Source: an optimization exercise on an open RTL-to-GDS flow (aim: small area). Production flows keep margins and buffers that such runs may drop.
At most, simulation tests tie the RTL to the original design; equivalence was not proved.
The series may have gaps, and a smaller design here may also do less where the tests do not look.
Only the layout flow was run in runs 3 to 5; the RTL was not checked for function there.
In runs 8 to 11 the design's own scripts or RTL, not TritonCTS, make the clock network.
The flow treats the clock pin as an ideal source. Dropping or thinning the clock tree relies on that and would not hold on a real chip.
Power figures rest on the tool's default switching activity, not on a simulated workload.

### flow/config.mk
export PLATFORM = sky130hd
export DESIGN_NAME = stop_watch
export DESIGN_NICKNAME = stop_watch
export VERILOG_FILES = /design/flow/design.v
export SDC_FILE = /design/flow/constraint.sdc
export NUM_CORES = 4
export LEC_CHECK = 0
export CAP_MARGIN = 20
export CORE_MARGIN = 2
export CORE_UTILIZATION = 40
export SLEW_MARGIN = 20
### flow/design.v
`timescale 1ns / 1ps
module clock_divider( clk, rst, one_hz_tick, two_hz_tick, blink_clock, hundred_hz_tick
    );
	input clk, rst;
	output one_hz_tick, two_hz_tick, blink_clock, hundred_hz_tick;
	reg one_hz_temp;
	reg two_hz_temp;
	reg blink_temp;
	reg hundred_hz_temp;
	reg [14:0] oneHz_counter;
	reg [13:0] twoHz_counter;
	reg [12:0] blinkHz_counter;
	reg [5:0] hundredHz_counter;
	wire one_hz_wrap     = (oneHz_counter == 15'd20000 - 15'd1);
	wire two_hz_wrap     = (twoHz_counter == 14'd10000 - 14'd1);
	wire blink_wrap      = (blinkHz_counter == 13'd5000 - 13'd1);
	wire hundred_hz_wrap = (hundredHz_counter == 6'd50 - 6'd1);
	 always @ (posedge clk) begin
        if (rst == 1'b1) begin
            oneHz_counter <= 15'b0;
            one_hz_temp <= 1'b0;
        end
        else if (one_hz_wrap) begin
            oneHz_counter <= 15'b0;
            one_hz_temp <= ~one_hz_temp;
        end
        else begin
            oneHz_counter <= oneHz_counter + 15'b1;
        end
    end
    always @ (posedge clk) begin
        if (rst == 1'b1) begin
            twoHz_counter <= 14'b0;
            two_hz_temp <= 1'b0;
        end
        else if (two_hz_wrap) begin
            twoHz_counter <= 14'b0;
            two_hz_temp <= ~two_hz_temp;
        end
        else begin
            twoHz_counter <= twoHz_counter + 14'b1;
        end
    end
    always @ (posedge clk) begin
        if (rst == 1'b1) begin
            hundredHz_counter <= 6'b0;
            hundred_hz_temp <= 1'b0;
        end
        else if (hundred_hz_wrap) begin
            hundredHz_counter <= 6'b0;
            hundred_hz_temp <= ~hundred_hz_temp;
        end
        else begin
            hundredHz_counter <= hundredHz_counter + 6'b1;
        end
    end
    always @ (posedge clk) begin
        if (rst == 1'b1) begin
            blinkHz_counter <= 13'b0;
            blink_temp <= 1'b0;
        end
        else if (blink_wrap) begin
            blinkHz_counter <= 13'b0;
            blink_temp <= ~blink_temp;
        end
        else begin
            blinkHz_counter <= blinkHz_counter + 13'b1;
        end
    end
	assign one_hz_tick = one_hz_wrap & ~one_hz_temp;
	assign two_hz_tick = two_hz_wrap & ~two_hz_temp;
	assign hundred_hz_tick = hundred_hz_wrap & ~hundred_hz_temp;
	assign blink_clock = blink_temp;
endmodule
`timescale 1ns / 1ps
module debouncing( clk, rst, pause_btn, pause_pulse, hundred_hz_tick
    );
    input clk, rst, hundred_hz_tick, pause_btn;
    output pause_pulse;
    reg [2:0] step_d_pause;
    always @ (posedge clk) begin
        if (rst)
            step_d_pause <= 3'b000;
        else if (hundred_hz_tick)
            step_d_pause[2:0] <= {pause_btn, step_d_pause[2:1]};
    end
    assign pause_pulse = hundred_hz_tick & ~step_d_pause[1] & step_d_pause[2];
endmodule
`timescale 1ns / 1ps
module counter(clk, rst, pause_pulse, one_hz_tick, two_hz_tick,
   select, adj, seconds, minutes);
   input clk, rst;
   input one_hz_tick, two_hz_tick;
   input pause_pulse, select, adj;
   output [5:0] seconds, minutes;
   reg [5:0] minutes_temp;
   reg [5:0] seconds_temp;
   reg is_pause;
   wire count_tick;
   always @ (posedge clk)
   begin
    if (rst)
      is_pause <= 1'b0;
    else if (pause_pulse)
      is_pause <= ~is_pause;
   end
   assign count_tick = adj ? two_hz_tick : one_hz_tick;
   always @ (posedge clk)
   begin
      if (rst)
        begin
        seconds_temp <= 6'b000000;
        minutes_temp <= 6'b000000;
        end
      else if (count_tick)
        begin
        if (~is_pause)
            begin
            if (adj)
                begin
                if (select)
                    begin
                    if (seconds_temp >= 59)
                        seconds_temp <= 6'b000000;
                    else
                        seconds_temp <= seconds_temp + 2;
                    end
                 else
                    begin
                    if (minutes_temp >= 59)
                        minutes_temp <= 6'b000000;
                    else
                        minutes_temp <= minutes_temp + 2;
                    end
                 end
             else
                begin
                if(seconds_temp >= 59)
                begin
                    if(minutes_temp >= 59)
                    begin
                        seconds_temp <= 59;
                        minutes_temp <= 59;
                    end
                    else
                    begin
                        seconds_temp <= 0;
                        minutes_temp <= minutes_temp + 1;
                    end
                end
                else
                    seconds_temp <= seconds_temp + 1;
                end
           end
       end
   end
assign seconds = seconds_temp;
assign minutes = minutes_temp;
endmodule
`timescale 1ns / 1ps
module seven_segment_display(minutes, seconds, v0, v1, v2, v3
    );
    input [5:0] minutes;
    input [5:0] seconds;
    output [6:0] v0;
    output [6:0] v1;
    output [6:0] v2;
    output [6:0] v3;
    wire [3:0] min0_temp;
    wire [3:0] min1_temp;
    wire [3:0] sec0_temp;
    wire [3:0] sec1_temp;
    reg [6:0] vec0;
    reg [6:0] vec1;
    reg [6:0] vec2;
    reg [6:0] vec3;
    assign min1_temp = minutes / 10;
    assign min0_temp = minutes -  (10*min1_temp);
    assign sec1_temp = seconds / 10;
    assign sec0_temp = seconds - (10*sec1_temp);
    always @ (*)
    begin
        case (min0_temp)
            4'b0000: vec2 = 7'b1000000;
            4'b0001: vec2 = 7'b1111001;
            4'b0010: vec2 = 7'b0100100;
            4'b0011: vec2 = 7'b0110000;
            4'b0100: vec2 = 7'b0011001;
            4'b0101: vec2 = 7'b0010010;
            4'b0110: vec2 = 7'b0000010;
            4'b0111: vec2 = 7'b1111000;
            4'b1000: vec2 = 7'b0000000;
            4'b1001: vec2 = 7'b0010000;
            default: vec2 = 7'b1111111;
        endcase
        case (min1_temp)
            4'b0000: vec3 = 7'b1000000;
            4'b0001: vec3 = 7'b1111001;
            4'b0010: vec3 = 7'b0100100;
            4'b0011: vec3 = 7'b0110000;
            4'b0100: vec3 = 7'b0011001;
            4'b0101: vec3 = 7'b0010010;
            4'b0110: vec3 = 7'b0000010;
            4'b0111: vec3 = 7'b1111000;
            4'b1000: vec3 = 7'b0000000;
            4'b1001: vec3 = 7'b0010000;
            default: vec3 = 7'b1111111;
        endcase
        case (sec0_temp)
            4'b0000: vec0 = 7'b1000000;
            4'b0001: vec0 = 7'b1111001;
            4'b0010: vec0 = 7'b0100100;
            4'b0011: vec0 = 7'b0110000;
            4'b0100: vec0 = 7'b0011001;
            4'b0101: vec0 = 7'b0010010;
            4'b0110: vec0 = 7'b0000010;
            4'b0111: vec0 = 7'b1111000;
            4'b1000: vec0 = 7'b0000000;
            4'b1001: vec0 = 7'b0010000;
            default: vec0 = 7'b1111111;
        endcase
        case (sec1_temp)
            4'b0000: vec1 = 7'b1000000;
            4'b0001: vec1 = 7'b1111001;
            4'b0010: vec1 = 7'b0100100;
            4'b0011: vec1 = 7'b0110000;
            4'b0100: vec1 = 7'b0011001;
            4'b0101: vec1 = 7'b0010010;
            4'b0110: vec1 = 7'b0000010;
            4'b0111: vec1 = 7'b1111000;
            4'b1000: vec1 = 7'b0000000;
            4'b1001: vec1 = 7'b0010000;
            default: vec1 = 7'b1111111;
        endcase
    end
    assign v0 = vec0;
    assign v1 = vec1;
    assign v2 = vec2;
    assign v3 = vec3;
endmodule
`timescale 1ns / 1ps
module final_display(clk, rst, blink_hz, hundred_hz_tick, select, adj, vec0, vec1, vec2, vec3,
               cathode, anode);
    input clk, rst;
    input blink_hz, hundred_hz_tick, select, adj;
    input [6:0]vec0;
    input [6:0]vec1;
    input [6:0]vec2;
    input [6:0]vec3;
    output [6:0] cathode;
    output [3:0] anode;
    reg [1:0] seg_case;
    reg [6:0] cathode_temp;
    reg [3:0] anode_temp;
    always @ (posedge clk)
    begin
        if (rst)
        begin
            seg_case <= 2'b00;
            anode_temp <= 4'b1111;
            cathode_temp <= 7'b1111111;
        end
        else if (hundred_hz_tick)
        begin
        if(seg_case == 0)
        begin
            seg_case <= seg_case + 2'b01;
            anode_temp <= 4'b0111;
            if(adj)
            begin
                if(!select)
                begin
                    if(blink_hz)
                        cathode_temp <= vec3;
                    else
                        cathode_temp <= 7'b1111111;
                end
                else
                    cathode_temp <= vec3;
            end  
            else
                cathode_temp <= vec3;
        end  
        else if (seg_case == 1)
        begin
            seg_case <= seg_case + 2'b01;
            anode_temp <= 4'b1011;
            if(adj)
            begin
                if(!select)
                begin
                    if(blink_hz)
                        cathode_temp <= vec2;
                    else
                        cathode_temp <= 7'b1111111;
                end
                else
                    cathode_temp <= vec2;
            end  
            else
                cathode_temp <= vec2;
        end  
       else if(seg_case == 2)
        begin
            seg_case <= seg_case + 2'b01;
            anode_temp <= 4'b1101;
            if(adj)
            begin
                if(select)
                begin
                    if(blink_hz)
                        cathode_temp <= vec1;
                    else
                        cathode_temp <= 7'b1111111;
                end
                else
                    cathode_temp <= vec1;
            end  
            else
                cathode_temp <= vec1;
        end  
        else if (seg_case == 3)
        begin
            seg_case <= seg_case + 2'b01;
            anode_temp <= 4'b1110;
            if(adj)
            begin
                if(select)
                begin
                    if(blink_hz)
                        cathode_temp <= vec0;
                    else
                        cathode_temp <= 7'b1111111;
                end
                else
                    cathode_temp <= vec0;
            end  
            else
                cathode_temp <= vec0;
        end  
        end
    end  
assign cathode = cathode_temp;
assign anode = anode_temp;
endmodule
`timescale 1ns / 1ps
module stop_watch(clk, pause, rst, adj, select, anode, cathode
    );
    input clk, pause, rst, adj, select;
    output [3:0] anode;
    output [6:0] cathode;
    wire one_hz_tick;
    wire two_hz_tick;
    wire blink_clock;
    wire hundred_hz_tick;
    wire pause_pulse;  
    wire [5:0] minutes_top;
    wire [5:0] seconds_top;
    wire [6:0] vec0;
    wire [6:0] vec1;
    wire [6:0] vec2;
    wire [6:0] vec3;
    clock_divider clk_div(.clk(clk), .rst(rst),
        .one_hz_tick(one_hz_tick), .two_hz_tick(two_hz_tick),
        .blink_clock(blink_clock), .hundred_hz_tick(hundred_hz_tick));
    debouncing debouncer(.clk(clk), .rst(rst), .pause_btn(pause),
        .pause_pulse(pause_pulse), .hundred_hz_tick(hundred_hz_tick));
    counter counting(.clk(clk), .rst(rst), .pause_pulse(pause_pulse),
        .one_hz_tick(one_hz_tick), .two_hz_tick(two_hz_tick),
        .select(select), .adj(adj), .seconds(seconds_top), .minutes(minutes_top));
    seven_segment_display seg_display(.minutes(minutes_top), .seconds(seconds_top),
        .v0(vec0), .v1(vec1), .v2(vec2), .v3(vec3));
    final_display f_dis (.clk(clk), .rst(rst), .blink_hz(blink_clock), .hundred_hz_tick(hundred_hz_tick),
        .select(select), .adj(adj), .vec0(vec0), .vec1(vec1), .vec2(vec2), .vec3(vec3),
        .cathode(cathode), .anode(anode));
endmodule
### flow/constraint.sdc
create_clock -name core_clock -period 6.0 [get_ports {clk}]
set_input_delay 1.2000 -clock core_clock [delete_from_list [all_inputs] [get_ports {clk}]]
set_output_delay 1.2000 -clock core_clock [all_outputs]
set_load 0.01 [all_outputs]
### flow/run.sh
#!/bin/bash
# synth_recipe.tcl (not shown) runs the flow's synth.tcl, then flattens the netlist and writes it again
# the make line also repeats each setting of config.mk as NAME=value (left out here)
make -C /OpenROAD-flow-scripts/flow DESIGN_CONFIG=/design/flow/config.mk WORK_HOME=/design/flow/orfs CLKGATE_MAP_FILE= SYNTH_SCRIPT=/design/flow/synth_recipe.tcl finish
==> flow_summary_export.csv, run 1 <==
group,metric,value,unit
floorplanning,row_count,42,
synthesis,syn_area_per_cell,8.14,sq um
cells_and_area,antenna_cells,0,
floorplanning,start_util,41.4,%
detailed_routing,first_pass_iters,4,
cells_and_area,mostFrequentLayoutCells,"94 x nor2_1, 79 x dfxtp_1, 54 x ha_1, 53 x nand2_1, 41 x a21oi_1",
critical_path,ff2ff_setup_slack,0.40,ns
sta,finalMaxSlewViolations,0,
critical_path,criticalPathCategory,"reg2reg",
floorplanning,die_area,0.0148,sq mm
floorplanning,die_h,122,microns
clocking,clock_latency,0.34,ns
synthesis,synth-compound-area-share,18.6,%
sta,slew_headroom,42.1,%
global_routing,grt_pass1_vias,4597,
critical_path,rr_startpoint,"counting.seconds_temp[1]",
cells_and_area,final_nets,757,
cells_and_area,nMultiInputCombCells,543,
sta,fin_crit_sh,93.3,%
clocking,cts_tree,"done",
global_routing,use_met2,29.9,%
critical_path,cpLargestDelayFamily,"compound AO/OA/AOI/OAI gates",
synthesis,synth_xor_area_share,8.06,%
outcome,status,"finished clean",
critical_path,critPathLaunchType,"register",
critical_path,arrival,5.83,ns
detailed_routing,drtIter0Drc,288,
synthesis,synthSimpleGateAreaFrac,24.2,%
critical_path,critPathCaptureType,"register",
min_path,holdCritPathClass,"reg2reg",
power,p_comb,0.0397,mW
synthesis,asyncSetResetFlopFracSynth,0,%
clocking,htreeDepth,3,
clocking,root_buffer,"clkbuf_16",
placement,dpl_worst_slack,0.208,ns
clocking,ctsHoldBuffers,0,
cells_and_area,layout_commonest_cell,"nor2_1",
cells_and_area,reg.largest.list,"clk_div.oneHz_counter x15, clk_div.twoHz_counter x14, clk_div.blinkHz_counter x13",
synthesis,synth_top_family_by_area,"simple AND/OR/NAND/NOR gates",
sta,timing.fmax,0.179,GHz
synthesis,syn_nets,740,
critical_path,crit_end,"f_dis.cathode_temp[0]",
global_routing,grt_max_degree,31,
clocking,clk_path_buf_depth,2,
synthesis,synth_ff_type,"dfxtp_1",
synthesis,synth_area_leaders,"dfxtp_1 29%, ha_1 12%, nor2_1 6.4%",
cells_and_area,n_all_buffers,33,
critical_path,slowest_stage,"or4_1",
clocking,cts_resized,0,
global_routing,track_usage,17.8,%
## run 1: metrics by stage
stage | utilization (%) | TNS [ns] | cells | power (mW) | instance area [sq um]
detailed placement | 44.0 | 0 | 857 | 0.596 | 5880
floorplan | - | 0 | 679 | 0.583 | 5540
CTS | 46.3 | 0 | 872 | 1.15 | 6170
global placement | 44.0 | 0 | 857 | 0.594 | 5880
global route | 46.9 | -0.0252 | 876 | 1.18 | 6260
finish | 46.9 | 0 | 876 | 1.13 | 6260
## run 1: synthesized netlist by cell type (3+ instances only)
master / instances
a211o_1: 10
xnor2_1: 27
and2_1: 4
nor2_1: 94
dfxtp_1: 80
nor2b_1: 8
o21ai_1: 9
clkbuf_1: 17
xor2_1: 22
nand3_1: 29
a211oi_1: 4
inv_1: 29
o31ai_1: 5
nor4b_1: 4
nand2b_1: 9
buf_2: 3
nand4_1: 14
buf_6: 4
o2111ai_1: 3
a31oi_1: 4
o21a_1: 7
o22ai_1: 3
nand2_1: 53
or3_1: 8
and3_1: 7
a21oi_1: 42
mux2i_1: 10
or2_2: 6
ha_1: 54
nor3_1: 12
mux2_2: 3
nand3b_1: 3
a21o_1: 6
a22oi_1: 3
o21ai_0: 25
nor3b_1: 6
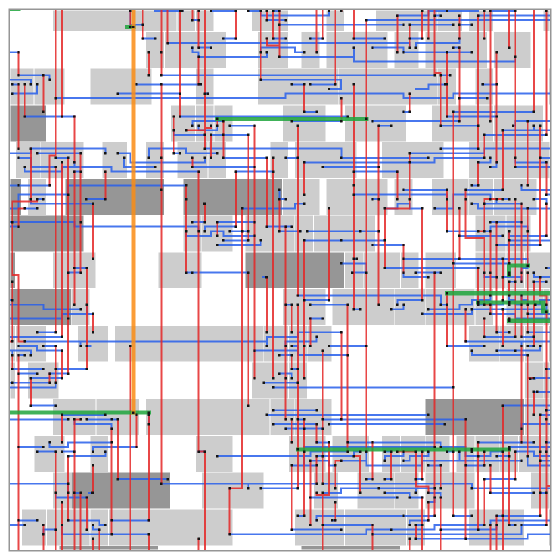
Figure 1: run 1, a small window of the routed layout.
Region (41, 16) to (81, 56) microns. Cells in grey, sequential cells in the stronger grey; small squares are vias.
[blue] metal 1
[red] metal 2
[orange] metal 4
[green] metal 3
sequential cells in the window: 7
netlist names of flops here include: counting.minutes_temp (4), clk_div.oneHz_counter (2)
cells with their middle in the window: 124
most frequent: ha_1 (14), nand2_1 (13), nor2_1 (13)

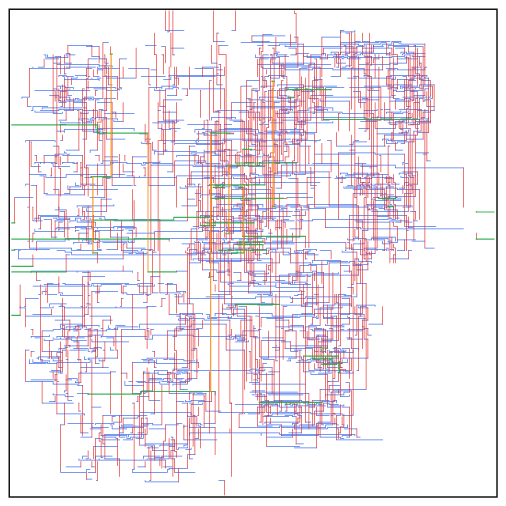
Figure 2: run 1, signal wires by layer.
(4 px per micron)
[red] metal 2 | wire length: 5930 microns
[blue] metal 1 | wire length: 5970 microns
[green] metal 3 | wire length: 401 microns
[orange] metal 4 | wire length: 214 microns
DRT Wirelength: 12500 microns
DR WL/cell: 14.3 microns

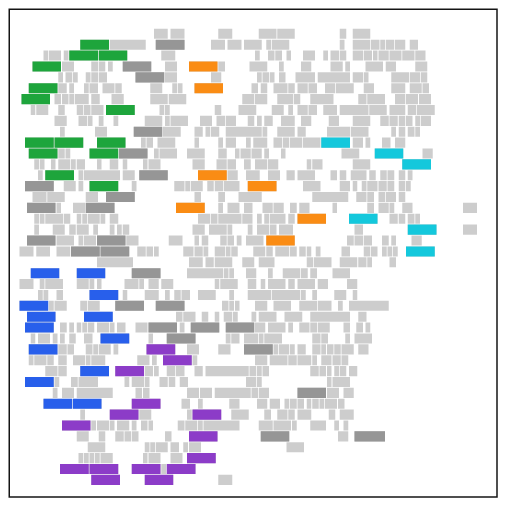
Figure 3: run 1, where the registers sit.
(4 px per micron)
[green] clk_div.twoHz_counter | sequential cells: 14 | where: top left
[blue] clk_div.blinkHz_counter | sequential cells: 13
[cyan] counting.seconds_temp | sequential cells: 6
[orange] f_dis.cathode_temp | sequential cells: 7
[purple] clk_div.oneHz_counter | sequential cells: 15 | where: bottom left
not coloured: 25
Seq. pwr: 0.544 mW
post-layout util: 46.9%
register area: 0.00160 sq mm
register share of the cell area: 25.6%

Figure 4. Metal 2 (run 1).
(6 px per micron)
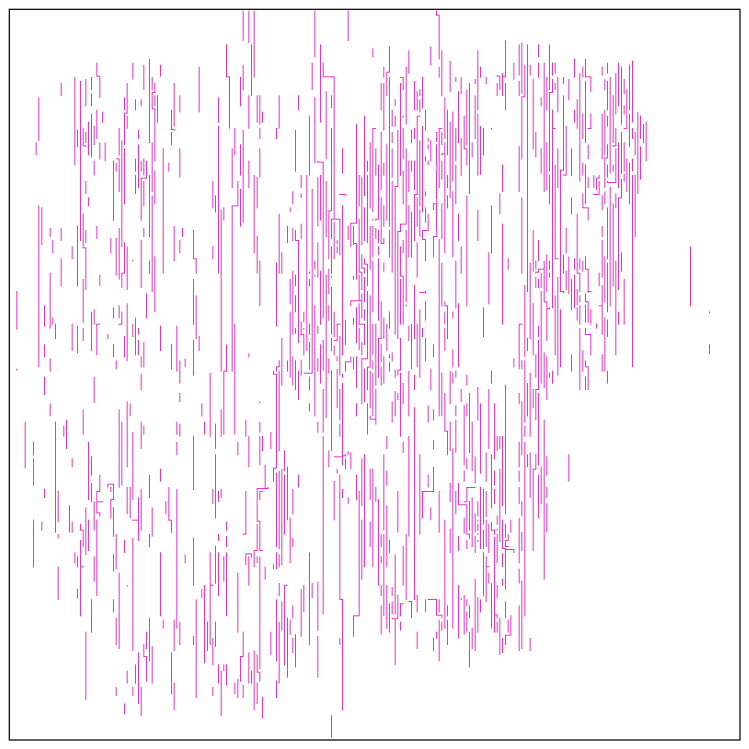

==> run 2, diff against run 1 <==
==> flow/design.v (replaced) <==
`timescale 1ns / 1ps
module stop_watch(clk, pause, rst, adj, select, anode, cathode);
    input clk, pause, rst, adj, select;
    output [3:0] anode;
    output [6:0] cathode;
    reg [5:0] p;
    reg h;
    reg [4:0] q;
    reg [2:0] c2;
    reg [3:0] ring;
    reg s2, s1, paused;
    reg [1:0] pend;
    reg mask;
    reg [2:0] st, mt;
    reg [3:0] su, mu;
    wire pw   = (p == 6'd49);
    wire t400 = pw & ~h;
    wire t100 = pw & h;
    wire even = ring[3] & ring[1] & ~(ring[2] & ring[0]);   
    wire q0   = (q == 5'd0);
    wire bt   = t100 & q0 & even;        
    wire post = t400 & q0 & even;        
    wire s_top = (st == 3'd6) | (st == 3'd5 && su == 4'd9);
    wire m_top = (mt == 3'd6) | (mt == 3'd5 && mu == 4'd9);
    always @(posedge clk) begin
        if (rst) begin
            p <= 6'd0; h <= 1'b0; q <= 5'd0; c2 <= 3'd0; ring <= 4'b1111;
            s2 <= 1'b0; paused <= 1'b0; mask <= 1'b1;
            st <= 3'd0; su <= 4'd0; mt <= 3'd0; mu <= 4'd0;
        end else begin
            p <= pw ? 6'd0 : p + 6'd1;
            if (pw) h <= ~h;
            if (bt) c2 <= c2 + 3'd1;
            if (t400) begin
                q <= (q == 5'd24) ? 5'd0 : q + 5'd1;
                ring <= (ring[3] & ring[2] & ring[1]) ? 4'b0111 : {1'b1, ring[3:1]};
                s2 <= pause;
                if (s2 & ~s1) paused <= ~paused;
                mask <= adj & ~c2[0] & (select == (ring[3] & ring[0] & ~(ring[2] & ring[1])));
            end
            if (post & ~paused) begin
                case (pend)
                2'd1: begin  
                    if (s_top) begin
                        if (m_top) begin st <= 3'd5; su <= 4'd9; mt <= 3'd5; mu <= 4'd9; end
                        else begin
                            st <= 3'd0; su <= 4'd0;
                            if (mu == 4'd9) begin mu <= 4'd0; mt <= mt + 3'd1; end
                            else mu <= mu + 4'd1;
                        end
                    end else if (su == 4'd9) begin su <= 4'd0; st <= st + 3'd1; end
                    else su <= su + 4'd1;
                end
                2'd3: begin  
                    if (s_top) begin st <= 3'd0; su <= 4'd0; end
                    else if (su[3]) begin su <= {3'b000, su[0]}; st <= st + 3'd1; end
                    else su <= su + 4'd2;
                end
                2'd2: begin  
                    if (m_top) begin mt <= 3'd0; mu <= 4'd0; end
                    else if (mu[3]) begin mu <= {3'b000, mu[0]}; mt <= mt + 3'd1; end
                    else mu <= mu + 4'd2;
                end
                default: ;
                endcase
            end
        end
        if (t400) s1 <= s2;
        if (pw) pend <= (adj & c2[1:0] == 2'b01) ? {1'b1, select} :
                        (~adj & c2 == 3'b011) ? 2'd1 : 2'd0;
    end
    reg [3:0] dig;
    always @(*) begin
        case (ring)
        4'b0111: dig = {1'b0, mt};
        4'b1011: dig = mu;
        4'b1101: dig = {1'b0, st};
        default: dig = su;
        endcase
    end
    reg [6:0] seg;
    always @(*) begin
        case (dig)
        4'd0: seg = 7'b1000000;
        4'd1: seg = 7'b1111001;
        4'd2: seg = 7'b0100100;
        4'd3: seg = 7'b0110000;
        4'd4: seg = 7'b0011001;
        4'd5: seg = 7'b0010010;
        4'd6: seg = 7'b0000010;
        4'd7: seg = 7'b1111000;
        4'd8: seg = 7'b0000000;
        4'd9: seg = 7'b0010000;
        default: seg = 7'bxxxxxxx;
        endcase
    end
    assign anode = ring;
    assign cathode = mask ? 7'b1111111 : seg;
endmodule
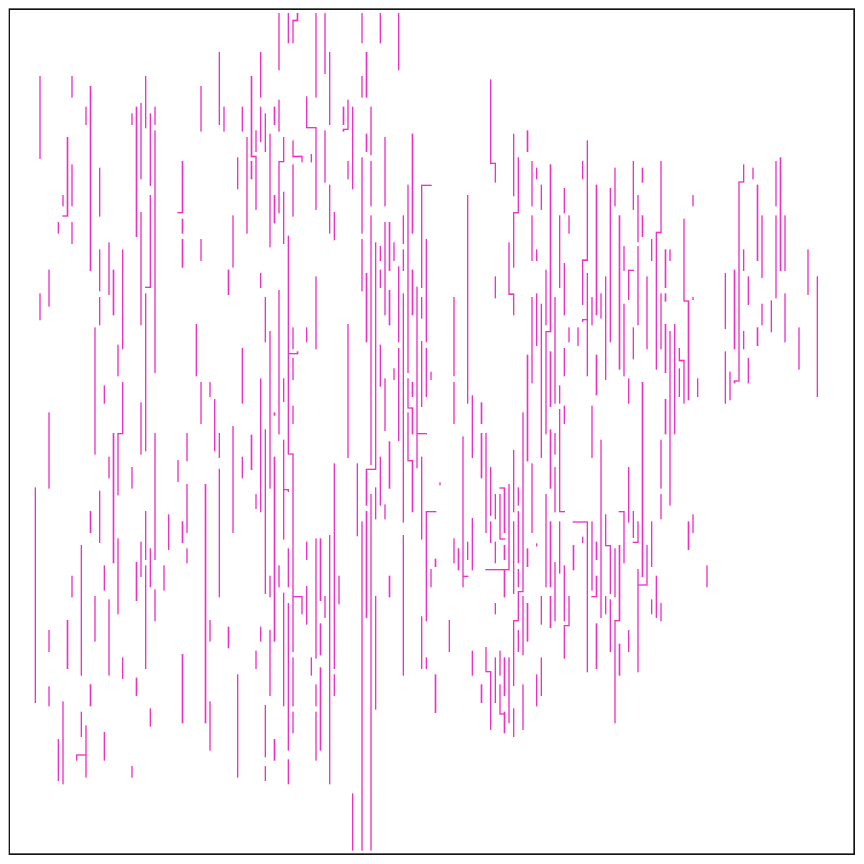
Figure 5: run 2, metal 2.
(10 px per micron)
nets with wire on the layer: 266
longest straight run: 35.5 microns
DRT Wirelength: 5330 microns
grt met2 use: 26.6%
DR vias: 2131

==> run 2 against run 1 <==
Core utilization fell by 0.97 points. Sequential power fell by 51%. Sequential cell count fell by 41. Total power fell by 57%. Maximum frequency rose by 22%. Still clean on timing, DRC and antenna. Combinational power fell by 71%. Global-route usage fell by 1.4 points.
==> flow_summary_export.csv, run 2 <==
group,metric,value,unit
cells_and_area,mostFrequentLayoutCells,"36 x dfxtp_1, 31 x nor2_1, 25 x ha_1, 24 x nand2_1",
synthesis,syn_area_per_cell,8.47,sq um
global_routing,grt_max_degree,29,
cells_and_area,finalNonFillerCells,392,
floorplanning,die_h,84.4,microns
sta,fin_crit_sh,76.5,%
min_path,holdCritPathClass,"reg2reg",
critical_path,slowest_stage,"dfxtp_1",
floorplanning,start_util,40.9,%
critical_path,criticalPathCategory,"reg2out",
clocking,cts_resized,0,
detailed_routing,first_pass_iters,4,
synthesis,asyncSetResetFlopFracSynth,0,%
sta,timing.fmax,0.218,GHz
sta,setup-tns-final,0,ns
outcome,status,"finished clean",
cells_and_area,n_all_buffers,16,
clocking,root_buffer,"clkbuf_8",
clocking,cts_tree,"done",
synthesis,synth.most_common_cell,"dfxtp_1",
synthesis,synth-compound-area-share,19.6,%
sta,finalMaxSlewViolations,0,
floorplanning,die_area,0.00711,sq mm
sta,slew_headroom,35.1,%
floorplanning,row_count,29,
synthesis,synth_area_leaders,"dfxtp_1 28%, ha_1 12%, nor2_1 4.5%",
critical_path,cpLargestDelayFamily,"compound AO/OA/AOI/OAI gates",
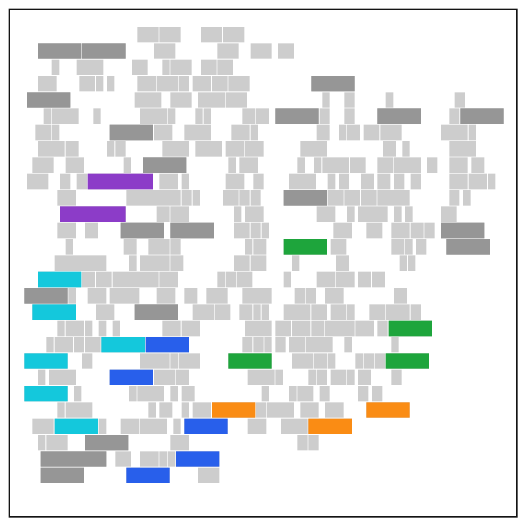
Figure 6: run 2, where the registers sit.
(6 px per micron)
[cyan] p | sequential cells: 6
[purple] pend | sequential cells: 2
[orange] mt | sequential cells: 3
[blue] q | sequential cells: 5
[green] mu | sequential cells: 4
not coloured: 19
register share of the cell area: 28.0%
post-layout util: 45.9%
register area: 811 sq um

==> run 2: cell count changes after synthesis, moves of 8 or more <==
cell / delta
a21oi_1: -25
nor3_1: -9
o21ai_1: -8
nand3_1: -24
nor2_1: -63
nand2_1: -29
xnor2_1: -18
o21ai_0: -9
inv_1: -12
ha_1: -29
xor2_1: -16
dfxtp_1: -44
nand4_1: -11
==> run 2: logic make-up after synthesis <==
kind of cell,after synthesis
compound gates,74
xor+xnor,15
fa+ha+maj,25
buf+inv,31
flops,39
mux,5
simple gates,116
==> run 2: power by group through the flow <==
stage,Clock (mW),Combinational (mW),Sequential [mW]
floorplan,0,0.00686,0.271
global placement,0,0.0120,0.271
detailed placement,0,0.0121,0.271
CTS,0.220,0.0122,0.265
global route,0.233,0.0134,0.266
finish,0.212,0.0116,0.265
==> run 2: worst paths after layout <==
check,slack [ns],endpoint
max,1.41,cathode[5]
min reg2reg,0.47,p[0]
max reg2reg,3.58,mt[2]
min,0.47,p[0]
==> run 2: layer usage <==
metal	part of all wire, %	wire length, microns
met1	49	2610
met2	47	2500
met3	3.3	176
met4	0.86	46
met5	0	0
Figure 7. A small window of the routed layout (run 2).
Region (22, 5) to (62, 45) microns. Cells in grey, sequential cells in the stronger grey; small squares are vias.
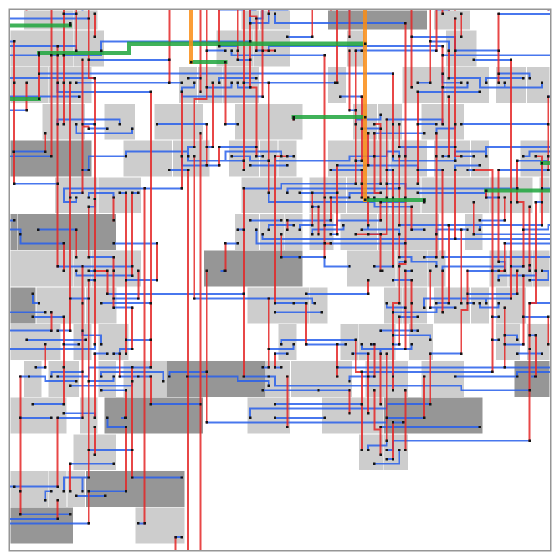

==> run 3: a larger rewrite; changed files in full <==
removed: flow/run.sh
==> flow/design.v <==
`timescale 1ns / 1ps
module stop_watch(clk, pause, rst, adj, select, anode, cathode);
    input clk, pause, rst, adj, select;
    output [3:0] anode;
    output [6:0] cathode;
    reg [5:0] p;
    reg h;
    reg [4:0] q;
    reg [2:0] c2;
    reg [3:0] ring;
    reg s2, s1, paused;
    reg [1:0] pend;
    reg mask;
    reg [2:0] st, mt;
    reg [3:0] su, mu;
    wire pw   = (p == 6'b001001);    
    wire t400 = pw & ~h;
    wire t100 = pw & h;
    wire even = ring[3] & ring[1] & ~(ring[2] & ring[0]);   
    wire q0   = (q == 5'b00000);
    wire bt   = t100 & q0 & even;        
    wire post = t400 & q0 & even;        
    wire s_top = (st == 3'd6) | (st == 3'd5 && su == 4'd9);
    wire m_top = (mt == 3'd6) | (mt == 3'd5 && mu == 4'd9);
    always @(posedge clk) begin
        if (rst) begin
            p <= 6'd0; h <= 1'b0; q <= 5'd0; c2 <= 3'd0; ring <= 4'b1111;
            s2 <= 1'b0; paused <= 1'b0; mask <= 1'b1;
            st <= 3'd0; su <= 4'd0; mt <= 3'd0; mu <= 4'd0;
        end else begin
            p <= pw ? 6'd0 : {p[4:0], ~(p[5] ^ p[4])};
            if (pw) h <= ~h;
            if (bt) c2 <= c2 + 3'd1;
            if (t400) begin
                q <= (q == 5'b10100) ? 5'd0 : {q[3:0], ~(q[4] ^ q[2])};
                ring <= (ring[3] & ring[2] & ring[1]) ? 4'b0111 : {1'b1, ring[3:1]};
                s2 <= pause;
                if (s2 & ~s1) paused <= ~paused;
                mask <= adj & ~c2[0] & (select == (ring[3] & ring[0] & ~(ring[2] & ring[1])));
            end
            if (post & ~paused) begin
                case (pend)
                2'd1: begin  
                    if (s_top) begin
                        if (m_top) begin st <= 3'd5; su <= 4'd9; mt <= 3'd5; mu <= 4'd9; end
                        else begin
                            st <= 3'd0; su <= 4'd0;
                            if (mu == 4'd9) begin mu <= 4'd0; mt <= mt + 3'd1; end
                            else mu <= mu + 4'd1;
                        end
                    end else if (su == 4'd9) begin su <= 4'd0; st <= st + 3'd1; end
                    else su <= su + 4'd1;
                end
                2'd3: begin  
                    if (s_top) begin st <= 3'd0; su <= 4'd0; end
                    else if (su[3]) begin su <= {3'b000, su[0]}; st <= st + 3'd1; end
                    else su <= su + 4'd2;
                end
                2'd2: begin  
                    if (m_top) begin mt <= 3'd0; mu <= 4'd0; end
                    else if (mu[3]) begin mu <= {3'b000, mu[0]}; mt <= mt + 3'd1; end
                    else mu <= mu + 4'd2;
                end
                default: ;
                endcase
            end
        end
        if (t400) s1 <= s2;
        if (pw) pend <= (adj & c2[1:0] == 2'b01) ? {1'b1, select} :
                        (~adj & c2 == 3'b011) ? 2'd1 : 2'd0;
    end
    reg [3:0] dig;
    always @(*) begin
        case (ring)
        4'b0111: dig = {1'b0, mt};
        4'b1011: dig = mu;
        4'b1101: dig = {1'b0, st};
        default: dig = su;
        endcase
    end
    reg [6:0] seg;
    always @(*) begin
        case (dig)
        4'd0: seg = 7'b1000000;
        4'd1: seg = 7'b1111001;
        4'd2: seg = 7'b0100100;
        4'd3: seg = 7'b0110000;
        4'd4: seg = 7'b0011001;
        4'd5: seg = 7'b0010010;
        4'd6: seg = 7'b0000010;
        4'd7: seg = 7'b1111000;
        4'd8: seg = 7'b0000000;
        4'd9: seg = 7'b0010000;
        default: seg = 7'bxxxxxxx;
        endcase
    end
    assign anode = ring;
    assign cathode = mask ? 7'b1111111 : seg;
endmodule
==> flow/flow/run.sh <==
#!/bin/bash
# Own layout flow: the standard synthesis, then the combinational logic between the
# (unchanged) flip-flops is re-optimised for area with ABC, proven equivalent to the standard
# netlist with a SAT miter, and the standard ORFS flow continues from that netlist.
set -euo pipefail
W=$PWD
F=$W/flow
PLAT=${FLOW_PLATFORM:-sky130hd}
TOP=${FLOW_TOP:-stop_watch}
R=$W/orfs/results/$PLAT/stop_watch/base
LIB=$FLOW_HOME/platforms/$PLAT/lib/sky130_fd_sc_hd__tt_025C_1v80.lib

bash standard.sh synth > $W/log_1_standard_synth.log 2>&1

cp $R/1_2_yosys.v $W/std_netlist.v
python3 $F/unmap.py $LIB $W/std_netlist.v $W/std_unmapped.v > $W/log_2_unmap.log 2>&1

DU=$(sed -n '/DONT_USE_CELLS/,/^$/p' $FLOW_HOME/platforms/$PLAT/config.mk | tr -d '\\' \
     | grep -o 'sky130_fd_sc_hd__[a-z0-9_]*' | sed 's/^/-dont_use /' | tr '\n' ' ')
SCRIPT=${REOPT_SCRIPT:-'+strash;&get,-n;&deepsyn,-T,60;&dch,-f;&nf,-R,1000;&put'}
cat > $W/reopt.ys <<EOT
read_liberty -lib $LIB
read_verilog $W/std_unmapped.v
hierarchy -top $TOP
opt -purge
techmap
opt -fast -purge
abc -liberty $LIB $DU -script $SCRIPT
opt_clean -purge
hilomap -singleton -hicell sky130_fd_sc_hd__conb_1 HI -locell sky130_fd_sc_hd__conb_1 LO
insbuf -buf sky130_fd_sc_hd__buf_4 A X
splitnets
opt_clean -purge
stat -liberty $LIB
write_verilog -noattr -nohex -nodec $W/reopt_netlist.v
EOT
ok=0
if yosys -s $W/reopt.ys > $W/log_3_reopt.log 2>&1; then
  # prove the new logic equal to the standard netlist's, flip-flops cut
  python3 $F/unmap.py $LIB $W/reopt_netlist.v $W/reopt_unmapped.v >> $W/log_2_unmap.log 2>&1
  python3 $F/cut.py $W/std_unmapped.v $W/cut_gold.v $TOP
  python3 $F/cut.py $W/reopt_unmapped.v $W/cut_gate.v $TOP
  cat > $W/equiv.ys <<EOT
read_verilog $W/cut_gold.v
rename $TOP gold
read_verilog $W/cut_gate.v
rename $TOP gate
proc
opt_clean
miter -equiv -flatten -make_assert -ignore_gold_x gold gate miter
hierarchy -top miter
sat -verify -prove-asserts -set-init-undef miter
EOT
  if yosys -s $W/equiv.ys > $W/log_4_equiv.log 2>&1 && grep -q "SUCCESS" $W/log_4_equiv.log; then
    ok=1
  fi
fi
if [[ $ok == 1 ]]; then
  echo "using re-optimised netlist" | tee $W/log_5_choice.log
  cp $W/reopt_netlist.v $R/1_2_yosys.v
  rm -f $R/1_synth.odb $R/1_synth.sdc
else
  echo "re-optimisation failed or not proven; using the standard netlist" | tee $W/log_5_choice.log
fi

bash standard.sh finish ${FLOW_MAKE_ARGS:-} > $W/log_6_standard_finish.log 2>&1
==> flow/flow/cut.py <==
#!/usr/bin/env python3
"""Turn a flat netlist of unmapped logic (unmap.py output) into a purely combinational module:
each flip-flop instance becomes a primary input (its Q) and a primary output (its D pins),
so two versions of the logic can be compared by a SAT miter."""
import re, sys, hashlib
src, dst, top = sys.argv[1:4]
text = open(src).read()
inst_re = re.compile(r'^\s*(sky130_fd_sc_hd__\w+)\s+(\S+)\s*\((.*?)\);', re.S | re.M)
ins, outs, assigns = [], [], []
k = 0
def rep(m):
    global k
    cell, name, body = m.groups()
    conns = re.findall(r'\.(\w+)\(([^()]*)\)', body)
    lines = []
    for pin, net in conns:
        net = net.strip()
        if net == '': continue
        port = 'cut_' + hashlib.md5((name + '.' + pin).encode()).hexdigest()[:16]
        if pin in ('Q', 'Q_N'):
            ins.append(port); lines.append('  assign %s = %s;' % (net + ' ', port))
        elif pin == 'CLK':
            continue
        else:
            outs.append(port); lines.append('  assign %s = %s;' % (port, net + ' '))
    return '\n'.join(lines)
text = inst_re.sub(rep, text)
# add the cut ports to the module header
m = re.search(r'module\s+%s\s*\(' % re.escape(top), text)
extra = ''.join(' %s,' % x for x in ins + outs)
text = text[:m.end()] + extra + text[m.end():]
decl = ''.join('  input %s;\n' % x for x in ins) + ''.join('  output %s;\n' % x for x in outs)
semi = text.index(';', m.end())
text = text[:semi + 1] + '\n' + decl + text[semi + 1:]
open(dst, 'w').write(text)
==> flow/flow/unmap.py <==
#!/usr/bin/env python3
"""Replace each combinational standard-cell instance in a flat Yosys netlist by
assign statements of its liberty function; sequential cells are kept."""
import re, sys
lib, src, dst = sys.argv[1:4]
funcs = {}   # cell -> {outpin: expr}
cur = None; pin = None; seq = set()
for line in open(lib):
    m = re.match(r'\s*cell\s*\(\s*"?(\w+)"?\s*\)', line)
    if m: cur = m.group(1); funcs[cur] = {}; continue
    if cur is None: continue
    if re.match(r'\s*(ff|latch|statetable)\s*\(', line): seq.add(cur)
    m = re.match(r'\s*pin\s*\(\s*"?(\w+)"?\s*\)', line)
    if m: pin = m.group(1); continue
    m = re.match(r'\s*function\s*:\s*"([^"]*)"', line)
    if m and pin: funcs[cur][pin] = m.group(1)
text = open(src).read()
out = []
inst_re = re.compile(r'^\s*(sky130_fd_sc_hd__\w+)\s+(\S+)\s*\((.*?)\);', re.S | re.M)
pos = 0; n = 0
for m in inst_re.finditer(text):
    cell, name, body = m.groups()
    if cell in seq or cell not in funcs or not funcs[cell]:
        continue
    conns = dict(re.findall(r'\.(\w+)\(([^()]*)\)', body))
    assigns = []
    for op, f in funcs[cell].items():
        if op not in conns or conns[op].strip() == '': continue
        e = f.replace('!', '~')
        e = re.sub(r'\b([A-Za-z_]\w*)\b', lambda k: '(' + conns[k.group(1)].strip() + ' )', e)
        assigns.append('  assign %s = %s;' % (conns[op].strip() + ' ', e))
    out.append((m.start(), m.end(), '\n'.join(assigns)))
    n += 1
res = []; last = 0
for s, e, rep in out:
    res.append(text[last:s]); res.append(rep); last = e
res.append(text[last:])
open(dst, 'w').write(''.join(res))
print('unmapped', n, 'cells', file=sys.stderr)
==> flow/standard.sh <==
#!/bin/bash
# synth_recipe.tcl (not shown) runs the flow's synth.tcl, then flattens the netlist and writes it again
# the make line also repeats each setting of config.mk as NAME=value (left out here)
make -C /OpenROAD-flow-scripts/flow DESIGN_CONFIG=/design/flow/config.mk WORK_HOME=/design/flow/orfs CLKGATE_MAP_FILE= SYNTH_SCRIPT=/design/flow/synth_recipe.tcl "${@:-finish}"
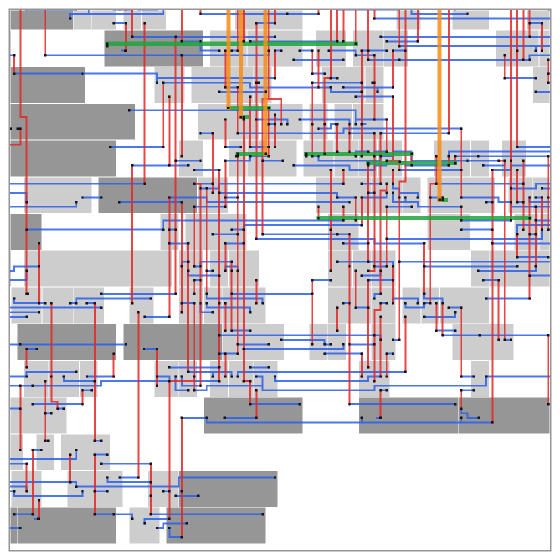
Figure 8: run 3, a small window of the routed layout.
Region (22, 5) to (62, 45) microns. Cells in grey, sequential cells in the stronger grey; small squares are vias.
[red] metal 2
[orange] metal 4
[blue] metal 1
[green] metal 3
cells with their middle in the window: 107
most frequent: nand2_1 (12), dfxtp_1 (12), a21oi_1 (9)
netlist names of flops here include: p (4), su (4), pend (2)
sequential cells in the window: 14

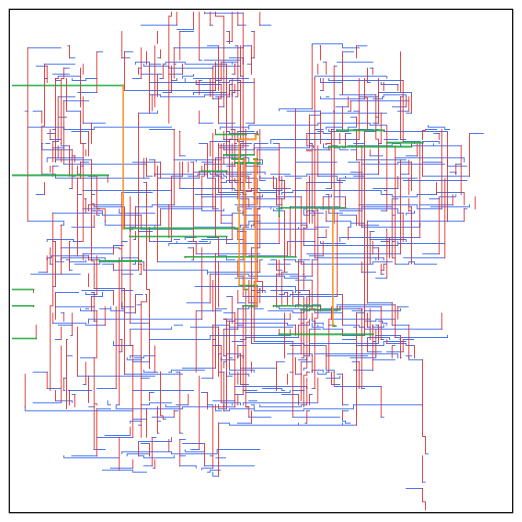
Figure 9: run 3, signal wires by layer.
(6 px per micron)
DR WL/cell: 13.8 microns
DRT Wirelength: 5450 microns

==> run 3 against run 2 <==
Global-route usage up 0.62 points. Maximum frequency up 0.25%. Die area shrank 1.7%. Synthesized area shrank 1.7%. Sequential share of layout area grew 0.57 points. Sequential power barely moved. Total power rose by 6.3%. Critical path depth is 1 lower. Sequential cell count did not move. Critical endpoint is now cathode[6].
==> flow_summary_export.csv, run 3 <==
group,metric,value,unit
cells_and_area,fill_cells,635,
detailed_routing,m1WireLength,2600,microns
clocking,cts_resized,0,
critical_path,rr_startpoint,"mu[1]",
cells_and_area,mostFrequentLayoutCells,"36 x nand2_1, 36 x dfxtp_1, 22 x a21oi_1, 22 x nor2_1, 22 x ha_1",
detailed_routing,vias,2170,
detailed_routing,viasPerCell,5.51,
sta,finalMaxSlewViolations,0,
placement,dpl-instance-area,0.00273,sq mm
floorplanning,die_area,0.00700,sq mm
critical_path,criticalPathCategory,"reg2out",
min_path,hold_end,"s1",
synthesis,asyncSetResetFlopFracSynth,0,%
power,p_comb,0.0220,mW
sta,setup-tns-final,0,ns
min_path,holdCritPathClass,"reg2reg",
sta,timing.fmax,0.219,GHz
global_routing,use_met2,27.8,%
power,p_leak,1.12,nW
critical_path,slowest_stage,"a221oi_1",
sta,slew_headroom,51.8,%
detailed_routing,wl_met2,2530,microns
outcome,status,"finished clean",
floorplanning,row_count,29,
power,power_leader,"sequential cells",
cells_and_area,drive_above_1_share,5.36,%
placement,gp_congestion,0.846,
critical_path,ff2ff_setup_slack,3.47,ns
sta,clock_skew,0.00862,ns
critical_path,crit_buf_inv,2,
clocking,clk_path_buf_depth,2,
power,p_clk,0.231,mW
clocking,cts_tree,"done",
synthesis,syn_area_per_cell,8.21,sq um
detailed_routing,first_pass_iters,4,
detailed_routing,wl_met3,201,microns
cells_and_area,finish.utilization,45.5,%
critical_path,r2r_end,"mt[2]",
cells_and_area,finalNonFillerCells,394,
critical_path,cpLargestDelayFamily,"compound AO/OA/AOI/OAI gates",
global_routing,track_usage,17.0,%
sta,fin_crit_sh,76.3,%
synthesis,synth_area_leaders,"dfxtp_1 28%, ha_1 11%, nand2_1 5.3%",
detailed_routing,top_layer,"met4",
clocking,root_buffer,"clkbuf_8",
global_routing,grt_max_degree,29,
clocking,htreeDepth,2,
power,sequentialPower,0.267,mW
floorplanning,die_h,83.6,microns
floorplanning,start_util,40.7,%
synthesis,syn_inst,309,
==> run 3: changes by cell type in the layout (fill, tap and decap cells not counted), moves of 5 or more <==
cell	delta
nor2_1	-9
xnor2_1	-6
nand2_1	+12
a21oi_1	+5
nor3_1	+6
a211oi_1	-5
nand4b_1	-5
==> run 3: logic make-up after synthesis <==
family                     synth area share [%]
adders and majority gates                  10.8
muxes                                      4.19
and+or+nand+nor                            25.3
buffers and inverters                      5.97
AOI/OAI and AO/OA                          20.0
DFF                                        32.0
xor gates and xnor gates                   1.73
==> run 3: worst max path at each step <==
stage	from	endpoint
final	ring[2]	cathode[6]
after global routing	ring[2]	cathode[6]
after detailed placement	ring[2]	cathode[6]
after global placement	ring[2]	cathode[6]
after CTS	ring[2]	cathode[6]
after floorplan	ring[2]	cathode[6]
==> run 3: cell type report <==
cell class	count	area, sq um	share of cell area, %
Multi-Input combinational cell	232	1580	55.4
Clock inverter	3	47.5	1.67
Inverter	21	78.8	2.77
Clock buffer	5	68.8	2.42
Timing Repair Buffer	17	165	5.81
Sequential cell	39	811	28.5
Tap cell	77	96.3	3.39
Figure 10. Critical path on the layout (run 3).
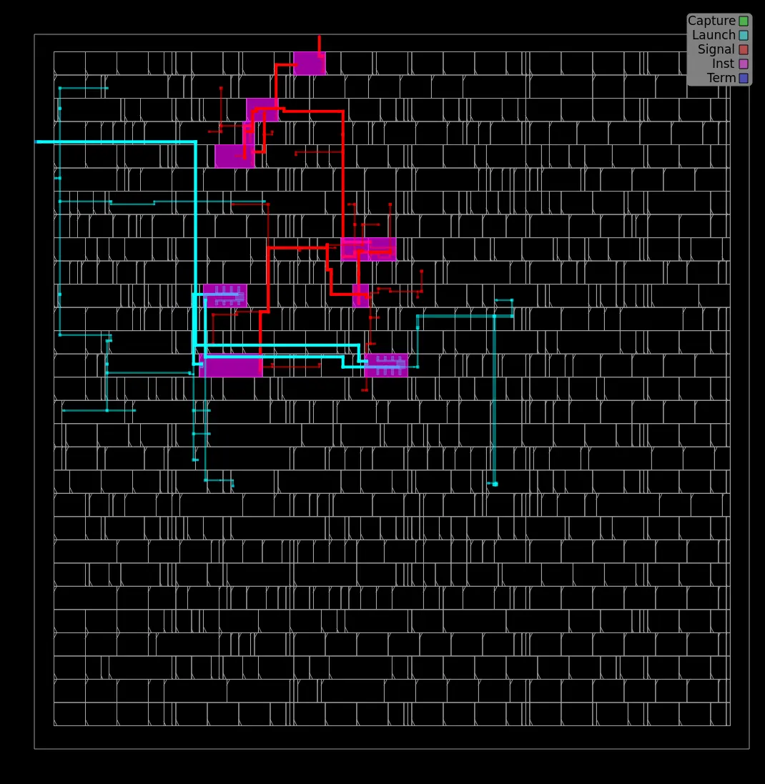

==> run 4, diff against run 3 <==
--- a/flow/flow/run.sh
+++ b/flow/flow/run.sh
@@ -49,7 +49,7 @@
 opt_clean
 miter -equiv -flatten -make_assert -ignore_gold_x gold gate miter
 hierarchy -top miter
-sat -verify -prove-asserts -set-init-undef miter
+sat -verify -prove-asserts miter
 EOT
   if yosys -s $W/equiv.ys > $W/log_4_equiv.log 2>&1 && grep -q "SUCCESS" $W/log_4_equiv.log; then
     ok=1
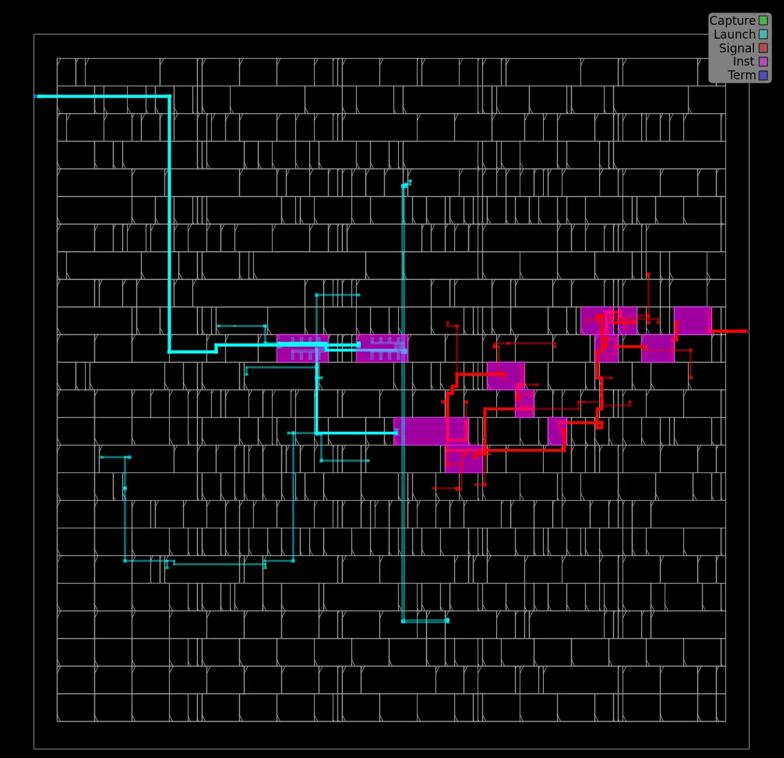
Figure 11: run 4, critical path on the layout.
Fin Setup TNS: 0 ns
post-layout util: 47.7%
Tmin final: 4.21 ns
setup slack after layout: 1.79 ns

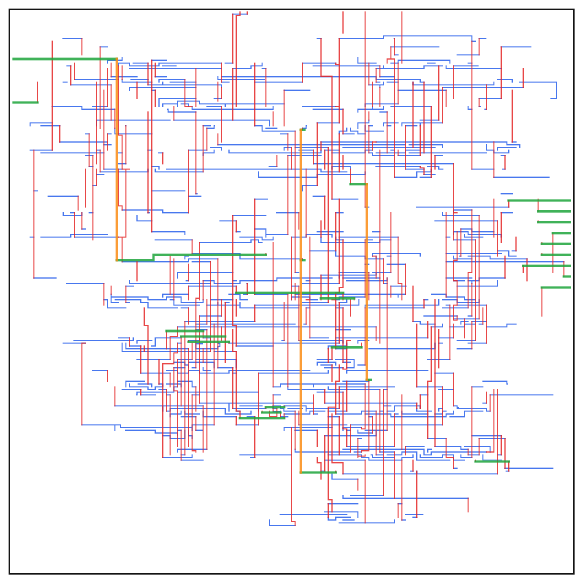
Figure 12: run 4, signal wires by layer.
(8 px per micron)
DR WL/cell: 12.9 microns
DR vias: 1541
DRT Wirelength: 3740 microns
Global Route Usage Sum: 16.6%

==> run 4 against run 3 <==
Combinational power down 21%. Core utilization up 2.1 points. Sequential power about the same. Setup slack better by 0.37 ns. Count of clock-buffer cells in the layout up 1. Via count down 29%. Critical path depth up 2. Hold slack better by 0.0018 ns. Clock power down 26%. Clock skew down 0.0033 ns. Register-to-register slack worse by 0.74 ns. Highest routed layer unchanged.
==> flow_summary_export.csv, run 4 <==
group,metric,value,unit
detailed_routing,first_pass_iters,4,
critical_path,cpLargestDelayFamily,"compound AO/OA/AOI/OAI gates",
detailed_routing,viasPerCell,5.31,
critical_path,r2r_end,"mu[3]",
clocking,cts_tree,"done",
power,p_leak,0.745,nW
outcome,status,"finished clean",
floorplanning,row_count,24,
cells_and_area,drive_above_1_share,3.36,%
synthesis,syn_area_per_cell,8.12,sq um
placement,gp_congestion,0.840,
floorplanning,die_area,0.00495,sq mm
sta,slew_headroom,55.0,%
critical_path,slowest_stage,"dfxtp_1",
critical_path,criticalPathCategory,"reg2out",
floorplanning,die_h,70.4,microns
min_path,holdCritPathClass,"reg2reg",
synthesis,syn_inst,217,
clocking,root_buffer,"clkbuf_8",
critical_path,rr_startpoint,"p[1]",
sta,fin_crit_sh,70.1,%
sta,clock_skew,0.00536,ns
clocking,clk_path_buf_depth,2,
clocking,cts_resized,0,
clocking,htreeDepth,2,
sta,timing.fmax,0.238,GHz
critical_path,ff2ff_setup_slack,2.73,ns
critical_path,crit_buf_inv,1,
[run 4: cell type report]
class,instances,area (sq um)
multi-input combinational,165,892
clock buffer,6,72.6
clock inverter,2,12.5
fill,437,2250
sequential,39,811
inverter,10,37.5
tap,52,65.1
timing repair buffer,16,158
[run 4: worst max path at each step]
stage / startpoint / end / slack [ns] / cells past startpoint
2_1_floorplan: ring[3] / cathode[5] / 2.70 / 7
3_3_place_gp: ring[3] / cathode[5] / 2.18 / 9
3_5_place_dp: ring[3] / cathode[5] / 2.11 / 9
4_1_cts: ring[3] / cathode[5] / 1.78 / 9
5_1_grt: ring[1] / cathode[5] / 1.52 / 9
6_report: ring[1] / cathode[5] / 1.79 / 9
[run 4: power groups by stage]
stage	logic (mW)	registers, mW	clock network [mW]
global route	0.0194	0.265	0.189
detailed placement	0.0173	0.271	0
CTS	0.0174	0.265	0.178
floorplan	0.00891	0.271	0
global placement	0.0173	0.271	0
finish	0.0173	0.265	0.170
[run 4: routing by layer]
layer  vias to the layer above  share of wire [%]  global-route usage, %
met1                       692                 52                   23.4
met4                         0                2.5                   8.76
met3                         7                3.4                   3.32
met5                         -                  0                      0
li1                        806                  -                      -
met2                        36                 42                   23.6
Figure 13. A small window of the routed layout (run 4).
Region (15, 1) to (55, 41) microns. Cells in grey, sequential cells in the stronger grey; small squares are vias.
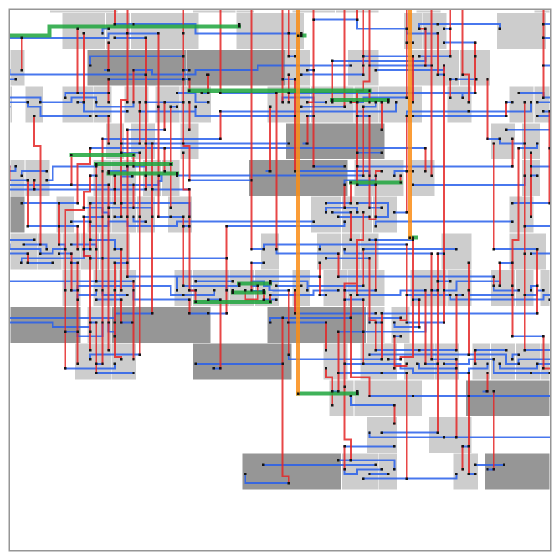

==> run 5, diff against run 4 <==
--- a/flow/flow/run.sh
+++ b/flow/flow/run.sh
@@ -63,4 +63,4 @@
   echo "re-optimisation failed or not proven; using the standard netlist" | tee $W/log_5_choice.log
 fi
 
-bash standard.sh finish ${FLOW_MAKE_ARGS:-} > $W/log_6_standard_finish.log 2>&1
+bash standard.sh finish "BUFFER_PORTS_ARGS=-buffer_cell sky130_fd_sc_hd__buf_1" > $W/log_6_standard_finish.log 2>&1
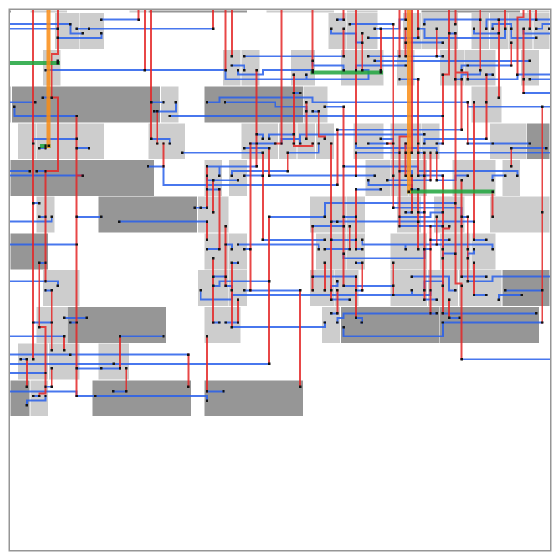
Figure 14: run 5, a small window of the routed layout.
Region (16, 1) to (56, 41) microns. Cells in grey, sequential cells in the stronger grey; small squares are vias.
[blue] metal 1
[red] metal 2
[orange] metal 4
[green] metal 3
sequential cells in the window: 9
netlist names of flops here include: mu (4), p (2), pend (2)
most frequent: nor2_1 (15), nand2_1 (8), dfxtp_1 (7)
cells with their middle in the window: 78

==> run 5 against run 4 <==
Clock power up 28%. Total power up 9.6%. Combinational power down 24%. Largest power group unchanged. Non-clock buffer count up 1. Wire length down 2.1%. Sequential power about the same. Final area down 1.2%. Global-route usage down 0.69 points. Critical path type unchanged. First-iteration DRC count down 42%. Synthesized cell count up 1.4%. Largest cell class unchanged. Sequential cell count unchanged.
==> flow_summary_export.csv, run 5 <==
group,metric,value,unit
detailed_routing,wire_per_inst,12.5,microns
sta,period_minus_slack,3.70,ns
critical_path,slowest_stage,"dfxtp_1",
detailed_routing,viasPerCell,5.31,
power,sequentialPower,0.265,mW
power,p_leak,0.709,nW
placement,port_buffers,15,
placement,gp_congestion,0.828,
clocking,cts_resized,0,
critical_path,crit_buf_inv,1,
sta,final.setup.worst_slack,2.30,ns
cells_and_area,drive_above_1_share,3.72,%
global_routing,track_usage,15.9,%
sta,setup-tns-final,0,ns
sta,timing.fmax,0.270,GHz
clocking,root_buffer,"clkbuf_8",
sta,fin_crit_sh,61.7,%
sta,slew_headroom,64.7,%
sta,clock_skew,0.00608,ns
clocking,clk_path_buf_depth,2,
cells_and_area,finish.utilization,46.5,%
power,p_comb,0.0132,mW
floorplanning,row_count,24,
power,power_leader,"sequential cells",
clocking,htreeDepth,2,
synthesis,syn_inst,220,
outcome,status,"finished clean",
clocking,cts_tree,"done",
critical_path,cpLargestDelayFamily,"compound AO/OA/AOI/OAI gates",
detailed_routing,first_pass_iters,4,
critical_path,criticalPathCategory,"reg2out",
floorplanning,die_area,0.00505,sq mm
floorplanning,die_h,71.1,microns
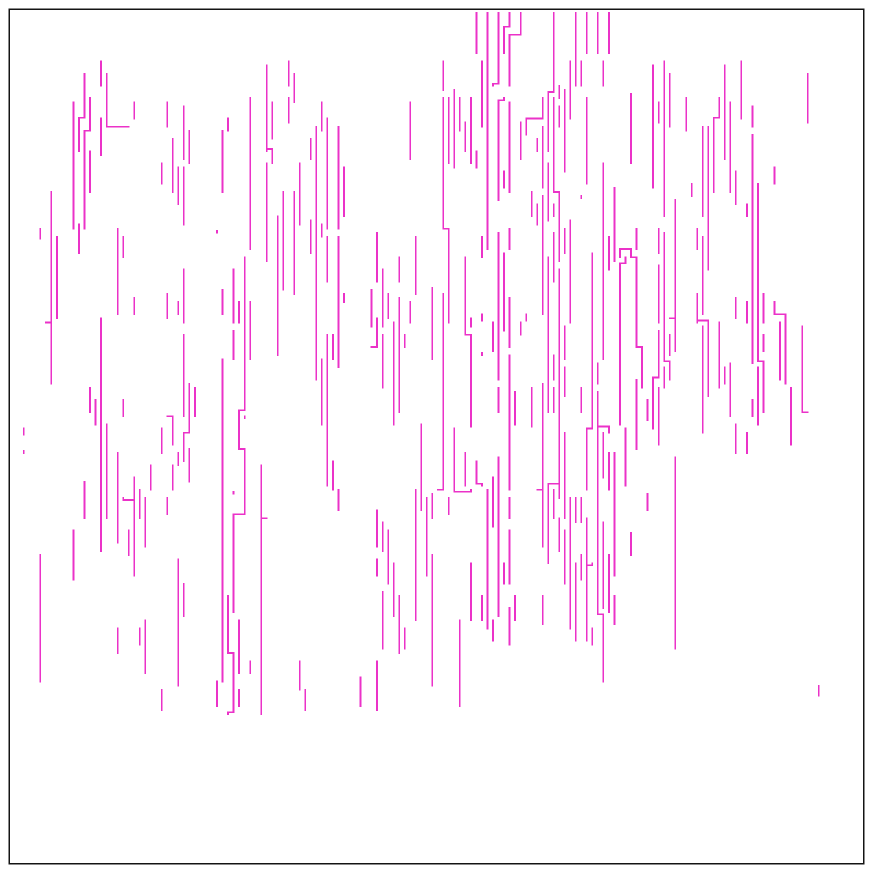
Figure 15: run 5, metal 2.
(12 px per micron)
DR vias: 1560
grt met2 use: 23.5%
DRT Wirelength: 3660 microns

[run 5: final timing paths]
path | startpoint | to | slack [ns] | cells after the start
worst max-delay path | ring[1] | cathode[4] | 2.30 | 11
worst max register to register | p[4] | mu[3] | 3.35 | 14
worst min register to register | p[5] | p[0] | 0.46 | 2
worst min-delay path | p[5] | p[0] | 0.46 | 2
[run 5: worst reg2reg max path, delay by kind of cell, from the launching register on]
| family | cells | cell delay [ns] |
|---|---|---|
| and+or+nand+nor | 11 | 1.88 |
| DFF | 1 | 0.32 |
| buffers and inverters | 1 | 0.19 |
| AOI/OAI and AO/OA | 2 | 0.20 |
[run 5: final cells by class]
cell class / count / area (sq um)
clock inverter: 2 / 37.5
tap: 52 / 65.1
sequential: 39 / 811
inverter: 9 / 33.8
multi-input combinational: 169 / 933
timing repair buffer: 17 / 71.3
clock buffer: 6 / 72.6
fill: 445 / 2330
[run 5: routing by layer]
metal / share of wire (%) / GRT usage (%)
met2: 43 / 23.5
met1: 52 / 21.6
met5: 0 / 0
met4: 1.8 / 6.92
met3: 2.9 / 4.56
Figure 16. Signal wires by layer (run 5).
(8 px per micron)
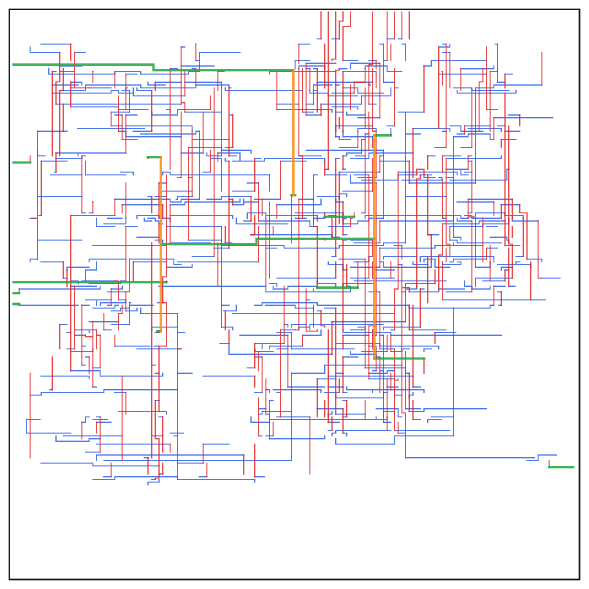

==> run 6, diff against run 5 <==
==> flow/design.v (replaced) <==
`timescale 1ns / 1ps
module stop_watch(clk, pause, rst, adj, select, anode, cathode);
    input clk, pause, rst, adj, select;
    output [3:0] anode;
    output [6:0] cathode;
    reg [5:0] p;
    reg h;
    reg [5:0] r;
    reg [2:0] c2;
    reg started;
    reg s2, s1, paused;
    reg [1:0] pend;
    reg mask;
    reg [2:0] st, mt;
    reg [3:0] su, mu;
    wire pw   = (p == 6'b001001);    
    wire t400 = pw & ~h;
    wire r0   = (r == 6'd0);
    wire post = t400 & r0 & started;   
    wire [1:0] idx = {r[1] ^ c2[0], r[0]};    
    wire s_top = (st[2] & st[1]) | (st[2] & st[0] & su[3] & su[0]);
    wire m_top = (mt[2] & mt[1]) | (mt[2] & mt[0] & mu[3] & mu[0]);
    wire [3:0] su1 = {(su[3] & ~su[0]) | (su[2] & su[1] & su[0]), su[2] ^ (su[1] & su[0]), ~su[3] & (su[1] ^ su[0]), ~su[0]};
    wire [3:0] mu1 = {(mu[3] & ~mu[0]) | (mu[2] & mu[1] & mu[0]), mu[2] ^ (mu[1] & mu[0]), ~mu[3] & (mu[1] ^ mu[0]), ~mu[0]};
    wire [3:0] su2 = {su[2] & su[1], su[2] ^ su[1], ~su[3] & ~su[1], su[0]};
    wire [3:0] mu2 = {mu[2] & mu[1], mu[2] ^ mu[1], ~mu[3] & ~mu[1], mu[0]};
    wire [2:0] st1 = {st[2] ^ (st[1] & st[0]), st[1] ^ st[0], ~st[0]};
    wire [2:0] mt1 = {mt[2] ^ (mt[1] & mt[0]), mt[1] ^ mt[0], ~mt[0]};
    always @(posedge clk) begin
        if (rst) begin
            p <= 6'd0; h <= 1'b0; r <= 6'd0; c2 <= 3'd0; started <= 1'b0;
            s2 <= 1'b0; paused <= 1'b0; mask <= 1'b1;
            st <= 3'd0; su <= 4'd0; mt <= 3'd0; mu <= 4'd0;
        end else begin
            p <= pw ? 6'd0 : {p[4:0], ~(p[5] ^ p[4])};
            if (pw) h <= ~h;
            if (t400) begin
                started <= 1'b1;
                if (r == 6'd49) begin r <= 6'd0; c2 <= c2 + 3'd1; end
                else r <= r + 6'd1;
                s2 <= pause;
                if (s2 & ~s1) paused <= ~paused;
                mask <= adj & ~c2[0] & (select == idx[1]);
            end
            if (post & ~paused) begin
                case (pend)
                2'd1: begin  
                    if (s_top) begin
                        if (m_top) begin st <= 3'd5; su <= 4'd9; mt <= 3'd5; mu <= 4'd9; end
                        else begin
                            st <= 3'd0; su <= 4'd0;
                            mu <= mu1;
                            if (mu[3] & mu[0]) mt <= mt1;
                        end
                    end else begin
                        su <= su1;
                        if (su[3] & su[0]) st <= st1;
                    end
                end
                2'd3: begin  
                    if (s_top) begin st <= 3'd0; su <= 4'd0; end
                    else begin su <= su2; if (su[3]) st <= st1; end
                end
                2'd2: begin  
                    if (m_top) begin mt <= 3'd0; mu <= 4'd0; end
                    else begin mu <= mu2; if (mu[3]) mt <= mt1; end
                end
                default: ;
                endcase
            end
        end
        if (t400) s1 <= s2;
        if (pw) pend <= (adj & c2[1:0] == 2'b10) ? {1'b1, select} :
                        (~adj & c2 == 3'b100) ? 2'd1 : 2'd0;
    end
    wire [1:0] shown = idx - 2'd1;
    reg [3:0] dig;
    always @(*) begin
        case (shown)
        2'd0: dig = {1'b0, mt};
        2'd1: dig = mu;
        2'd2: dig = {1'b0, st};
        default: dig = su;
        endcase
    end
    reg [6:0] seg;
    always @(*) begin
        case (dig)
        4'd0: seg = 7'b1000000;
        4'd1: seg = 7'b1111001;
        4'd2: seg = 7'b0100100;
        4'd3: seg = 7'b0110000;
        4'd4: seg = 7'b0011001;
        4'd5: seg = 7'b0010010;
        4'd6: seg = 7'b0000010;
        4'd7: seg = 7'b1111000;
        4'd8: seg = 7'b0000000;
        4'd9: seg = 7'b0010000;
        default: seg = 7'bxxxxxxx;
        endcase
    end
    assign anode = started ? ~(4'b1000 >> shown) : 4'b1111;
    assign cathode = mask ? 7'b1111111 : seg;
endmodule
--- a/flow/config.mk
+++ b/flow/config.mk
@@ -8,4 +8,7 @@
 export CAP_MARGIN = 20
 export CORE_MARGIN = 2
 export CORE_UTILIZATION = 40
+export CTS_BUF_LIST = sky130_fd_sc_hd__clkbuf_4 sky130_fd_sc_hd__clkbuf_8
+export CTS_CLUSTER_DIAMETER = 200
+export CTS_CLUSTER_SIZE = 40
 export SLEW_MARGIN = 20
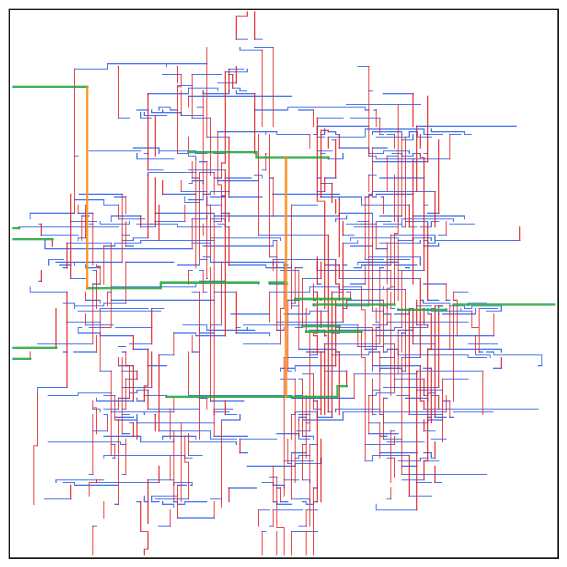
Figure 17: run 6, signal wires by layer.
(8 px per micron)
[orange] metal 4 | wire length: 55.1 microns
[blue] metal 1 | wire length: 1680 microns
[green] metal 3 | wire length: 135 microns
[red] metal 2 | wire length: 1690 microns
DR WL/cell: 12.9 microns
DR vias: 1484
DRT Wirelength: 3560 microns
Global Route Usage Sum: 17.2%

==> run 6 against run 5 <==
Still clean. Sequential share of layout area is 0.32 points higher. Sequential power shrank 4%. Maximum frequency down 3.7%. Critical path type unchanged. Largest power group unchanged.
==> flow_summary_export.csv, run 6 <==
group,metric,value,unit
outcome,status,"finished clean",
detailed_routing,m1WireLength,1680,microns
sta,slew_headroom,63.6,%
cells_and_area,multi_input_area_share,45.2,%
clocking,cts_resized,0,
sta,timing.fmax,0.260,GHz
sta,setup-tns-final,0,ns
cells_and_area,nonClkBufAreaFrac,3.74,%
sta,period_minus_slack,3.84,ns
global_routing,grt.busiest_layer,"met2",
detailed_routing,first_pass_iters,4,
floorplanning,die_h,68.4,microns
critical_path,ff2ff_setup_slack,3.09,ns
detailed_routing,wl_met2,1690,microns
cells_and_area,n_all_buffers,17,
sta,fin_crit_sh,64.1,%
cells_and_area,fill_cells,412,
clocking,htreeDepth,2,
global_routing,gr-usage-met1,21.0,%
detailed_routing,wl_met3,135,microns
cells_and_area,seq_share,40.4,%
critical_path,r2r_end,"mu[0]",
clocking,root_buffer,"clkbuf_8",
floorplanning,die_area,0.00468,sq mm
global_routing,met3_usage,5.10,%
placement,port_buffers,15,
placement,gp_congestion,0.744,
critical_path,ff2ff_path_depth,13,
critical_path,critPathLaunch,"r[1]",
cells_and_area,nNonClkInverters,7,
cells_and_area,drive_above_1_share,4.44,%
cells_and_area,clkbuf_count,5,
floorplanning,row_count,23,
sta,clock_skew,0.00596,ns
sta,final.setup.worst_slack,2.16,ns
cells_and_area,largest_class,"multi-input gates",
clocking,clk_path_buf_depth,2,
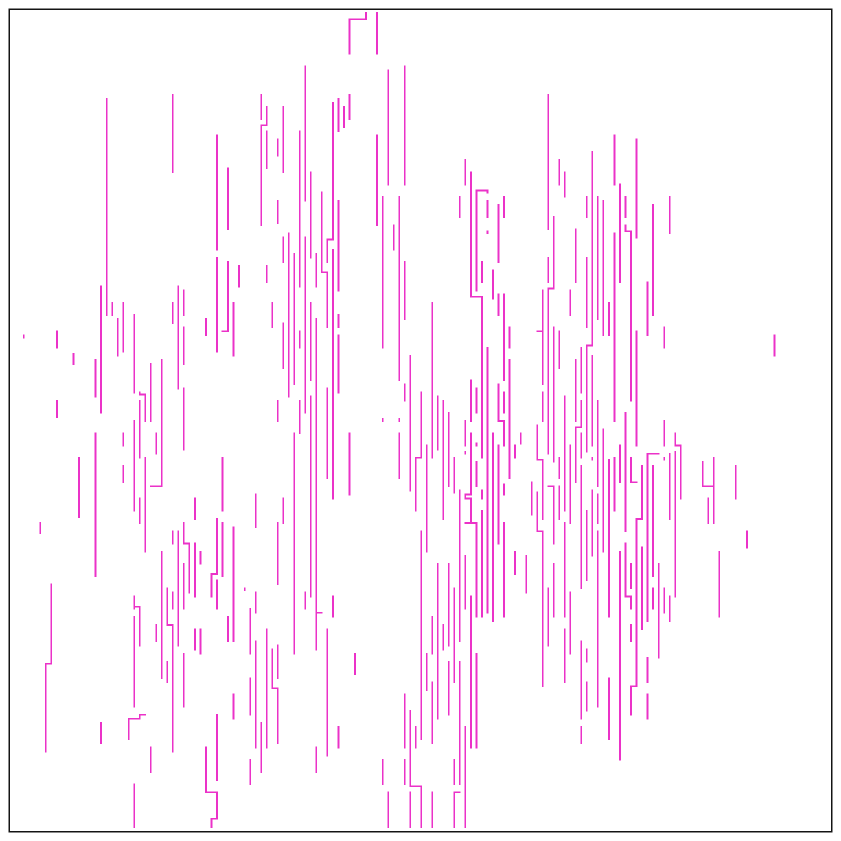
Figure 18: run 6, metal 2.
(12 px per micron)
wire length on this layer: 1690 microns
longest straight run: 27.5 microns
grt met2 use: 27.9%

[run 6: cell types whose count changed in the layout (fill, tap and decap cells not counted), moves of 4 or more]
| cell | change |
|---|---|
| a21oi_1 | -4 |
| and3_1 | +5 |
| a22o_1 | -4 |
| nand2_1 | -7 |
| o22ai_1 | +7 |
[run 6: worst max-delay path, cell delays in order (launching register included)]
cell,delay [ns]
dfxtp_1,0.46
xor2_1,0.30
nand2b_1,0.15
o22ai_1,0.16
nor2_1,0.08
a221oi_1,0.24
o21ai_0,0.18
o31ai_1,0.28
a31o_1,0.16
clkinv_1,0.06
a21o_1,0.16
buf_1,0.12
[run 6: how the worst min path moves through the flow]
stage	start	to	slack (ns)
after floorplan	h	h	0.43
after global placement	s2	s1	0.44
after detailed placement	s2	s1	0.45
after CTS	p[3]	p[4]	0.47
after global routing	h	h	0.49
final	p[3]	p[4]	0.47
[run 6: report_power, final]
| group | internal (mW) | switching (mW) | total, mW | leakage [nW] |
|---|---|---|---|---|
| combinational | 0.00644 | 0.00988 | 0.0163 | 0.325 |
| clock | 0.124 | 0.0944 | 0.219 | 0.0543 |
| sequential | 0.251 | 0.00272 | 0.254 | 0.300 |
==> run 7, diff against run 6 <==
--- a/flow/config.mk
+++ b/flow/config.mk
@@ -8,7 +8,4 @@
 export CAP_MARGIN = 20
 export CORE_MARGIN = 2
 export CORE_UTILIZATION = 40
-export CTS_BUF_LIST = sky130_fd_sc_hd__clkbuf_4 sky130_fd_sc_hd__clkbuf_8
-export CTS_CLUSTER_DIAMETER = 200
-export CTS_CLUSTER_SIZE = 40
 export SLEW_MARGIN = 20
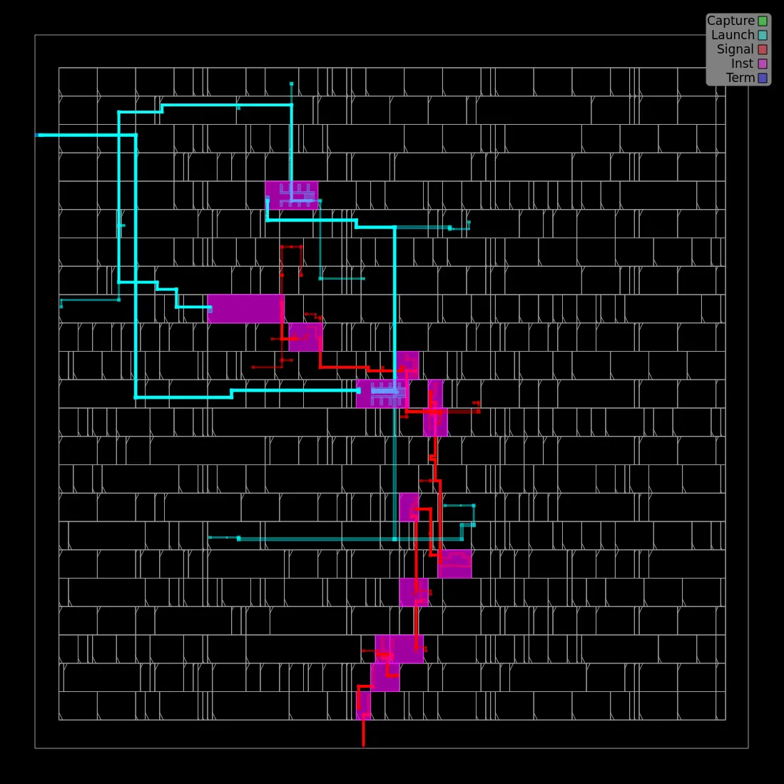
Figure 19: run 7, critical path on the layout.
setup slack after layout: 2.16 ns
Post-Layout Cell Count: 275
Tmin final: 3.84 ns
post-layout util: 47.7%

==> run 7 against run 6 <==
Register-to-register slack is essentially flat. Clock power barely moved. Hold slack unchanged. Total power stayed put. Global-route usage did not move.
==> flow_summary_export.csv, run 7 <==
group,metric,value,unit
sta,timing.fmax,0.260,GHz
critical_path,path_cells,"xor2_1, nand2b_1, o22ai_1, nor2_1, a221oi_1, o21ai_0, o31ai_1, a31o_1, clkinv_1, a21o_1, buf_1",
placement,gp_congestion,0.744,
clocking,cts_resized,0,
critical_path,ff2ff_setup_slack,3.09,ns
critical_path,ff2ff_path_depth,13,
critical_path,slowest_stage,"dfxtp_1",
sta,fin_crit_sh,64.1,%
placement,port_buffers,15,
global_routing,track_usage,17.2,%
clocking,clk_path_buf_depth,2,
sta,setup-tns-final,0,ns
outcome,status,"finished clean",
detailed_routing,vias,1484,
sta,clock_skew,0.00596,ns
floorplanning,die_area,0.00468,sq mm
power,internal_power,0.382,mW
cells_and_area,drive_above_1_share,4.44,%
detailed_routing,first_pass_iters,4,
clocking,root_buffer,"clkbuf_8",
power,p_comb_share,3.3,%
power,sequentialPower,0.254,mW
critical_path,critPathMaxStageDelay,0.46,ns
power,power_leader,"sequential cells",
floorplanning,row_count,23,
detailed_routing,wire_per_inst,12.9,microns
power,p_sw_share,21.9,%
detailed_routing,drt_wl_total,3560,microns
min_path,hp-start,"p[3]",
power,p_comb,0.0163,mW
floorplanning,die_h,68.4,microns
min_path,hold_end,"p[4]",
power,seqPwrFrac,51.9,%
power,pwr-share-clk,44.8,%
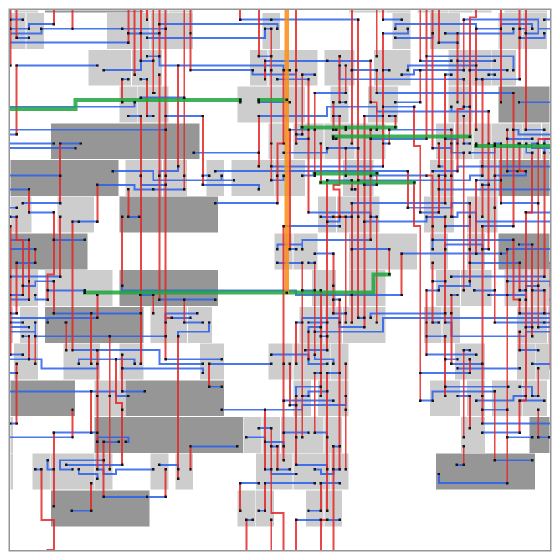
Figure 20: run 7, a small window of the routed layout.
Region (14, 1) to (54, 41) microns. Cells in grey, sequential cells in the stronger grey; small squares are vias.
[red] metal 2
[orange] metal 4
[green] metal 3
[blue] metal 1
most frequent: nor2_1 (18), dfxtp_1 (11), o22ai_1 (9)
sequential cells in the window: 14
netlist names of flops here include: p (2), pend (2), st (2)
cells with their middle in the window: 117

==> run 7: worst max-delay path by stage <==
stage	startpoint	end	slack, ns	depth (start not counted)
floorplan	r[1]	cathode[1]	2.50	10
global placement	r[1]	cathode[1]	2.55	11
detailed placement	r[1]	cathode[1]	2.47	11
CTS	r[1]	cathode[1]	2.13	11
global route	r[1]	cathode[1]	1.90	11
finish	r[1]	cathode[1]	2.16	11
==> run 7: routing by layer <==
metal | global-route usage [%] | part of all wire (%)
met3 | 5.10 | 3.8
met5 | 0 | 0
met1 | 21.0 | 47
met4 | 7.25 | 1.5
met2 | 27.9 | 47
==> run 7: worst max-delay path: cells and delay by family (launching register included) <==
family / cells / cell delay (ns)
AO/OA/AOI/OAI: 6 / 1.18
XOR/XNOR: 1 / 0.30
buffers and inverters: 2 / 0.18
flip-flops: 1 / 0.46
AND/OR/NAND/NOR: 2 / 0.23
==> run 7: area by class of cell <==
class                           count  area, sq um  area share [%]
Clock buffer                        5         68.8            3.60
Clock inverter                      3         46.3            2.42
Inverter                            7         26.3            1.38
Multi-Input combinational cell    156          863            45.2
Sequential cell                    37          771            40.4
Tap cell                           50         62.6            3.28
Timing Repair Buffer               17         71.3            3.74
Figure 21. Where the registers sit (run 7).
(6 px per micron)
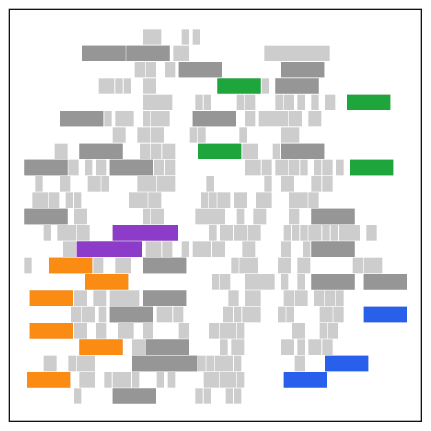

==> run 8, diff against run 7 <==
--- a/flow/flow/run.sh
+++ b/flow/flow/run.sh
@@ -63,4 +63,13 @@
   echo "re-optimisation failed or not proven; using the standard netlist" | tee $W/log_5_choice.log
 fi
 
-bash standard.sh finish "BUFFER_PORTS_ARGS=-buffer_cell sky130_fd_sc_hd__buf_1" > $W/log_6_standard_finish.log 2>&1
+PORTBUF="BUFFER_PORTS_ARGS=-buffer_cell sky130_fd_sc_hd__buf_1"
+bash standard.sh place "$PORTBUF" > $W/log_6_standard_place.log 2>&1
+
+# clock tree: the clock port drives three clock buffers, each driving a cluster of flip-flops
+FLOW_HOME=$FLOW_HOME PLAT=$PLAT R=$R CLKPORT=clk CLKBUFS=3 CLKBUF=sky130_fd_sc_hd__clkbuf_8 \
+  openroad -no_init -exit $F/mycts.tcl > $W/log_7_cts.log 2>&1
+cp $R/4_1_cts.odb $R/4_cts.odb
+touch $R/4_cts.sdc
+
+bash standard.sh finish "$PORTBUF" > $W/log_8_standard_finish.log 2>&1
==> flow/flow/mycts.tcl (new file) <==
# Clock tree of one buffer: the clock port drives a single clock buffer, placed at the
# centre of the flip-flops, which drives every flip-flop clock pin.
set plat $::env(FLOW_HOME)/platforms/$::env(PLAT)
read_lef $plat/lef/sky130_fd_sc_hd.tlef
read_lef $plat/lef/sky130_fd_sc_hd_merged.lef
read_liberty $plat/lib/sky130_fd_sc_hd__tt_025C_1v80.lib
read_db $::env(R)/3_place.odb
read_sdc $::env(R)/3_place.sdc
source $plat/setRC.tcl
set block [ord::get_db_block]
set clknet [$block findNet $::env(CLKPORT)]
$clknet setSigType CLOCK
set master [[ord::get_db] findMaster $::env(CLKBUF)]
set K $::env(CLKBUFS)
# sinks and their positions
set sinks {}
foreach it [$clknet getITerms] {
  set bb [[$it getInst] getBBox]
  lappend sinks [list $it [expr {([$bb xMin] + [$bb xMax]) / 2.0}] [expr {([$bb yMin] + [$bb yMax]) / 2.0}]]
}
# k-means on the sink positions, started from sinks spread along x
set sorted [lsort -real -index 1 $sinks]
set N [llength $sorted]
set cent {}
for {set k 0} {$k < $K} {incr k} {
  set s [lindex $sorted [expr {int(($k + 0.5) * $N / $K)}]]
  lappend cent [list [lindex $s 1] [lindex $s 2]]
}
for {set iter 0} {$iter < 50} {incr iter} {
  set assign {}
  foreach s $sinks {
    set best 0; set bd 1e30
    for {set k 0} {$k < $K} {incr k} {
      set c [lindex $cent $k]
      set d [expr {abs([lindex $s 1] - [lindex $c 0]) + abs([lindex $s 2] - [lindex $c 1])}]
      if {$d < $bd} { set bd $d; set best $k }
    }
    lappend assign $best
  }
  set newcent {}
  for {set k 0} {$k < $K} {incr k} {
    set sx 0; set sy 0; set n 0
    foreach s $sinks a $assign { if {$a == $k} { set sx [expr {$sx + [lindex $s 1]}]; set sy [expr {$sy + [lindex $s 2]}]; incr n } }
    if {$n > 0} { lappend newcent [list [expr {$sx / $n}] [expr {$sy / $n}]] } else { lappend newcent [lindex $cent $k] }
  }
  set cent $newcent
}
for {set k 0} {$k < $K} {incr k} {
  set buf [odb::dbInst_create $block $master clkbuf_leaf_$k]
  set net [odb::dbNet_create $block clknet_leaf_$k]
  $net setSigType CLOCK
  set n 0
  foreach s $sinks a $assign {
    if {$a == $k} { set it [lindex $s 0]; $it disconnect; $it connect $net; incr n }
  }
  [$buf findITerm A] connect $clknet
  [$buf findITerm X] connect $net
  set c [lindex $cent $k]
  $buf setLocation [expr {int([lindex $c 0])}] [expr {int([lindex $c 1])}]
  $buf setPlacementStatus PLACED
  puts "clock buffer $k drives $n sinks"
}
detailed_placement
set_propagated_clock [all_clocks]
estimate_parasitics -placement
repair_timing -hold -hold_margin 0
detailed_placement
check_placement -verbose
report_checks -path_delay min -format end
report_checks -path_delay max -format end
report_check_types -max_slew -max_capacitance -violators
write_db $::env(R)/4_1_cts.odb
write_sdc -no_timestamp $::env(R)/4_cts.sdc
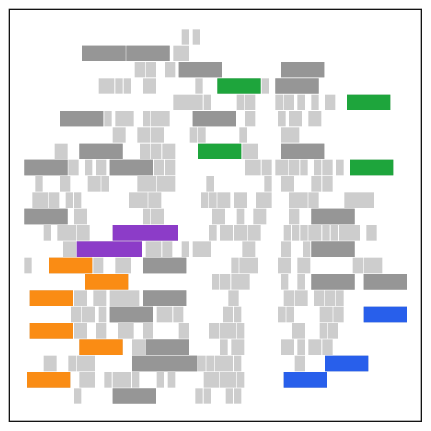
Figure 22: run 8, where the registers sit.
(6 px per micron)
[green] mu | sequential cells: 4
[blue] su | sequential cells: 3
[purple] pend | sequential cells: 2
[orange] p | sequential cells: 6 | where: bottom left
not coloured: 22
register share of the cell area: 42.0%
Seq. pwr: 0.254 mW
register area: 771 sq um
post-layout util: 45.9%

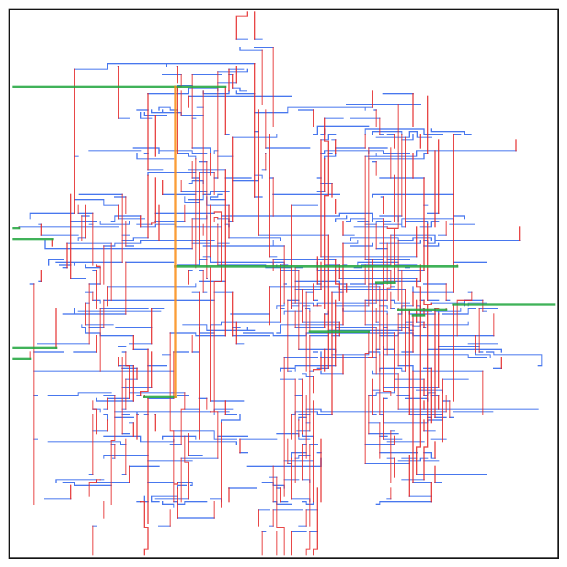
Figure 23: run 8, signal wires by layer.
(8 px per micron)
[orange] metal 4 | wire length: 38.8 microns
[red] metal 2 | wire length: 1640 microns
[blue] metal 1 | wire length: 1660 microns
[green] metal 3 | wire length: 108 microns
DRT Wirelength: 3450 microns
DR WL/cell: 12.8 microns
DR vias: 1459
Global Route Usage Sum: 15.4%

==> run 8 against run 7 <==
Still clean on timing, DRC and antenna. Sequential power barely moved. Total power shrank 23%. Final area is 3.9% lower. Maximum frequency rose by 4.6%. Critical path type unchanged.
==> flow_summary_export.csv, run 8 <==
group,metric,value,unit
outcome,status,"finished clean",
cells_and_area,n_sequential_cell,37,
floorplanning,start_util,41.5,%
critical_path,slowest_stage,"dfxtp_1",
sta,finalSetupViolCount,0,
critical_path,cpLargestDelayFamily,"compound AO/OA/AOI/OAI gates",
cells_and_area,reg.largest.list,"p x6, r x6, mu x4",
global_routing,grt_pass1_vias,1324,
detailed_routing,drc_errors,0,
sta,worst_pin_slew,0.548,ns
cells_and_area,antenna_cells,0,
floorplanning,die_w,68.4,microns
cells_and_area,multi_input_area_share,47.0,%
global_routing,grt_overflow,0,
placement,dp.cells,267,
sta,clock_skew,0.0120,ns
sta,hold_viol,0,
detailed_routing,ant_nets,0,
sta,final.setup.worst_slack,2.33,ns
power,p_per_area,204,mW/mm^2
sta,slew_headroom,63.2,%
synthesis,syn_area,0.00166,sq mm
placement,dp_hpwl,2640,microns
critical_path,arrival,2.47,ns
placement,port_buffers,15,
cells_and_area,nMultiInputCombCells,156,
cells_and_area,finalNonFillerCells,270,
cells_and_area,nNonClkInverters,7,
cells_and_area,multiInputGateArea,863,sq um
floorplanning,die_h,68.4,microns
floorplanning,taps,50,
floorplanning,core-area,0.00400,sq mm
sta,timing.fmax,0.272,GHz
critical_path,critPathCaptureType,"output port",
critical_path,crit_buf_inv,2,
global_routing,grt_pass1_wl,5710,microns
global_routing,grt_max_degree,20,
floorplanning,ioPinCount,16,
floorplanning,die_area,0.00468,sq mm
critical_path,critPathMaxStageDelay,0.46,ns
cells_and_area,layout_commonest_cell,"dfxtp_1",
detailed_routing,first_pass_iters,4,
floorplanning,row_count,23,
synthesis,syn_nets,205,
synthesis,syn_inst,200,
power,p_leak,0.646,nW
sta,setup-tns-final,0,ns
sta,hold_slack,0.466,ns
cells_and_area,final_nets,227,
placement,gp_congestion,0.744,
cells_and_area,largest_class,"multi-input gates",
critical_path,path_cells,"xor2_1, nand2b_1, o22ai_1, nor2_1, a221oi_1, o21ai_0, o31ai_1, a31o_1, clkinv_1, a21o_1, buf_1",
sta,fin_crit_sh,61.2,%
cells_and_area,synthToLayoutAreaGrowth,10.6,%
sta,period_minus_slack,3.67,ns
detailed_routing,drtIter0Drc,73,
cells_and_area,drive_above_1_share,2.27,%
## run 8: stage by stage
step                      instance area (sq um)  power (mW)  utilization, %
after global routing                       1840       0.390            45.9
after detailed placement                   1790       0.276            44.9
after global placement                     1790       0.276            44.9
after floorplan                            1660       0.269               -
final                                      1840       0.375            45.9
## run 8: where the power goes
group / internal (mW) / leakage [nW] / total [mW] / switching [mW]
Combinational: 0.00644 / 0.325 / 0.0163 / 0.00984
Clock: 0.0458 / 0.0216 / 0.105 / 0.0591
Sequential: 0.251 / 0.300 / 0.254 / 0.00271
## run 8: layer usage
| metal | vias up | GRT usage [%] | share of wire [%] |
|---|---|---|---|
| met3 | 3 | 1.64 | 3.1 |
| met4 | 0 | 2.00 | 1.1 |
| met1 | 668 | 20.3 | 48 |
| li1 | 771 | - | - |
| met5 | - | 0 | 0 |
| met2 | 17 | 27.5 | 48 |
## run 8: final timing paths
path,startpoint,endpoint,slack (ns),cells past startpoint
setup reg to reg,p[4],mu[0],3.09,13
setup / recovery,r[1],cathode[1],2.33,11
hold reg to reg,p[3],p[4],0.47,1
hold / removal,p[3],p[4],0.47,1
Figure 24. Metal 2 (run 8).
(12 px per micron)
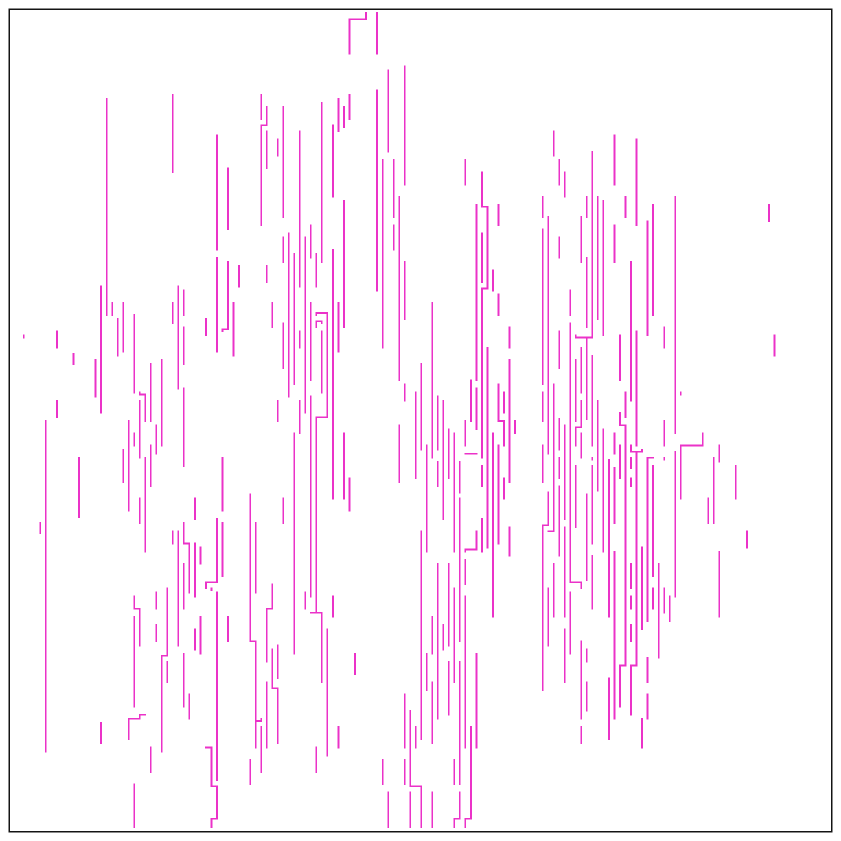

==> run 9, diff against run 8 <==
--- a/flow/design.v
+++ b/flow/design.v
@@ -15,9 +15,11 @@
     reg [3:0] su, mu;
     wire pw   = (p == 6'b001001);    
     wire t400 = pw & ~h;
-    wire r0   = (r == 6'd0);
-    wire post = t400 & r0 & started;   
-    wire [1:0] idx = {r[1] ^ c2[0], r[0]};    
+    wire rw   = (r == 6'd49);
+    wire post = t400 & rw & started;   
+    wire [1:0] shown = {r[1] ^ c2[0], r[0]};    
+    wire [1:0] idx = shown + 2'd1;              
+    wire blink = c2[0] ^ rw;                    
     wire s_top = (st[2] & st[1]) | (st[2] & st[0] & su[3] & su[0]);
     wire m_top = (mt[2] & mt[1]) | (mt[2] & mt[0] & mu[3] & mu[0]);
     wire [3:0] su1 = {(su[3] & ~su[0]) | (su[2] & su[1] & su[0]), su[2] ^ (su[1] & su[0]), ~su[3] & (su[1] ^ su[0]), ~su[0]};
@@ -28,19 +30,18 @@
     wire [2:0] mt1 = {mt[2] ^ (mt[1] & mt[0]), mt[1] ^ mt[0], ~mt[0]};
     always @(posedge clk) begin
         if (rst) begin
-            p <= 6'd0; h <= 1'b0; r <= 6'd0; c2 <= 3'd0; started <= 1'b0;
-            s2 <= 1'b0; paused <= 1'b0; mask <= 1'b1;
+            p <= 6'd0; h <= 1'b0; r <= 6'd49; c2 <= 3'd7; started <= 1'b0;
+            s2 <= 1'b0; paused <= 1'b0;
             st <= 3'd0; su <= 4'd0; mt <= 3'd0; mu <= 4'd0;
         end else begin
             p <= pw ? 6'd0 : {p[4:0], ~(p[5] ^ p[4])};
             if (pw) h <= ~h;
             if (t400) begin
                 started <= 1'b1;
-                if (r == 6'd49) begin r <= 6'd0; c2 <= c2 + 3'd1; end
+                if (rw) begin r <= 6'd0; c2 <= c2 + 3'd1; end
                 else r <= r + 6'd1;
                 s2 <= pause;
                 if (s2 & ~s1) paused <= ~paused;
-                mask <= adj & ~c2[0] & (select == idx[1]);
             end
             if (post & ~paused) begin
                 case (pend)
@@ -69,11 +70,10 @@
                 endcase
             end
         end
-        if (t400) s1 <= s2;
-        if (pw) pend <= (adj & c2[1:0] == 2'b10) ? {1'b1, select} :
-                        (~adj & c2 == 3'b100) ? 2'd1 : 2'd0;
+        if (t400) begin s1 <= s2; mask <= adj & ~blink & (select == idx[1]); end
+        if (pw) pend <= (adj & c2[1:0] == 2'b01) ? {1'b1, select} :
+                        (~adj & c2 == 3'b011) ? 2'd1 : 2'd0;
     end
-    wire [1:0] shown = idx - 2'd1;
     reg [3:0] dig;
     always @(*) begin
         case (shown)
@@ -100,5 +100,5 @@
         endcase
     end
     assign anode = started ? ~(4'b1000 >> shown) : 4'b1111;
-    assign cathode = mask ? 7'b1111111 : seg;
+    assign cathode = (mask | ~started) ? 7'b1111111 : seg;
 endmodule
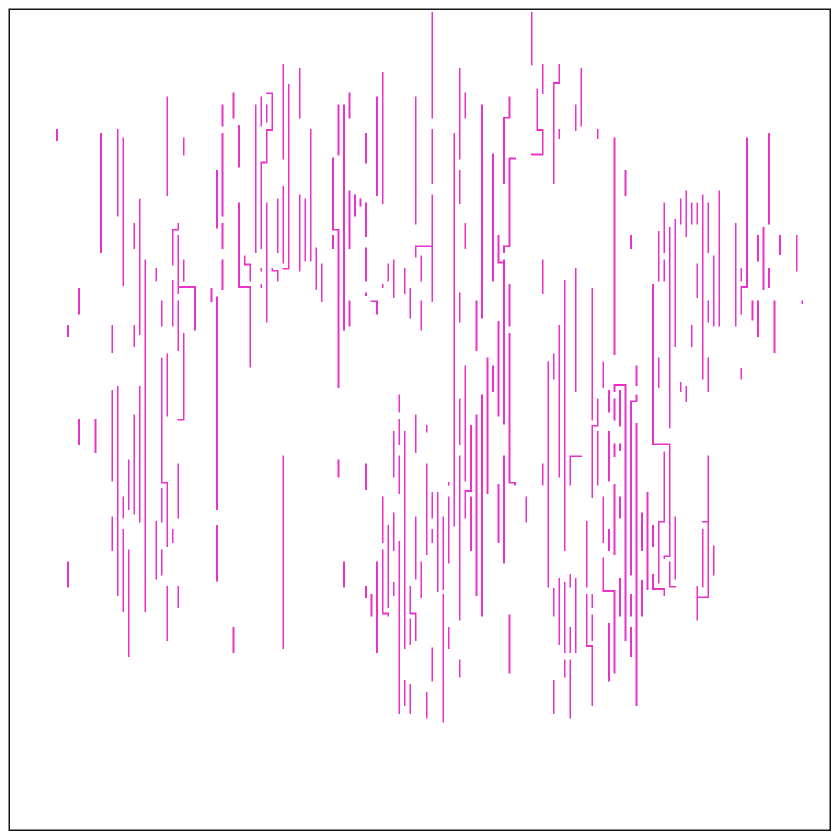
Figure 25: run 9, metal 2.
(12 px per micron)
main direction: vertical
share of all routed wire: 46%
nets with wire on the layer: 178
DRT Wirelength: 3270 microns
grt met2 use: 24.9%
DR vias: 1365

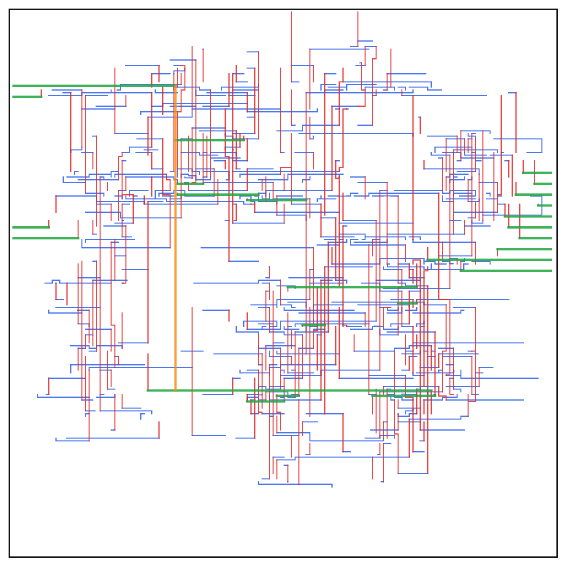
Figure 26: run 9, signal wires by layer.
(8 px per micron)
Global Route Usage Sum: 14.1%
DR WL/cell: 12.9 microns

==> run 9 against run 8 <==
Wire length down 5.1%. Synthesized cell count down 7.0%. Largest power group unchanged. Maximum frequency about the same. Core utilization down 0.53 points. Sequential cell count unchanged. Critical path type unchanged. Highest routed layer unchanged. Still clean on timing, DRC and antenna. Largest cell class unchanged.
==> flow_summary_export.csv, run 9 <==
group,metric,value,unit
global_routing,grt_max_degree,22,
synthesis,syn_inst,186,
global_routing,grt_overflow,0,
placement,gp_congestion,0.799,
power,power_leader,"sequential cells",
critical_path,crit_end,"cathode[3]",
cells_and_area,reg.largest.list,"p x6, r x6, mu x4",
detailed_routing,drtIter0Drc,93,
cells_and_area,antenna_cells,0,
outcome,status,"finished clean",
floorplanning,ioPinCount,16,
power,p_leak,0.625,nW
sta,fin_crit_sh,61.3,%
placement,dpl-instance-area,0.00177,sq mm
placement,port_buffers,15,
critical_path,critPathLaunch,"c2[0]",
sta,hold_viol,0,
power,p_comb_share,4.9,%
power,p_comb,0.0185,mW
floorplanning,die_w,68.3,microns
sta,slew_headroom,40.5,%
power,sequentialPower,0.257,mW
detailed_routing,ant_nets,0,
global_routing,grt_pass1_wl,5250,microns
critical_path,cpLargestDelayFamily,"compound AO/OA/AOI/OAI gates",
cells_and_area,synthToLayoutAreaGrowth,9.68,%
sta,worst_pin_slew,0.892,ns
power,p_per_area,209,mW/mm^2
synthesis,syn_nets,191,
detailed_routing,drc_errors,0,
min_path,min_path_cells,1,
floorplanning,core-area,0.00400,sq mm
global_routing,grt_pass1_vias,1118,
critical_path,arrival,2.48,ns
-- run 9: cell types whose count changed in the layout (fill, tap and decap cells not counted), moves of 3 or more --
cell | previous run | this run
a21oi_1 | 21 | 15
nand2b_1 | 3 | 7
nand3_1 | 5 | 2
nor3_1 | 10 | 4
o22ai_1 | 9 | 0
xnor2_1 | 2 | 5
-- run 9: area by class of cell --
cell class / count / area (sq um)
Tap cell: 50 / 62.6
Multi-Input combinational cell: 144 / 855
Fill cell: 400 / 2190
Timing Repair Buffer: 15 / 56.3
Buffer: 3 / 41.3
Sequential cell: 37 / 781
Inverter: 5 / 18.8
-- run 9: through the flow --
| stage | std cells | util [%] | worst slack [ns] | hold WS, ns |
|---|---|---|---|---|
| after detailed placement | 251 | 44.3 | 2.52 | 0.449 |
| after global routing | 254 | 45.4 | 2.16 | 0.483 |
| after floorplan | 186 | - | 2.88 | 0.429 |
| after global placement | 251 | 44.3 | 2.65 | 0.438 |
| final | 254 | 45.4 | 2.32 | 0.468 |
-- run 9: metal layers --
layer	GRT usage (%)	share of wire, %	up-vias
met4	1.50	1.2	0
met2	24.9	46	35
met3	1.81	6.0	3
li1	-	-	699
met5	0	0	-
met1	19.0	47	628
Figure 27. A small window of the routed layout (run 9).
Region (14, 0) to (54, 40) microns. Cells in grey, sequential cells in the stronger grey; small squares are vias.
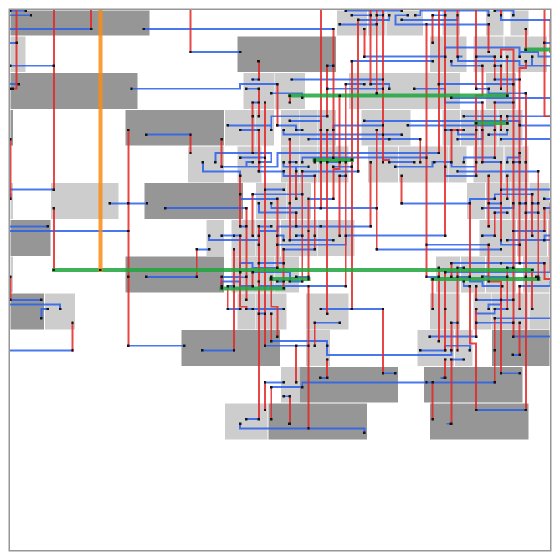

==> run 10, diff against run 9 <==
--- a/flow/design.v
+++ b/flow/design.v
@@ -7,15 +7,15 @@
     reg h;
     reg [5:0] r;
     reg [2:0] c2;
-    reg started;
     reg s2, s1, paused;
     reg [1:0] pend;
     reg mask;
     reg [2:0] st, mt;
     reg [3:0] su, mu;
-    wire pw   = (p == 6'b001001);    
+    wire pw   = ~p[5] & ~p[3] & ~p[1] & ~p[0];    
     wire t400 = pw & ~h;
-    wire rw   = (r == 6'd49);
+    wire rw   = r[5] & r[4] & r[0];            
+    wire started = ~(r[5] & r[4] & r[1]);     
     wire post = t400 & rw & started;   
     wire [1:0] shown = {r[1] ^ c2[0], r[0]};    
     wire [1:0] idx = shown + 2'd1;              
@@ -30,14 +30,13 @@
     wire [2:0] mt1 = {mt[2] ^ (mt[1] & mt[0]), mt[1] ^ mt[0], ~mt[0]};
     always @(posedge clk) begin
         if (rst) begin
-            p <= 6'd0; h <= 1'b0; r <= 6'd49; c2 <= 3'd7; started <= 1'b0;
+            p <= 6'd1; h <= 1'b0; r <= 6'd63; c2 <= 3'd7;
             s2 <= 1'b0; paused <= 1'b0;
             st <= 3'd0; su <= 4'd0; mt <= 3'd0; mu <= 4'd0;
         end else begin
-            p <= pw ? 6'd0 : {p[4:0], ~(p[5] ^ p[4])};
+            p <= pw ? 6'd1 : {p[4:0], p[5] ^ p[0]};
             if (pw) h <= ~h;
             if (t400) begin
-                started <= 1'b1;
                 if (rw) begin r <= 6'd0; c2 <= c2 + 3'd1; end
                 else r <= r + 6'd1;
                 s2 <= pause;
@@ -70,7 +69,7 @@
                 endcase
             end
         end
-        if (t400) begin s1 <= s2; mask <= adj & ~blink & (select == idx[1]); end
+        if (t400) begin s1 <= s2; mask <= adj & ~blink & (select == (idx[1] & started)); end
         if (pw) pend <= (adj & c2[1:0] == 2'b01) ? {1'b1, select} :
                         (~adj & c2 == 3'b011) ? 2'd1 : 2'd0;
     end
--- a/flow/flow/run.sh
+++ b/flow/flow/run.sh
@@ -17,33 +17,40 @@
 
 DU=$(sed -n '/DONT_USE_CELLS/,/^$/p' $FLOW_HOME/platforms/$PLAT/config.mk | tr -d '\\' \
      | grep -o 'sky130_fd_sc_hd__[a-z0-9_]*' | sed 's/^/-dont_use /' | tr '\n' ' ')
-SCRIPT=${REOPT_SCRIPT:-'+strash;&get,-n;&deepsyn,-T,60;&dch,-f;&nf,-R,1000;&put'}
-cat > $W/reopt.ys <<EOT
+# several deepsyn runs with different seeds, in parallel; the smallest proven one is used
+run_reopt() {
+  local S=$1
+  cat > $W/reopt_$S.ys <<EOT
 read_liberty -lib $LIB
 read_verilog $W/std_unmapped.v
 hierarchy -top $TOP
 opt -purge
 techmap
 opt -fast -purge
-abc -liberty $LIB $DU -script $SCRIPT
+abc -liberty $LIB $DU -script +strash;&get,-n;&deepsyn,-T,90,-S,$S;&dch,-f;&nf,-R,1000;&put
 opt_clean -purge
 hilomap -singleton -hicell sky130_fd_sc_hd__conb_1 HI -locell sky130_fd_sc_hd__conb_1 LO
 insbuf -buf sky130_fd_sc_hd__buf_4 A X
 splitnets
 opt_clean -purge
 stat -liberty $LIB
-write_verilog -noattr -nohex -nodec $W/reopt_netlist.v
+write_verilog -noattr -nohex -nodec $W/reopt_netlist_$S.v
 EOT
+  yosys -s $W/reopt_$S.ys > $W/log_3_reopt_$S.log 2>&1 || true
+}
+for S in 1 2 3 4; do run_reopt $S & done
+wait
+
+python3 $F/cut.py $W/std_unmapped.v $W/cut_gold.v $TOP
 ok=0
-if yosys -s $W/reopt.ys > $W/log_3_reopt.log 2>&1; then
+for S in $(for S in 1 2 3 4; do a=$(grep 'Chip area' $W/log_3_reopt_$S.log | awk '{print $NF}' || true); [[ -n "$a" ]] && echo "$a $S"; done | sort -n | awk '{print $2}'); do
   # prove the new logic equal to the standard netlist's, flip-flops cut
-  python3 $F/unmap.py $LIB $W/reopt_netlist.v $W/reopt_unmapped.v >> $W/log_2_unmap.log 2>&1
-  python3 $F/cut.py $W/std_unmapped.v $W/cut_gold.v $TOP
-  python3 $F/cut.py $W/reopt_unmapped.v $W/cut_gate.v $TOP
-  cat > $W/equiv.ys <<EOT
+  python3 $F/unmap.py $LIB $W/reopt_netlist_$S.v $W/reopt_unmapped_$S.v >> $W/log_2_unmap.log 2>&1
+  python3 $F/cut.py $W/reopt_unmapped_$S.v $W/cut_gate_$S.v $TOP
+  cat > $W/equiv_$S.ys <<EOT
 read_verilog $W/cut_gold.v
 rename $TOP gold
-read_verilog $W/cut_gate.v
+read_verilog $W/cut_gate_$S.v
 rename $TOP gate
 proc
 opt_clean
@@ -51,10 +58,12 @@
 hierarchy -top miter
 sat -verify -prove-asserts miter
 EOT
-  if yosys -s $W/equiv.ys > $W/log_4_equiv.log 2>&1 && grep -q "SUCCESS" $W/log_4_equiv.log; then
-    ok=1
+  if yosys -s $W/equiv_$S.ys > $W/log_4_equiv_$S.log 2>&1 && grep -q "SUCCESS" $W/log_4_equiv_$S.log; then
+    ok=1; cp $W/reopt_netlist_$S.v $W/reopt_netlist.v
+    echo "seed $S chosen" > $W/log_4_equiv.log
+    break
   fi
-fi
+done
 if [[ $ok == 1 ]]; then
   echo "using re-optimised netlist" | tee $W/log_5_choice.log
   cp $W/reopt_netlist.v $R/1_2_yosys.v
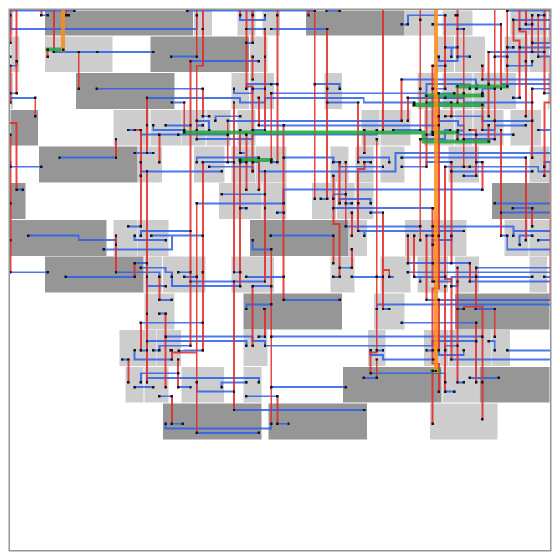
Figure 28: run 10, a small window of the routed layout.
Region (14, 0) to (54, 40) microns. Cells in grey, sequential cells in the stronger grey; small squares are vias.
[orange] metal 4
[green] metal 3
[red] metal 2
[blue] metal 1
cells with their middle in the window: 88
netlist names of flops here include: mt (3), st (3), su (3)
most frequent: dfxtp_1 (14), nor2_1 (11), nand2_1 (9)
sequential cells in the window: 15

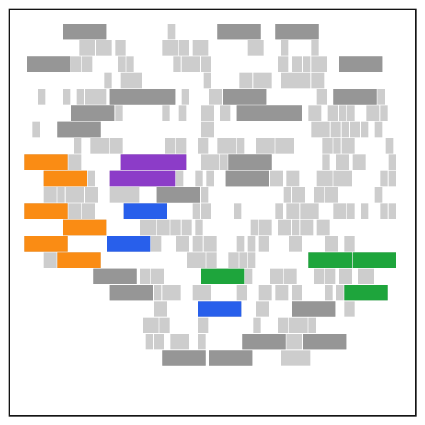
Figure 29: run 10, where the registers sit.
(6 px per micron)
register share of the cell area: 42.9%
post-layout util: 45.0%
Seq. pwr: 0.251 mW

==> run 10 against run 9 <==
Hold slack worse by 0.025 ns. Clock skew is 0.0052 ns higher. Die area is 2.3% lower. Combinational power is 23% higher. Synthesized cell count is 1.6% higher. Largest power group unchanged.
==> flow_summary_export.csv, run 10 <==
group,metric,value,unit
cells_and_area,synthToLayoutAreaGrowth,9.92,%
power,p_comb_share,6.0,%
outcome,status,"finished clean",
sta,hold_viol,0,
cells_and_area,seqCellArea,761,sq um
power,ir_worst_vdd,154,uV
synthesis,syn_area,0.00161,sq mm
critical_path,cpLargestDelayFamily,"simple AND/OR/NAND/NOR gates",
placement,gp_congestion,0.881,
power,p_sw,0.0756,mW
cells_and_area,antenna_cells,0,
cells_and_area,mostFrequentLayoutCells,"32 x dfxtp_1, 26 x nand2_1, 19 x nor2_1, 15 x buf_1, 14 x o21ai_0",
global_routing,grt_overflow,0,
global_routing,met3_usage,1.00,%
synthesis,syn_inst,189,
min_path,min_path_cells,1,
global_routing,grt_max_degree,19,
detailed_routing,ant_nets,0,
critical_path,critPathCaptureType,"register",
synthesis,yosys_warnings,1,
detailed_routing,wl_met2,1320,microns
power,internal_power,0.301,mW
sta,rsz0062_at_grt,"false",
global_routing,track_usage,14.3,%
global_routing,grt.busiest_layer,"met2",
power,p_per_area,212,mW/mm^2
sta,slew_headroom,44.1,%
detailed_routing,wire_per_inst,12.4,microns
global_routing,use_met2,22.5,%
power,p_leak,0.631,nW
floorplanning,core-area,0.00394,sq mm
sta,fin_crit_sh,64.0,%
placement,dpl-instance-area,0.00173,sq mm
cells_and_area,finalNonFillerCells,257,
detailed_routing,drt_wl_total,3180,microns
placement,port_buffers,15,
global_routing,grt_pass1_vias,1139,
sta,final.setup.worst_slack,2.16,ns
cells_and_area,reg.largest.list,"p x6, r x6, mu x4",
clocking,clk_pin_slew,0.10,ns
placement,dpl_worst_slack,2.26,ns
detailed_routing,wl_met3,149,microns
floorplanning,ioPinCount,16,
floorplanning,die_w,67.5,microns
detailed_routing,drc_errors,0,
synthesis,syn_nets,194,
cells_and_area,multiInputGateArea,842,sq um
critical_path,arrival,3.87,ns
detailed_routing,vias,1321,
detailed_routing,drtIter0Drc,138,
sta,worst_pin_slew,0.831,ns
placement,dp.cells,254,
global_routing,gr-usage-met1,21.6,%
detailed_routing,top_layer,"met4",
sta,finalMaxSlewViolations,0,
detailed_routing,m1WireLength,1650,microns
global_routing,grt_pass1_wl,5230,microns
critical_path,ff2ff_path_depth,13,
cells_and_area,fill_cells,400,
==> run 10: cell count changes in the layout (fill, tap and decap cells not counted), sizes merged, moves of 3 or more <==
cell / delta
a211oi: -3
and3: -3
nand2: +11
nor2: -10
o21ai: +5
o22ai: +6
==> run 10: cell type report <==
type / instances / share of cell area [%]
Multi-Input combinational cell: 150 / 47.5
Sequential cell: 36 / 42.9
Tap cell: 50 / 3.53
Timing Repair Buffer: 15 / 3.17
Buffer: 3 / 2.33
Inverter: 3 / 0.635
==> run 10: final timing paths <==
kind,startpoint,to,slack (ns)
worst max register to register,p[1],mu[2],2.16
worst max-delay path,p[1],mu[2],2.16
worst min register to register,p[4],p[5],0.44
worst min-delay path,p[4],p[5],0.44
==> run 10: power groups by stage <==
stage	combinational [mW]	sequential, mW	clock (mW)
after floorplan	0.0163	0.255	0
after global placement	0.0228	0.256	0
after detailed placement	0.0227	0.256	0
after global routing	0.0258	0.252	0.115
final	0.0228	0.251	0.103
==> run 10: metrics by stage <==
stage	hold WS, ns	utilization [%]
after floorplan	0.407	-
after global placement	0.410	44.0
after detailed placement	0.414	44.0
after global routing	0.479	45.0
final	0.443	45.0
Figure 30. Critical path on the layout (run 10).
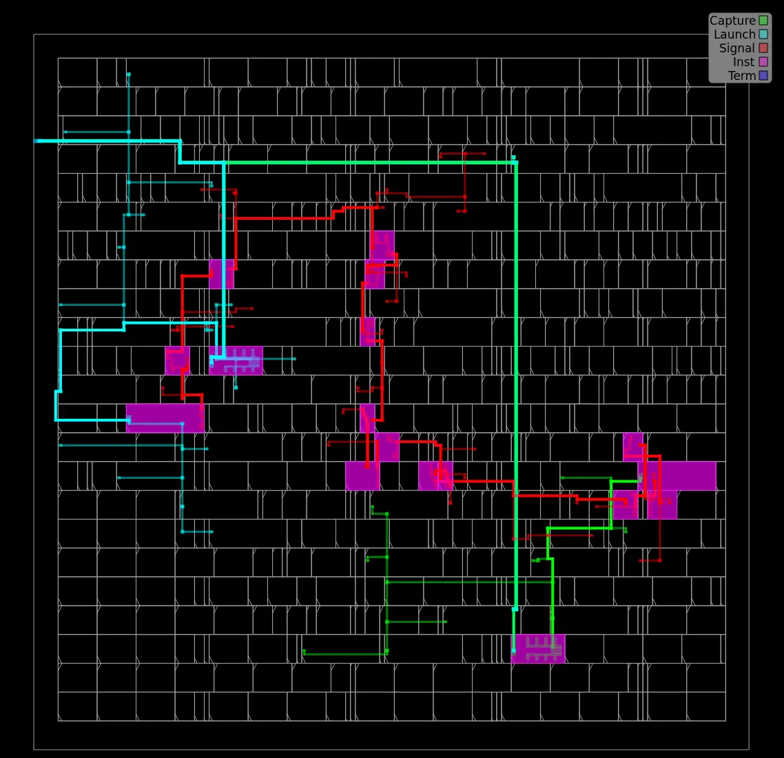

==> run 11, diff against run 10 <==
--- a/flow/design.v
+++ b/flow/design.v
@@ -15,7 +15,7 @@
     wire pw   = ~p[5] & ~p[3] & ~p[1] & ~p[0];    
     wire t400 = pw & ~h;
     wire rw   = r[5] & r[4] & r[0];            
-    wire started = ~(r[5] & r[4] & r[1]);     
+    wire started = ~(r[5] & r[4] & r[2]);     
     wire post = t400 & rw & started;   
     wire [1:0] shown = {r[1] ^ c2[0], r[0]};    
     wire [1:0] idx = shown + 2'd1;              
@@ -30,7 +30,7 @@
     wire [2:0] mt1 = {mt[2] ^ (mt[1] & mt[0]), mt[1] ^ mt[0], ~mt[0]};
     always @(posedge clk) begin
         if (rst) begin
-            p <= 6'd1; h <= 1'b0; r <= 6'd63; c2 <= 3'd7;
+            p <= 6'd1; h <= 1'b0; r <= 6'd53; c2 <= 3'd7;
             s2 <= 1'b0; paused <= 1'b0;
             st <= 3'd0; su <= 4'd0; mt <= 3'd0; mu <= 4'd0;
         end else begin
@@ -69,7 +69,7 @@
                 endcase
             end
         end
-        if (t400) begin s1 <= s2; mask <= adj & ~blink & (select == (idx[1] & started)); end
+        if (t400) begin s1 <= s2; mask <= adj & ~blink & (select == idx[1]); end
         if (pw) pend <= (adj & c2[1:0] == 2'b01) ? {1'b1, select} :
                         (~adj & c2 == 3'b011) ? 2'd1 : 2'd0;
     end
--- a/flow/flow/run.sh
+++ b/flow/flow/run.sh
@@ -27,7 +27,7 @@
 opt -purge
 techmap
 opt -fast -purge
-abc -liberty $LIB $DU -script +strash;&get,-n;&deepsyn,-T,90,-S,$S;&dch,-f;&nf,-R,1000;&put
+abc -liberty $LIB $DU -script +strash;&get,-n;&deepsyn,-J,2000,-T,240,-S,$S;&dch,-f;&nf,-R,1000;&put
 opt_clean -purge
 hilomap -singleton -hicell sky130_fd_sc_hd__conb_1 HI -locell sky130_fd_sc_hd__conb_1 LO
 insbuf -buf sky130_fd_sc_hd__buf_4 A X
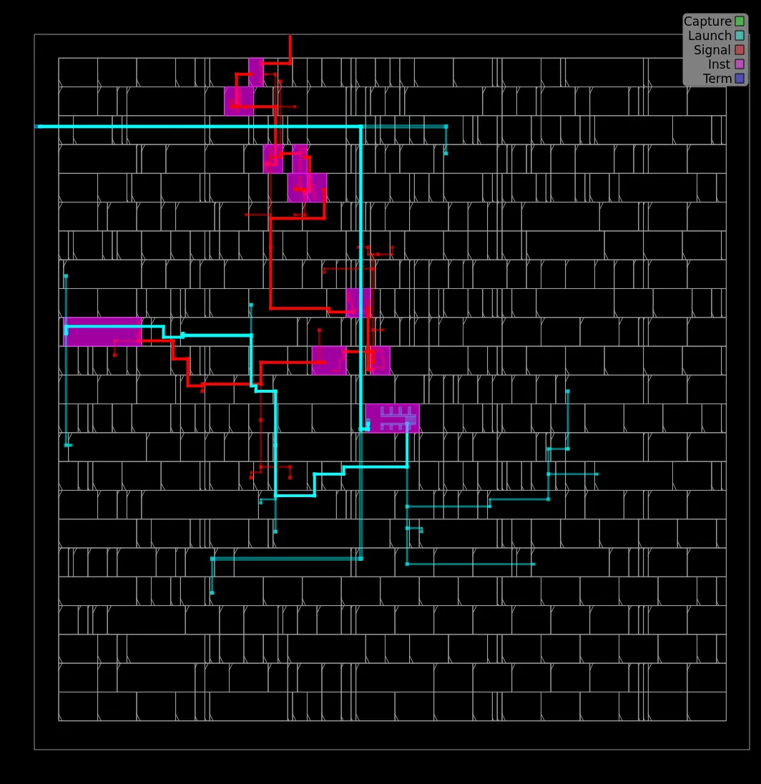
Figure 31: run 11, critical path on the layout.
Post-Layout Cell Count: 256
post-layout util: 45.2%

==> run 11 against run 10 <==
Still clean on timing, DRC and antenna. Via count is 4.8% higher. Wire length is 5.9% higher. Combinational power hardly changed. First-iteration DRC count is 13% lower. Synthesized cell count is 1.1% lower. Highest routed layer unchanged.
==> flow_summary_export.csv, run 11 <==
group,metric,value,unit
global_routing,grt_max_degree,20,
global_routing,grt_overflow,0,
synthesis,syn_area,0.00161,sq mm
power,internal_power,0.302,mW
global_routing,grt_pass1_vias,1163,
power,p_sw,0.0796,mW
critical_path,ff2ff_path_depth,13,
min_path,hp-start,"p[4]",
power,p_comb_share,6.0,%
floorplanning,ioPinCount,16,
detailed_routing,ant_nets,0,
placement,dp.cells,253,
sta,setup-tns-final,0,ns
critical_path,rr_startpoint,"p[0]",
critical_path,crit_end,"cathode[0]",
floorplanning,core-area,0.00394,sq mm
floorplanning,row_count,23,
synthesis,syn_inst,187,
power,p_leak,0.639,nW
global_routing,track_usage,15.3,%
cells_and_area,layout_commonest_cell,"dfxtp_1",
power,p_clk,0.107,mW
critical_path,ff2ff_setup_slack,2.44,ns
critical_path,required,4.80,ns
power,p_per_area,214,mW/mm^2
sta,rsz0062_at_grt,"false",
cells_and_area,mostFrequentLayoutCells,"32 x dfxtp_1, 22 x nor2_1, 18 x nand2_1, 15 x a21oi_1, 15 x buf_1",
cells_and_area,reg.largest.list,"p x6, r x6, mu x4",
clocking,clk_pin_slew,0.10,ns
sta,hold_viol,0,
sta,worst_pin_slew,0.843,ns
detailed_routing,drc_errors,0,
critical_path,critPathLaunch,"c2[0]",
cells_and_area,final_nets,213,
critical_path,r2r_end,"mt[1]",
cells_and_area,antenna_cells,0,
sta,slew_headroom,43.3,%
power,p_comb,0.0229,mW
detailed_routing,drt_wl_total,3370,microns
min_path,hold_end,"p[5]",
detailed_routing,vias,1385,
synthesis,syn_nets,192,
sta,finalMaxSlewViolations,0,
power,ir_worst_vdd,139,uV
placement,gp_congestion,0.837,
power,power_leader,"sequential cells",
cells_and_area,synthToLayoutAreaGrowth,10.4,%
critical_path,arrival,2.81,ns
floorplanning,die_w,67.5,microns
critical_path,critPathCaptureType,"output port",
detailed_routing,wire_per_inst,13.2,microns
detailed_routing,drtIter0Drc,120,
power,sequentialPower,0.251,mW
min_path,min_path_cells,1,
sta,fin_crit_sh,66.8,%
synthesis,yosys_warnings,1,
placement,port_buffers,15,
global_routing,grt_pass1_wl,5470,microns
outcome,status,"finished clean",
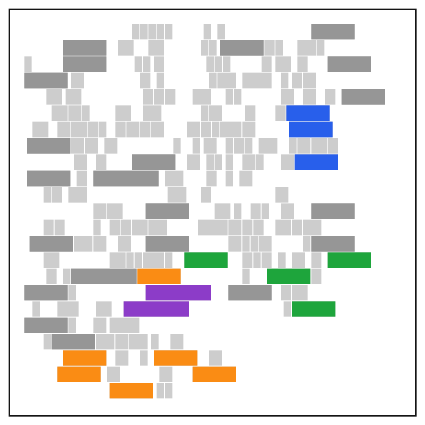
Figure 32: run 11, where the registers sit.
(6 px per micron)
[orange] p | sequential cells: 6
[purple] pend | sequential cells: 2
[green] mu | sequential cells: 4
[blue] su | sequential cells: 3
not coloured: 21
register area: 761 sq um
register share of the cell area: 42.7%

## run 11: worst max-delay path: stages (launching register included)
cell and delay, ns:
dfxtp_1 0.49, xor2_1 0.35, nor3_1 0.08, nor4_1 0.65
a21oi_1 0.14, o21ai_0 0.23, nand2_1 0.11, a21oi_1 0.24
a21boi_0 0.20, buf_1 0.17
## run 11: through the flow
step / util, % / worst slack, ns / area [sq um] / hold slack [ns] / power (mW)
after floorplan: - / 2.43 / 1610 / 0.407 / 0.271
after global placement: 44.1 / 2.17 / 1740 / 0.414 / 0.280
final: 45.2 / 1.99 / 1780 / 0.434 / 0.381
after global routing: 45.2 / 1.60 / 1780 / 0.460 / 0.398
after detailed placement: 44.1 / 2.15 / 1740 / 0.425 / 0.280
## run 11: layout make-up
class                   instances  area, sq um
plain buffers                   3         41.3
fillers                       390         2160
inverters                       4         15.0
multi-input cells             147          838
flip-flops and latches         36          761
well taps                      50         62.6
repair buffers                 16         63.8
## run 11: per-layer routing
layer,vias up,global-route usage (%),part of all wire (%)
met5,-,0,0
met3,3,1.67,4.3
met4,0,1.53,1.2
li1,714,-,-
met1,637,22.7,49
met2,31,24.6,45

==> notes/layouts.md <==
Pictures saved along the way, in no particular order.

Where the registers sit.
(6 px per micron)
panel A
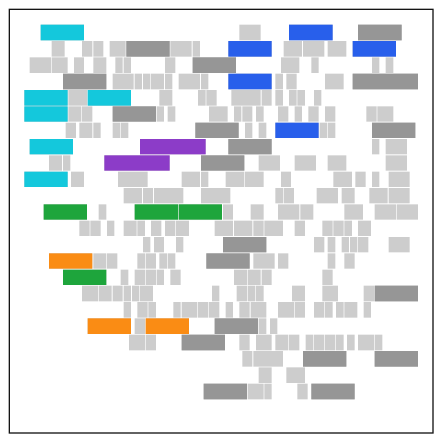
panel B
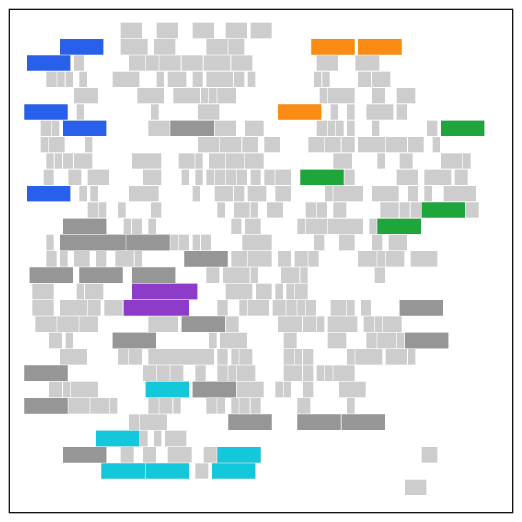
panel C
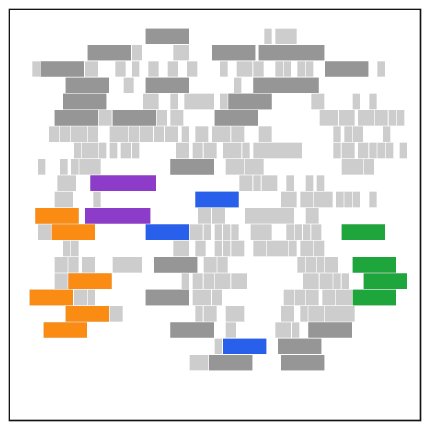
panel D
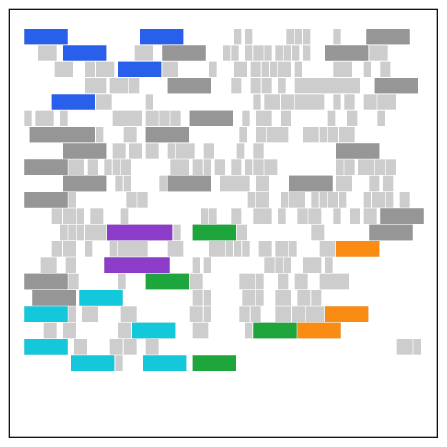
| picture | from |
|---|---|
| panel A | run 4 |
| panel D | run 5 |
| panel C | run 9 |
| panel B | run 3 |
The one with the most cells is panel B.


==> screenshots <==
Critical path on the layout.
(a)
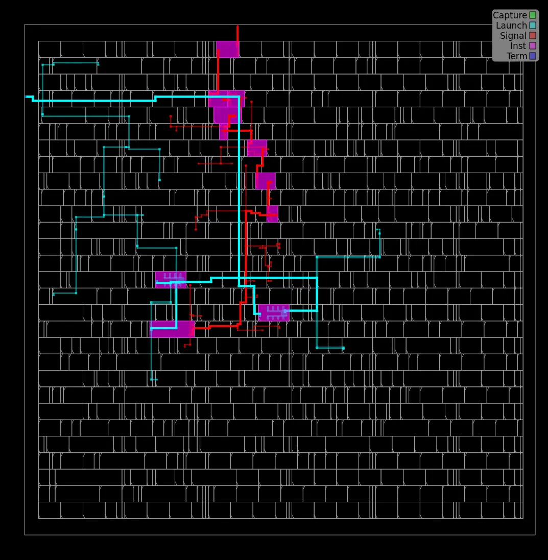
(b)
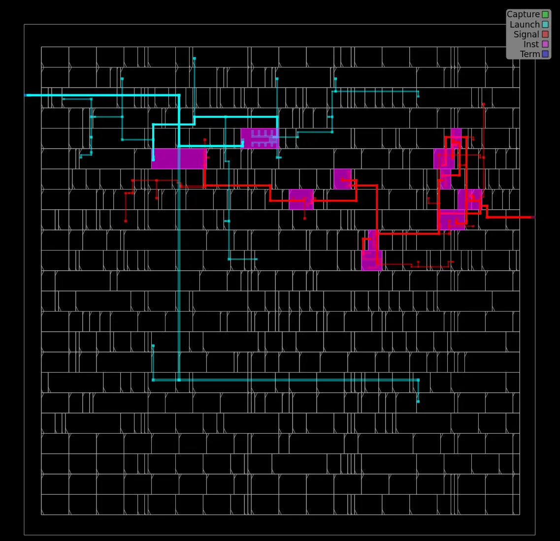
(c)
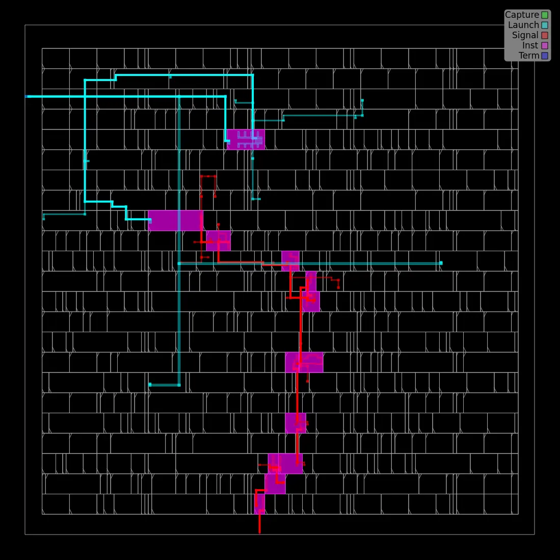
(d)
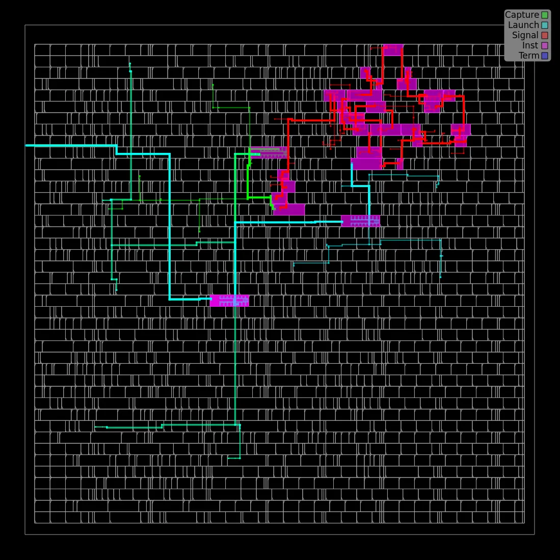
(d) is run 1.
(a) is run 2.
(c) is run 8.
(b) is run 9.
- most cells: (d)

[afterwards: timing with drivers on the ports]
In the flow no input, the clock included, has a driving cell. The finished layouts below were timed again as built, in two steps.
Step 1 assumes that a clkbuf_16 drives the clock port and a buf_2 every other input.
Step 2, shift: input delay + t, output delay - t, t = (earliest + latest rising clock arrival at the registers) / 2. This alone moves slack from input paths to output paths.
Slacks: no drivers / after step 1 / after step 2; pairs: no drivers / after step 1.
run	shift t [ns]	setup slack, ns	worst setup path at the end	worst data-port slew with drivers (ns)	pins driven straight from the clock port
run 1	0.374	0.402 / 0.402 / 0.402	register to register	0.05	1
run 2	0.325	1.412 / 1.381 / 1.706	register to output	0.03	1
run 3	0.323	1.424 / 1.396 / 1.719	register to output	0.03	1
run 4	0.308	1.791 / 1.765 / 2.073	register to output	0.03	1
run 5	0.318	2.296 / 2.271 / 2.589	register to output	0.03	1
run 6	0.316	2.156 / 2.130 / 2.446	register to output	0.03	1
run 7	0.316	2.156 / 2.130 / 2.446	register to output	0.03	1
run 8	0.186	2.326 / 2.278 / 2.464	register to output	0.03	3
run 9	0.184	2.324 / 2.276 / 2.461	register to output	0.03	3
run 10	0.189	2.163 / 2.163 / 2.163	register to register	0.03	3
run 11	0.189	1.990 / 1.942 / 2.130	register to output	0.03	3
After both steps setup and hold are still met in every run listed.
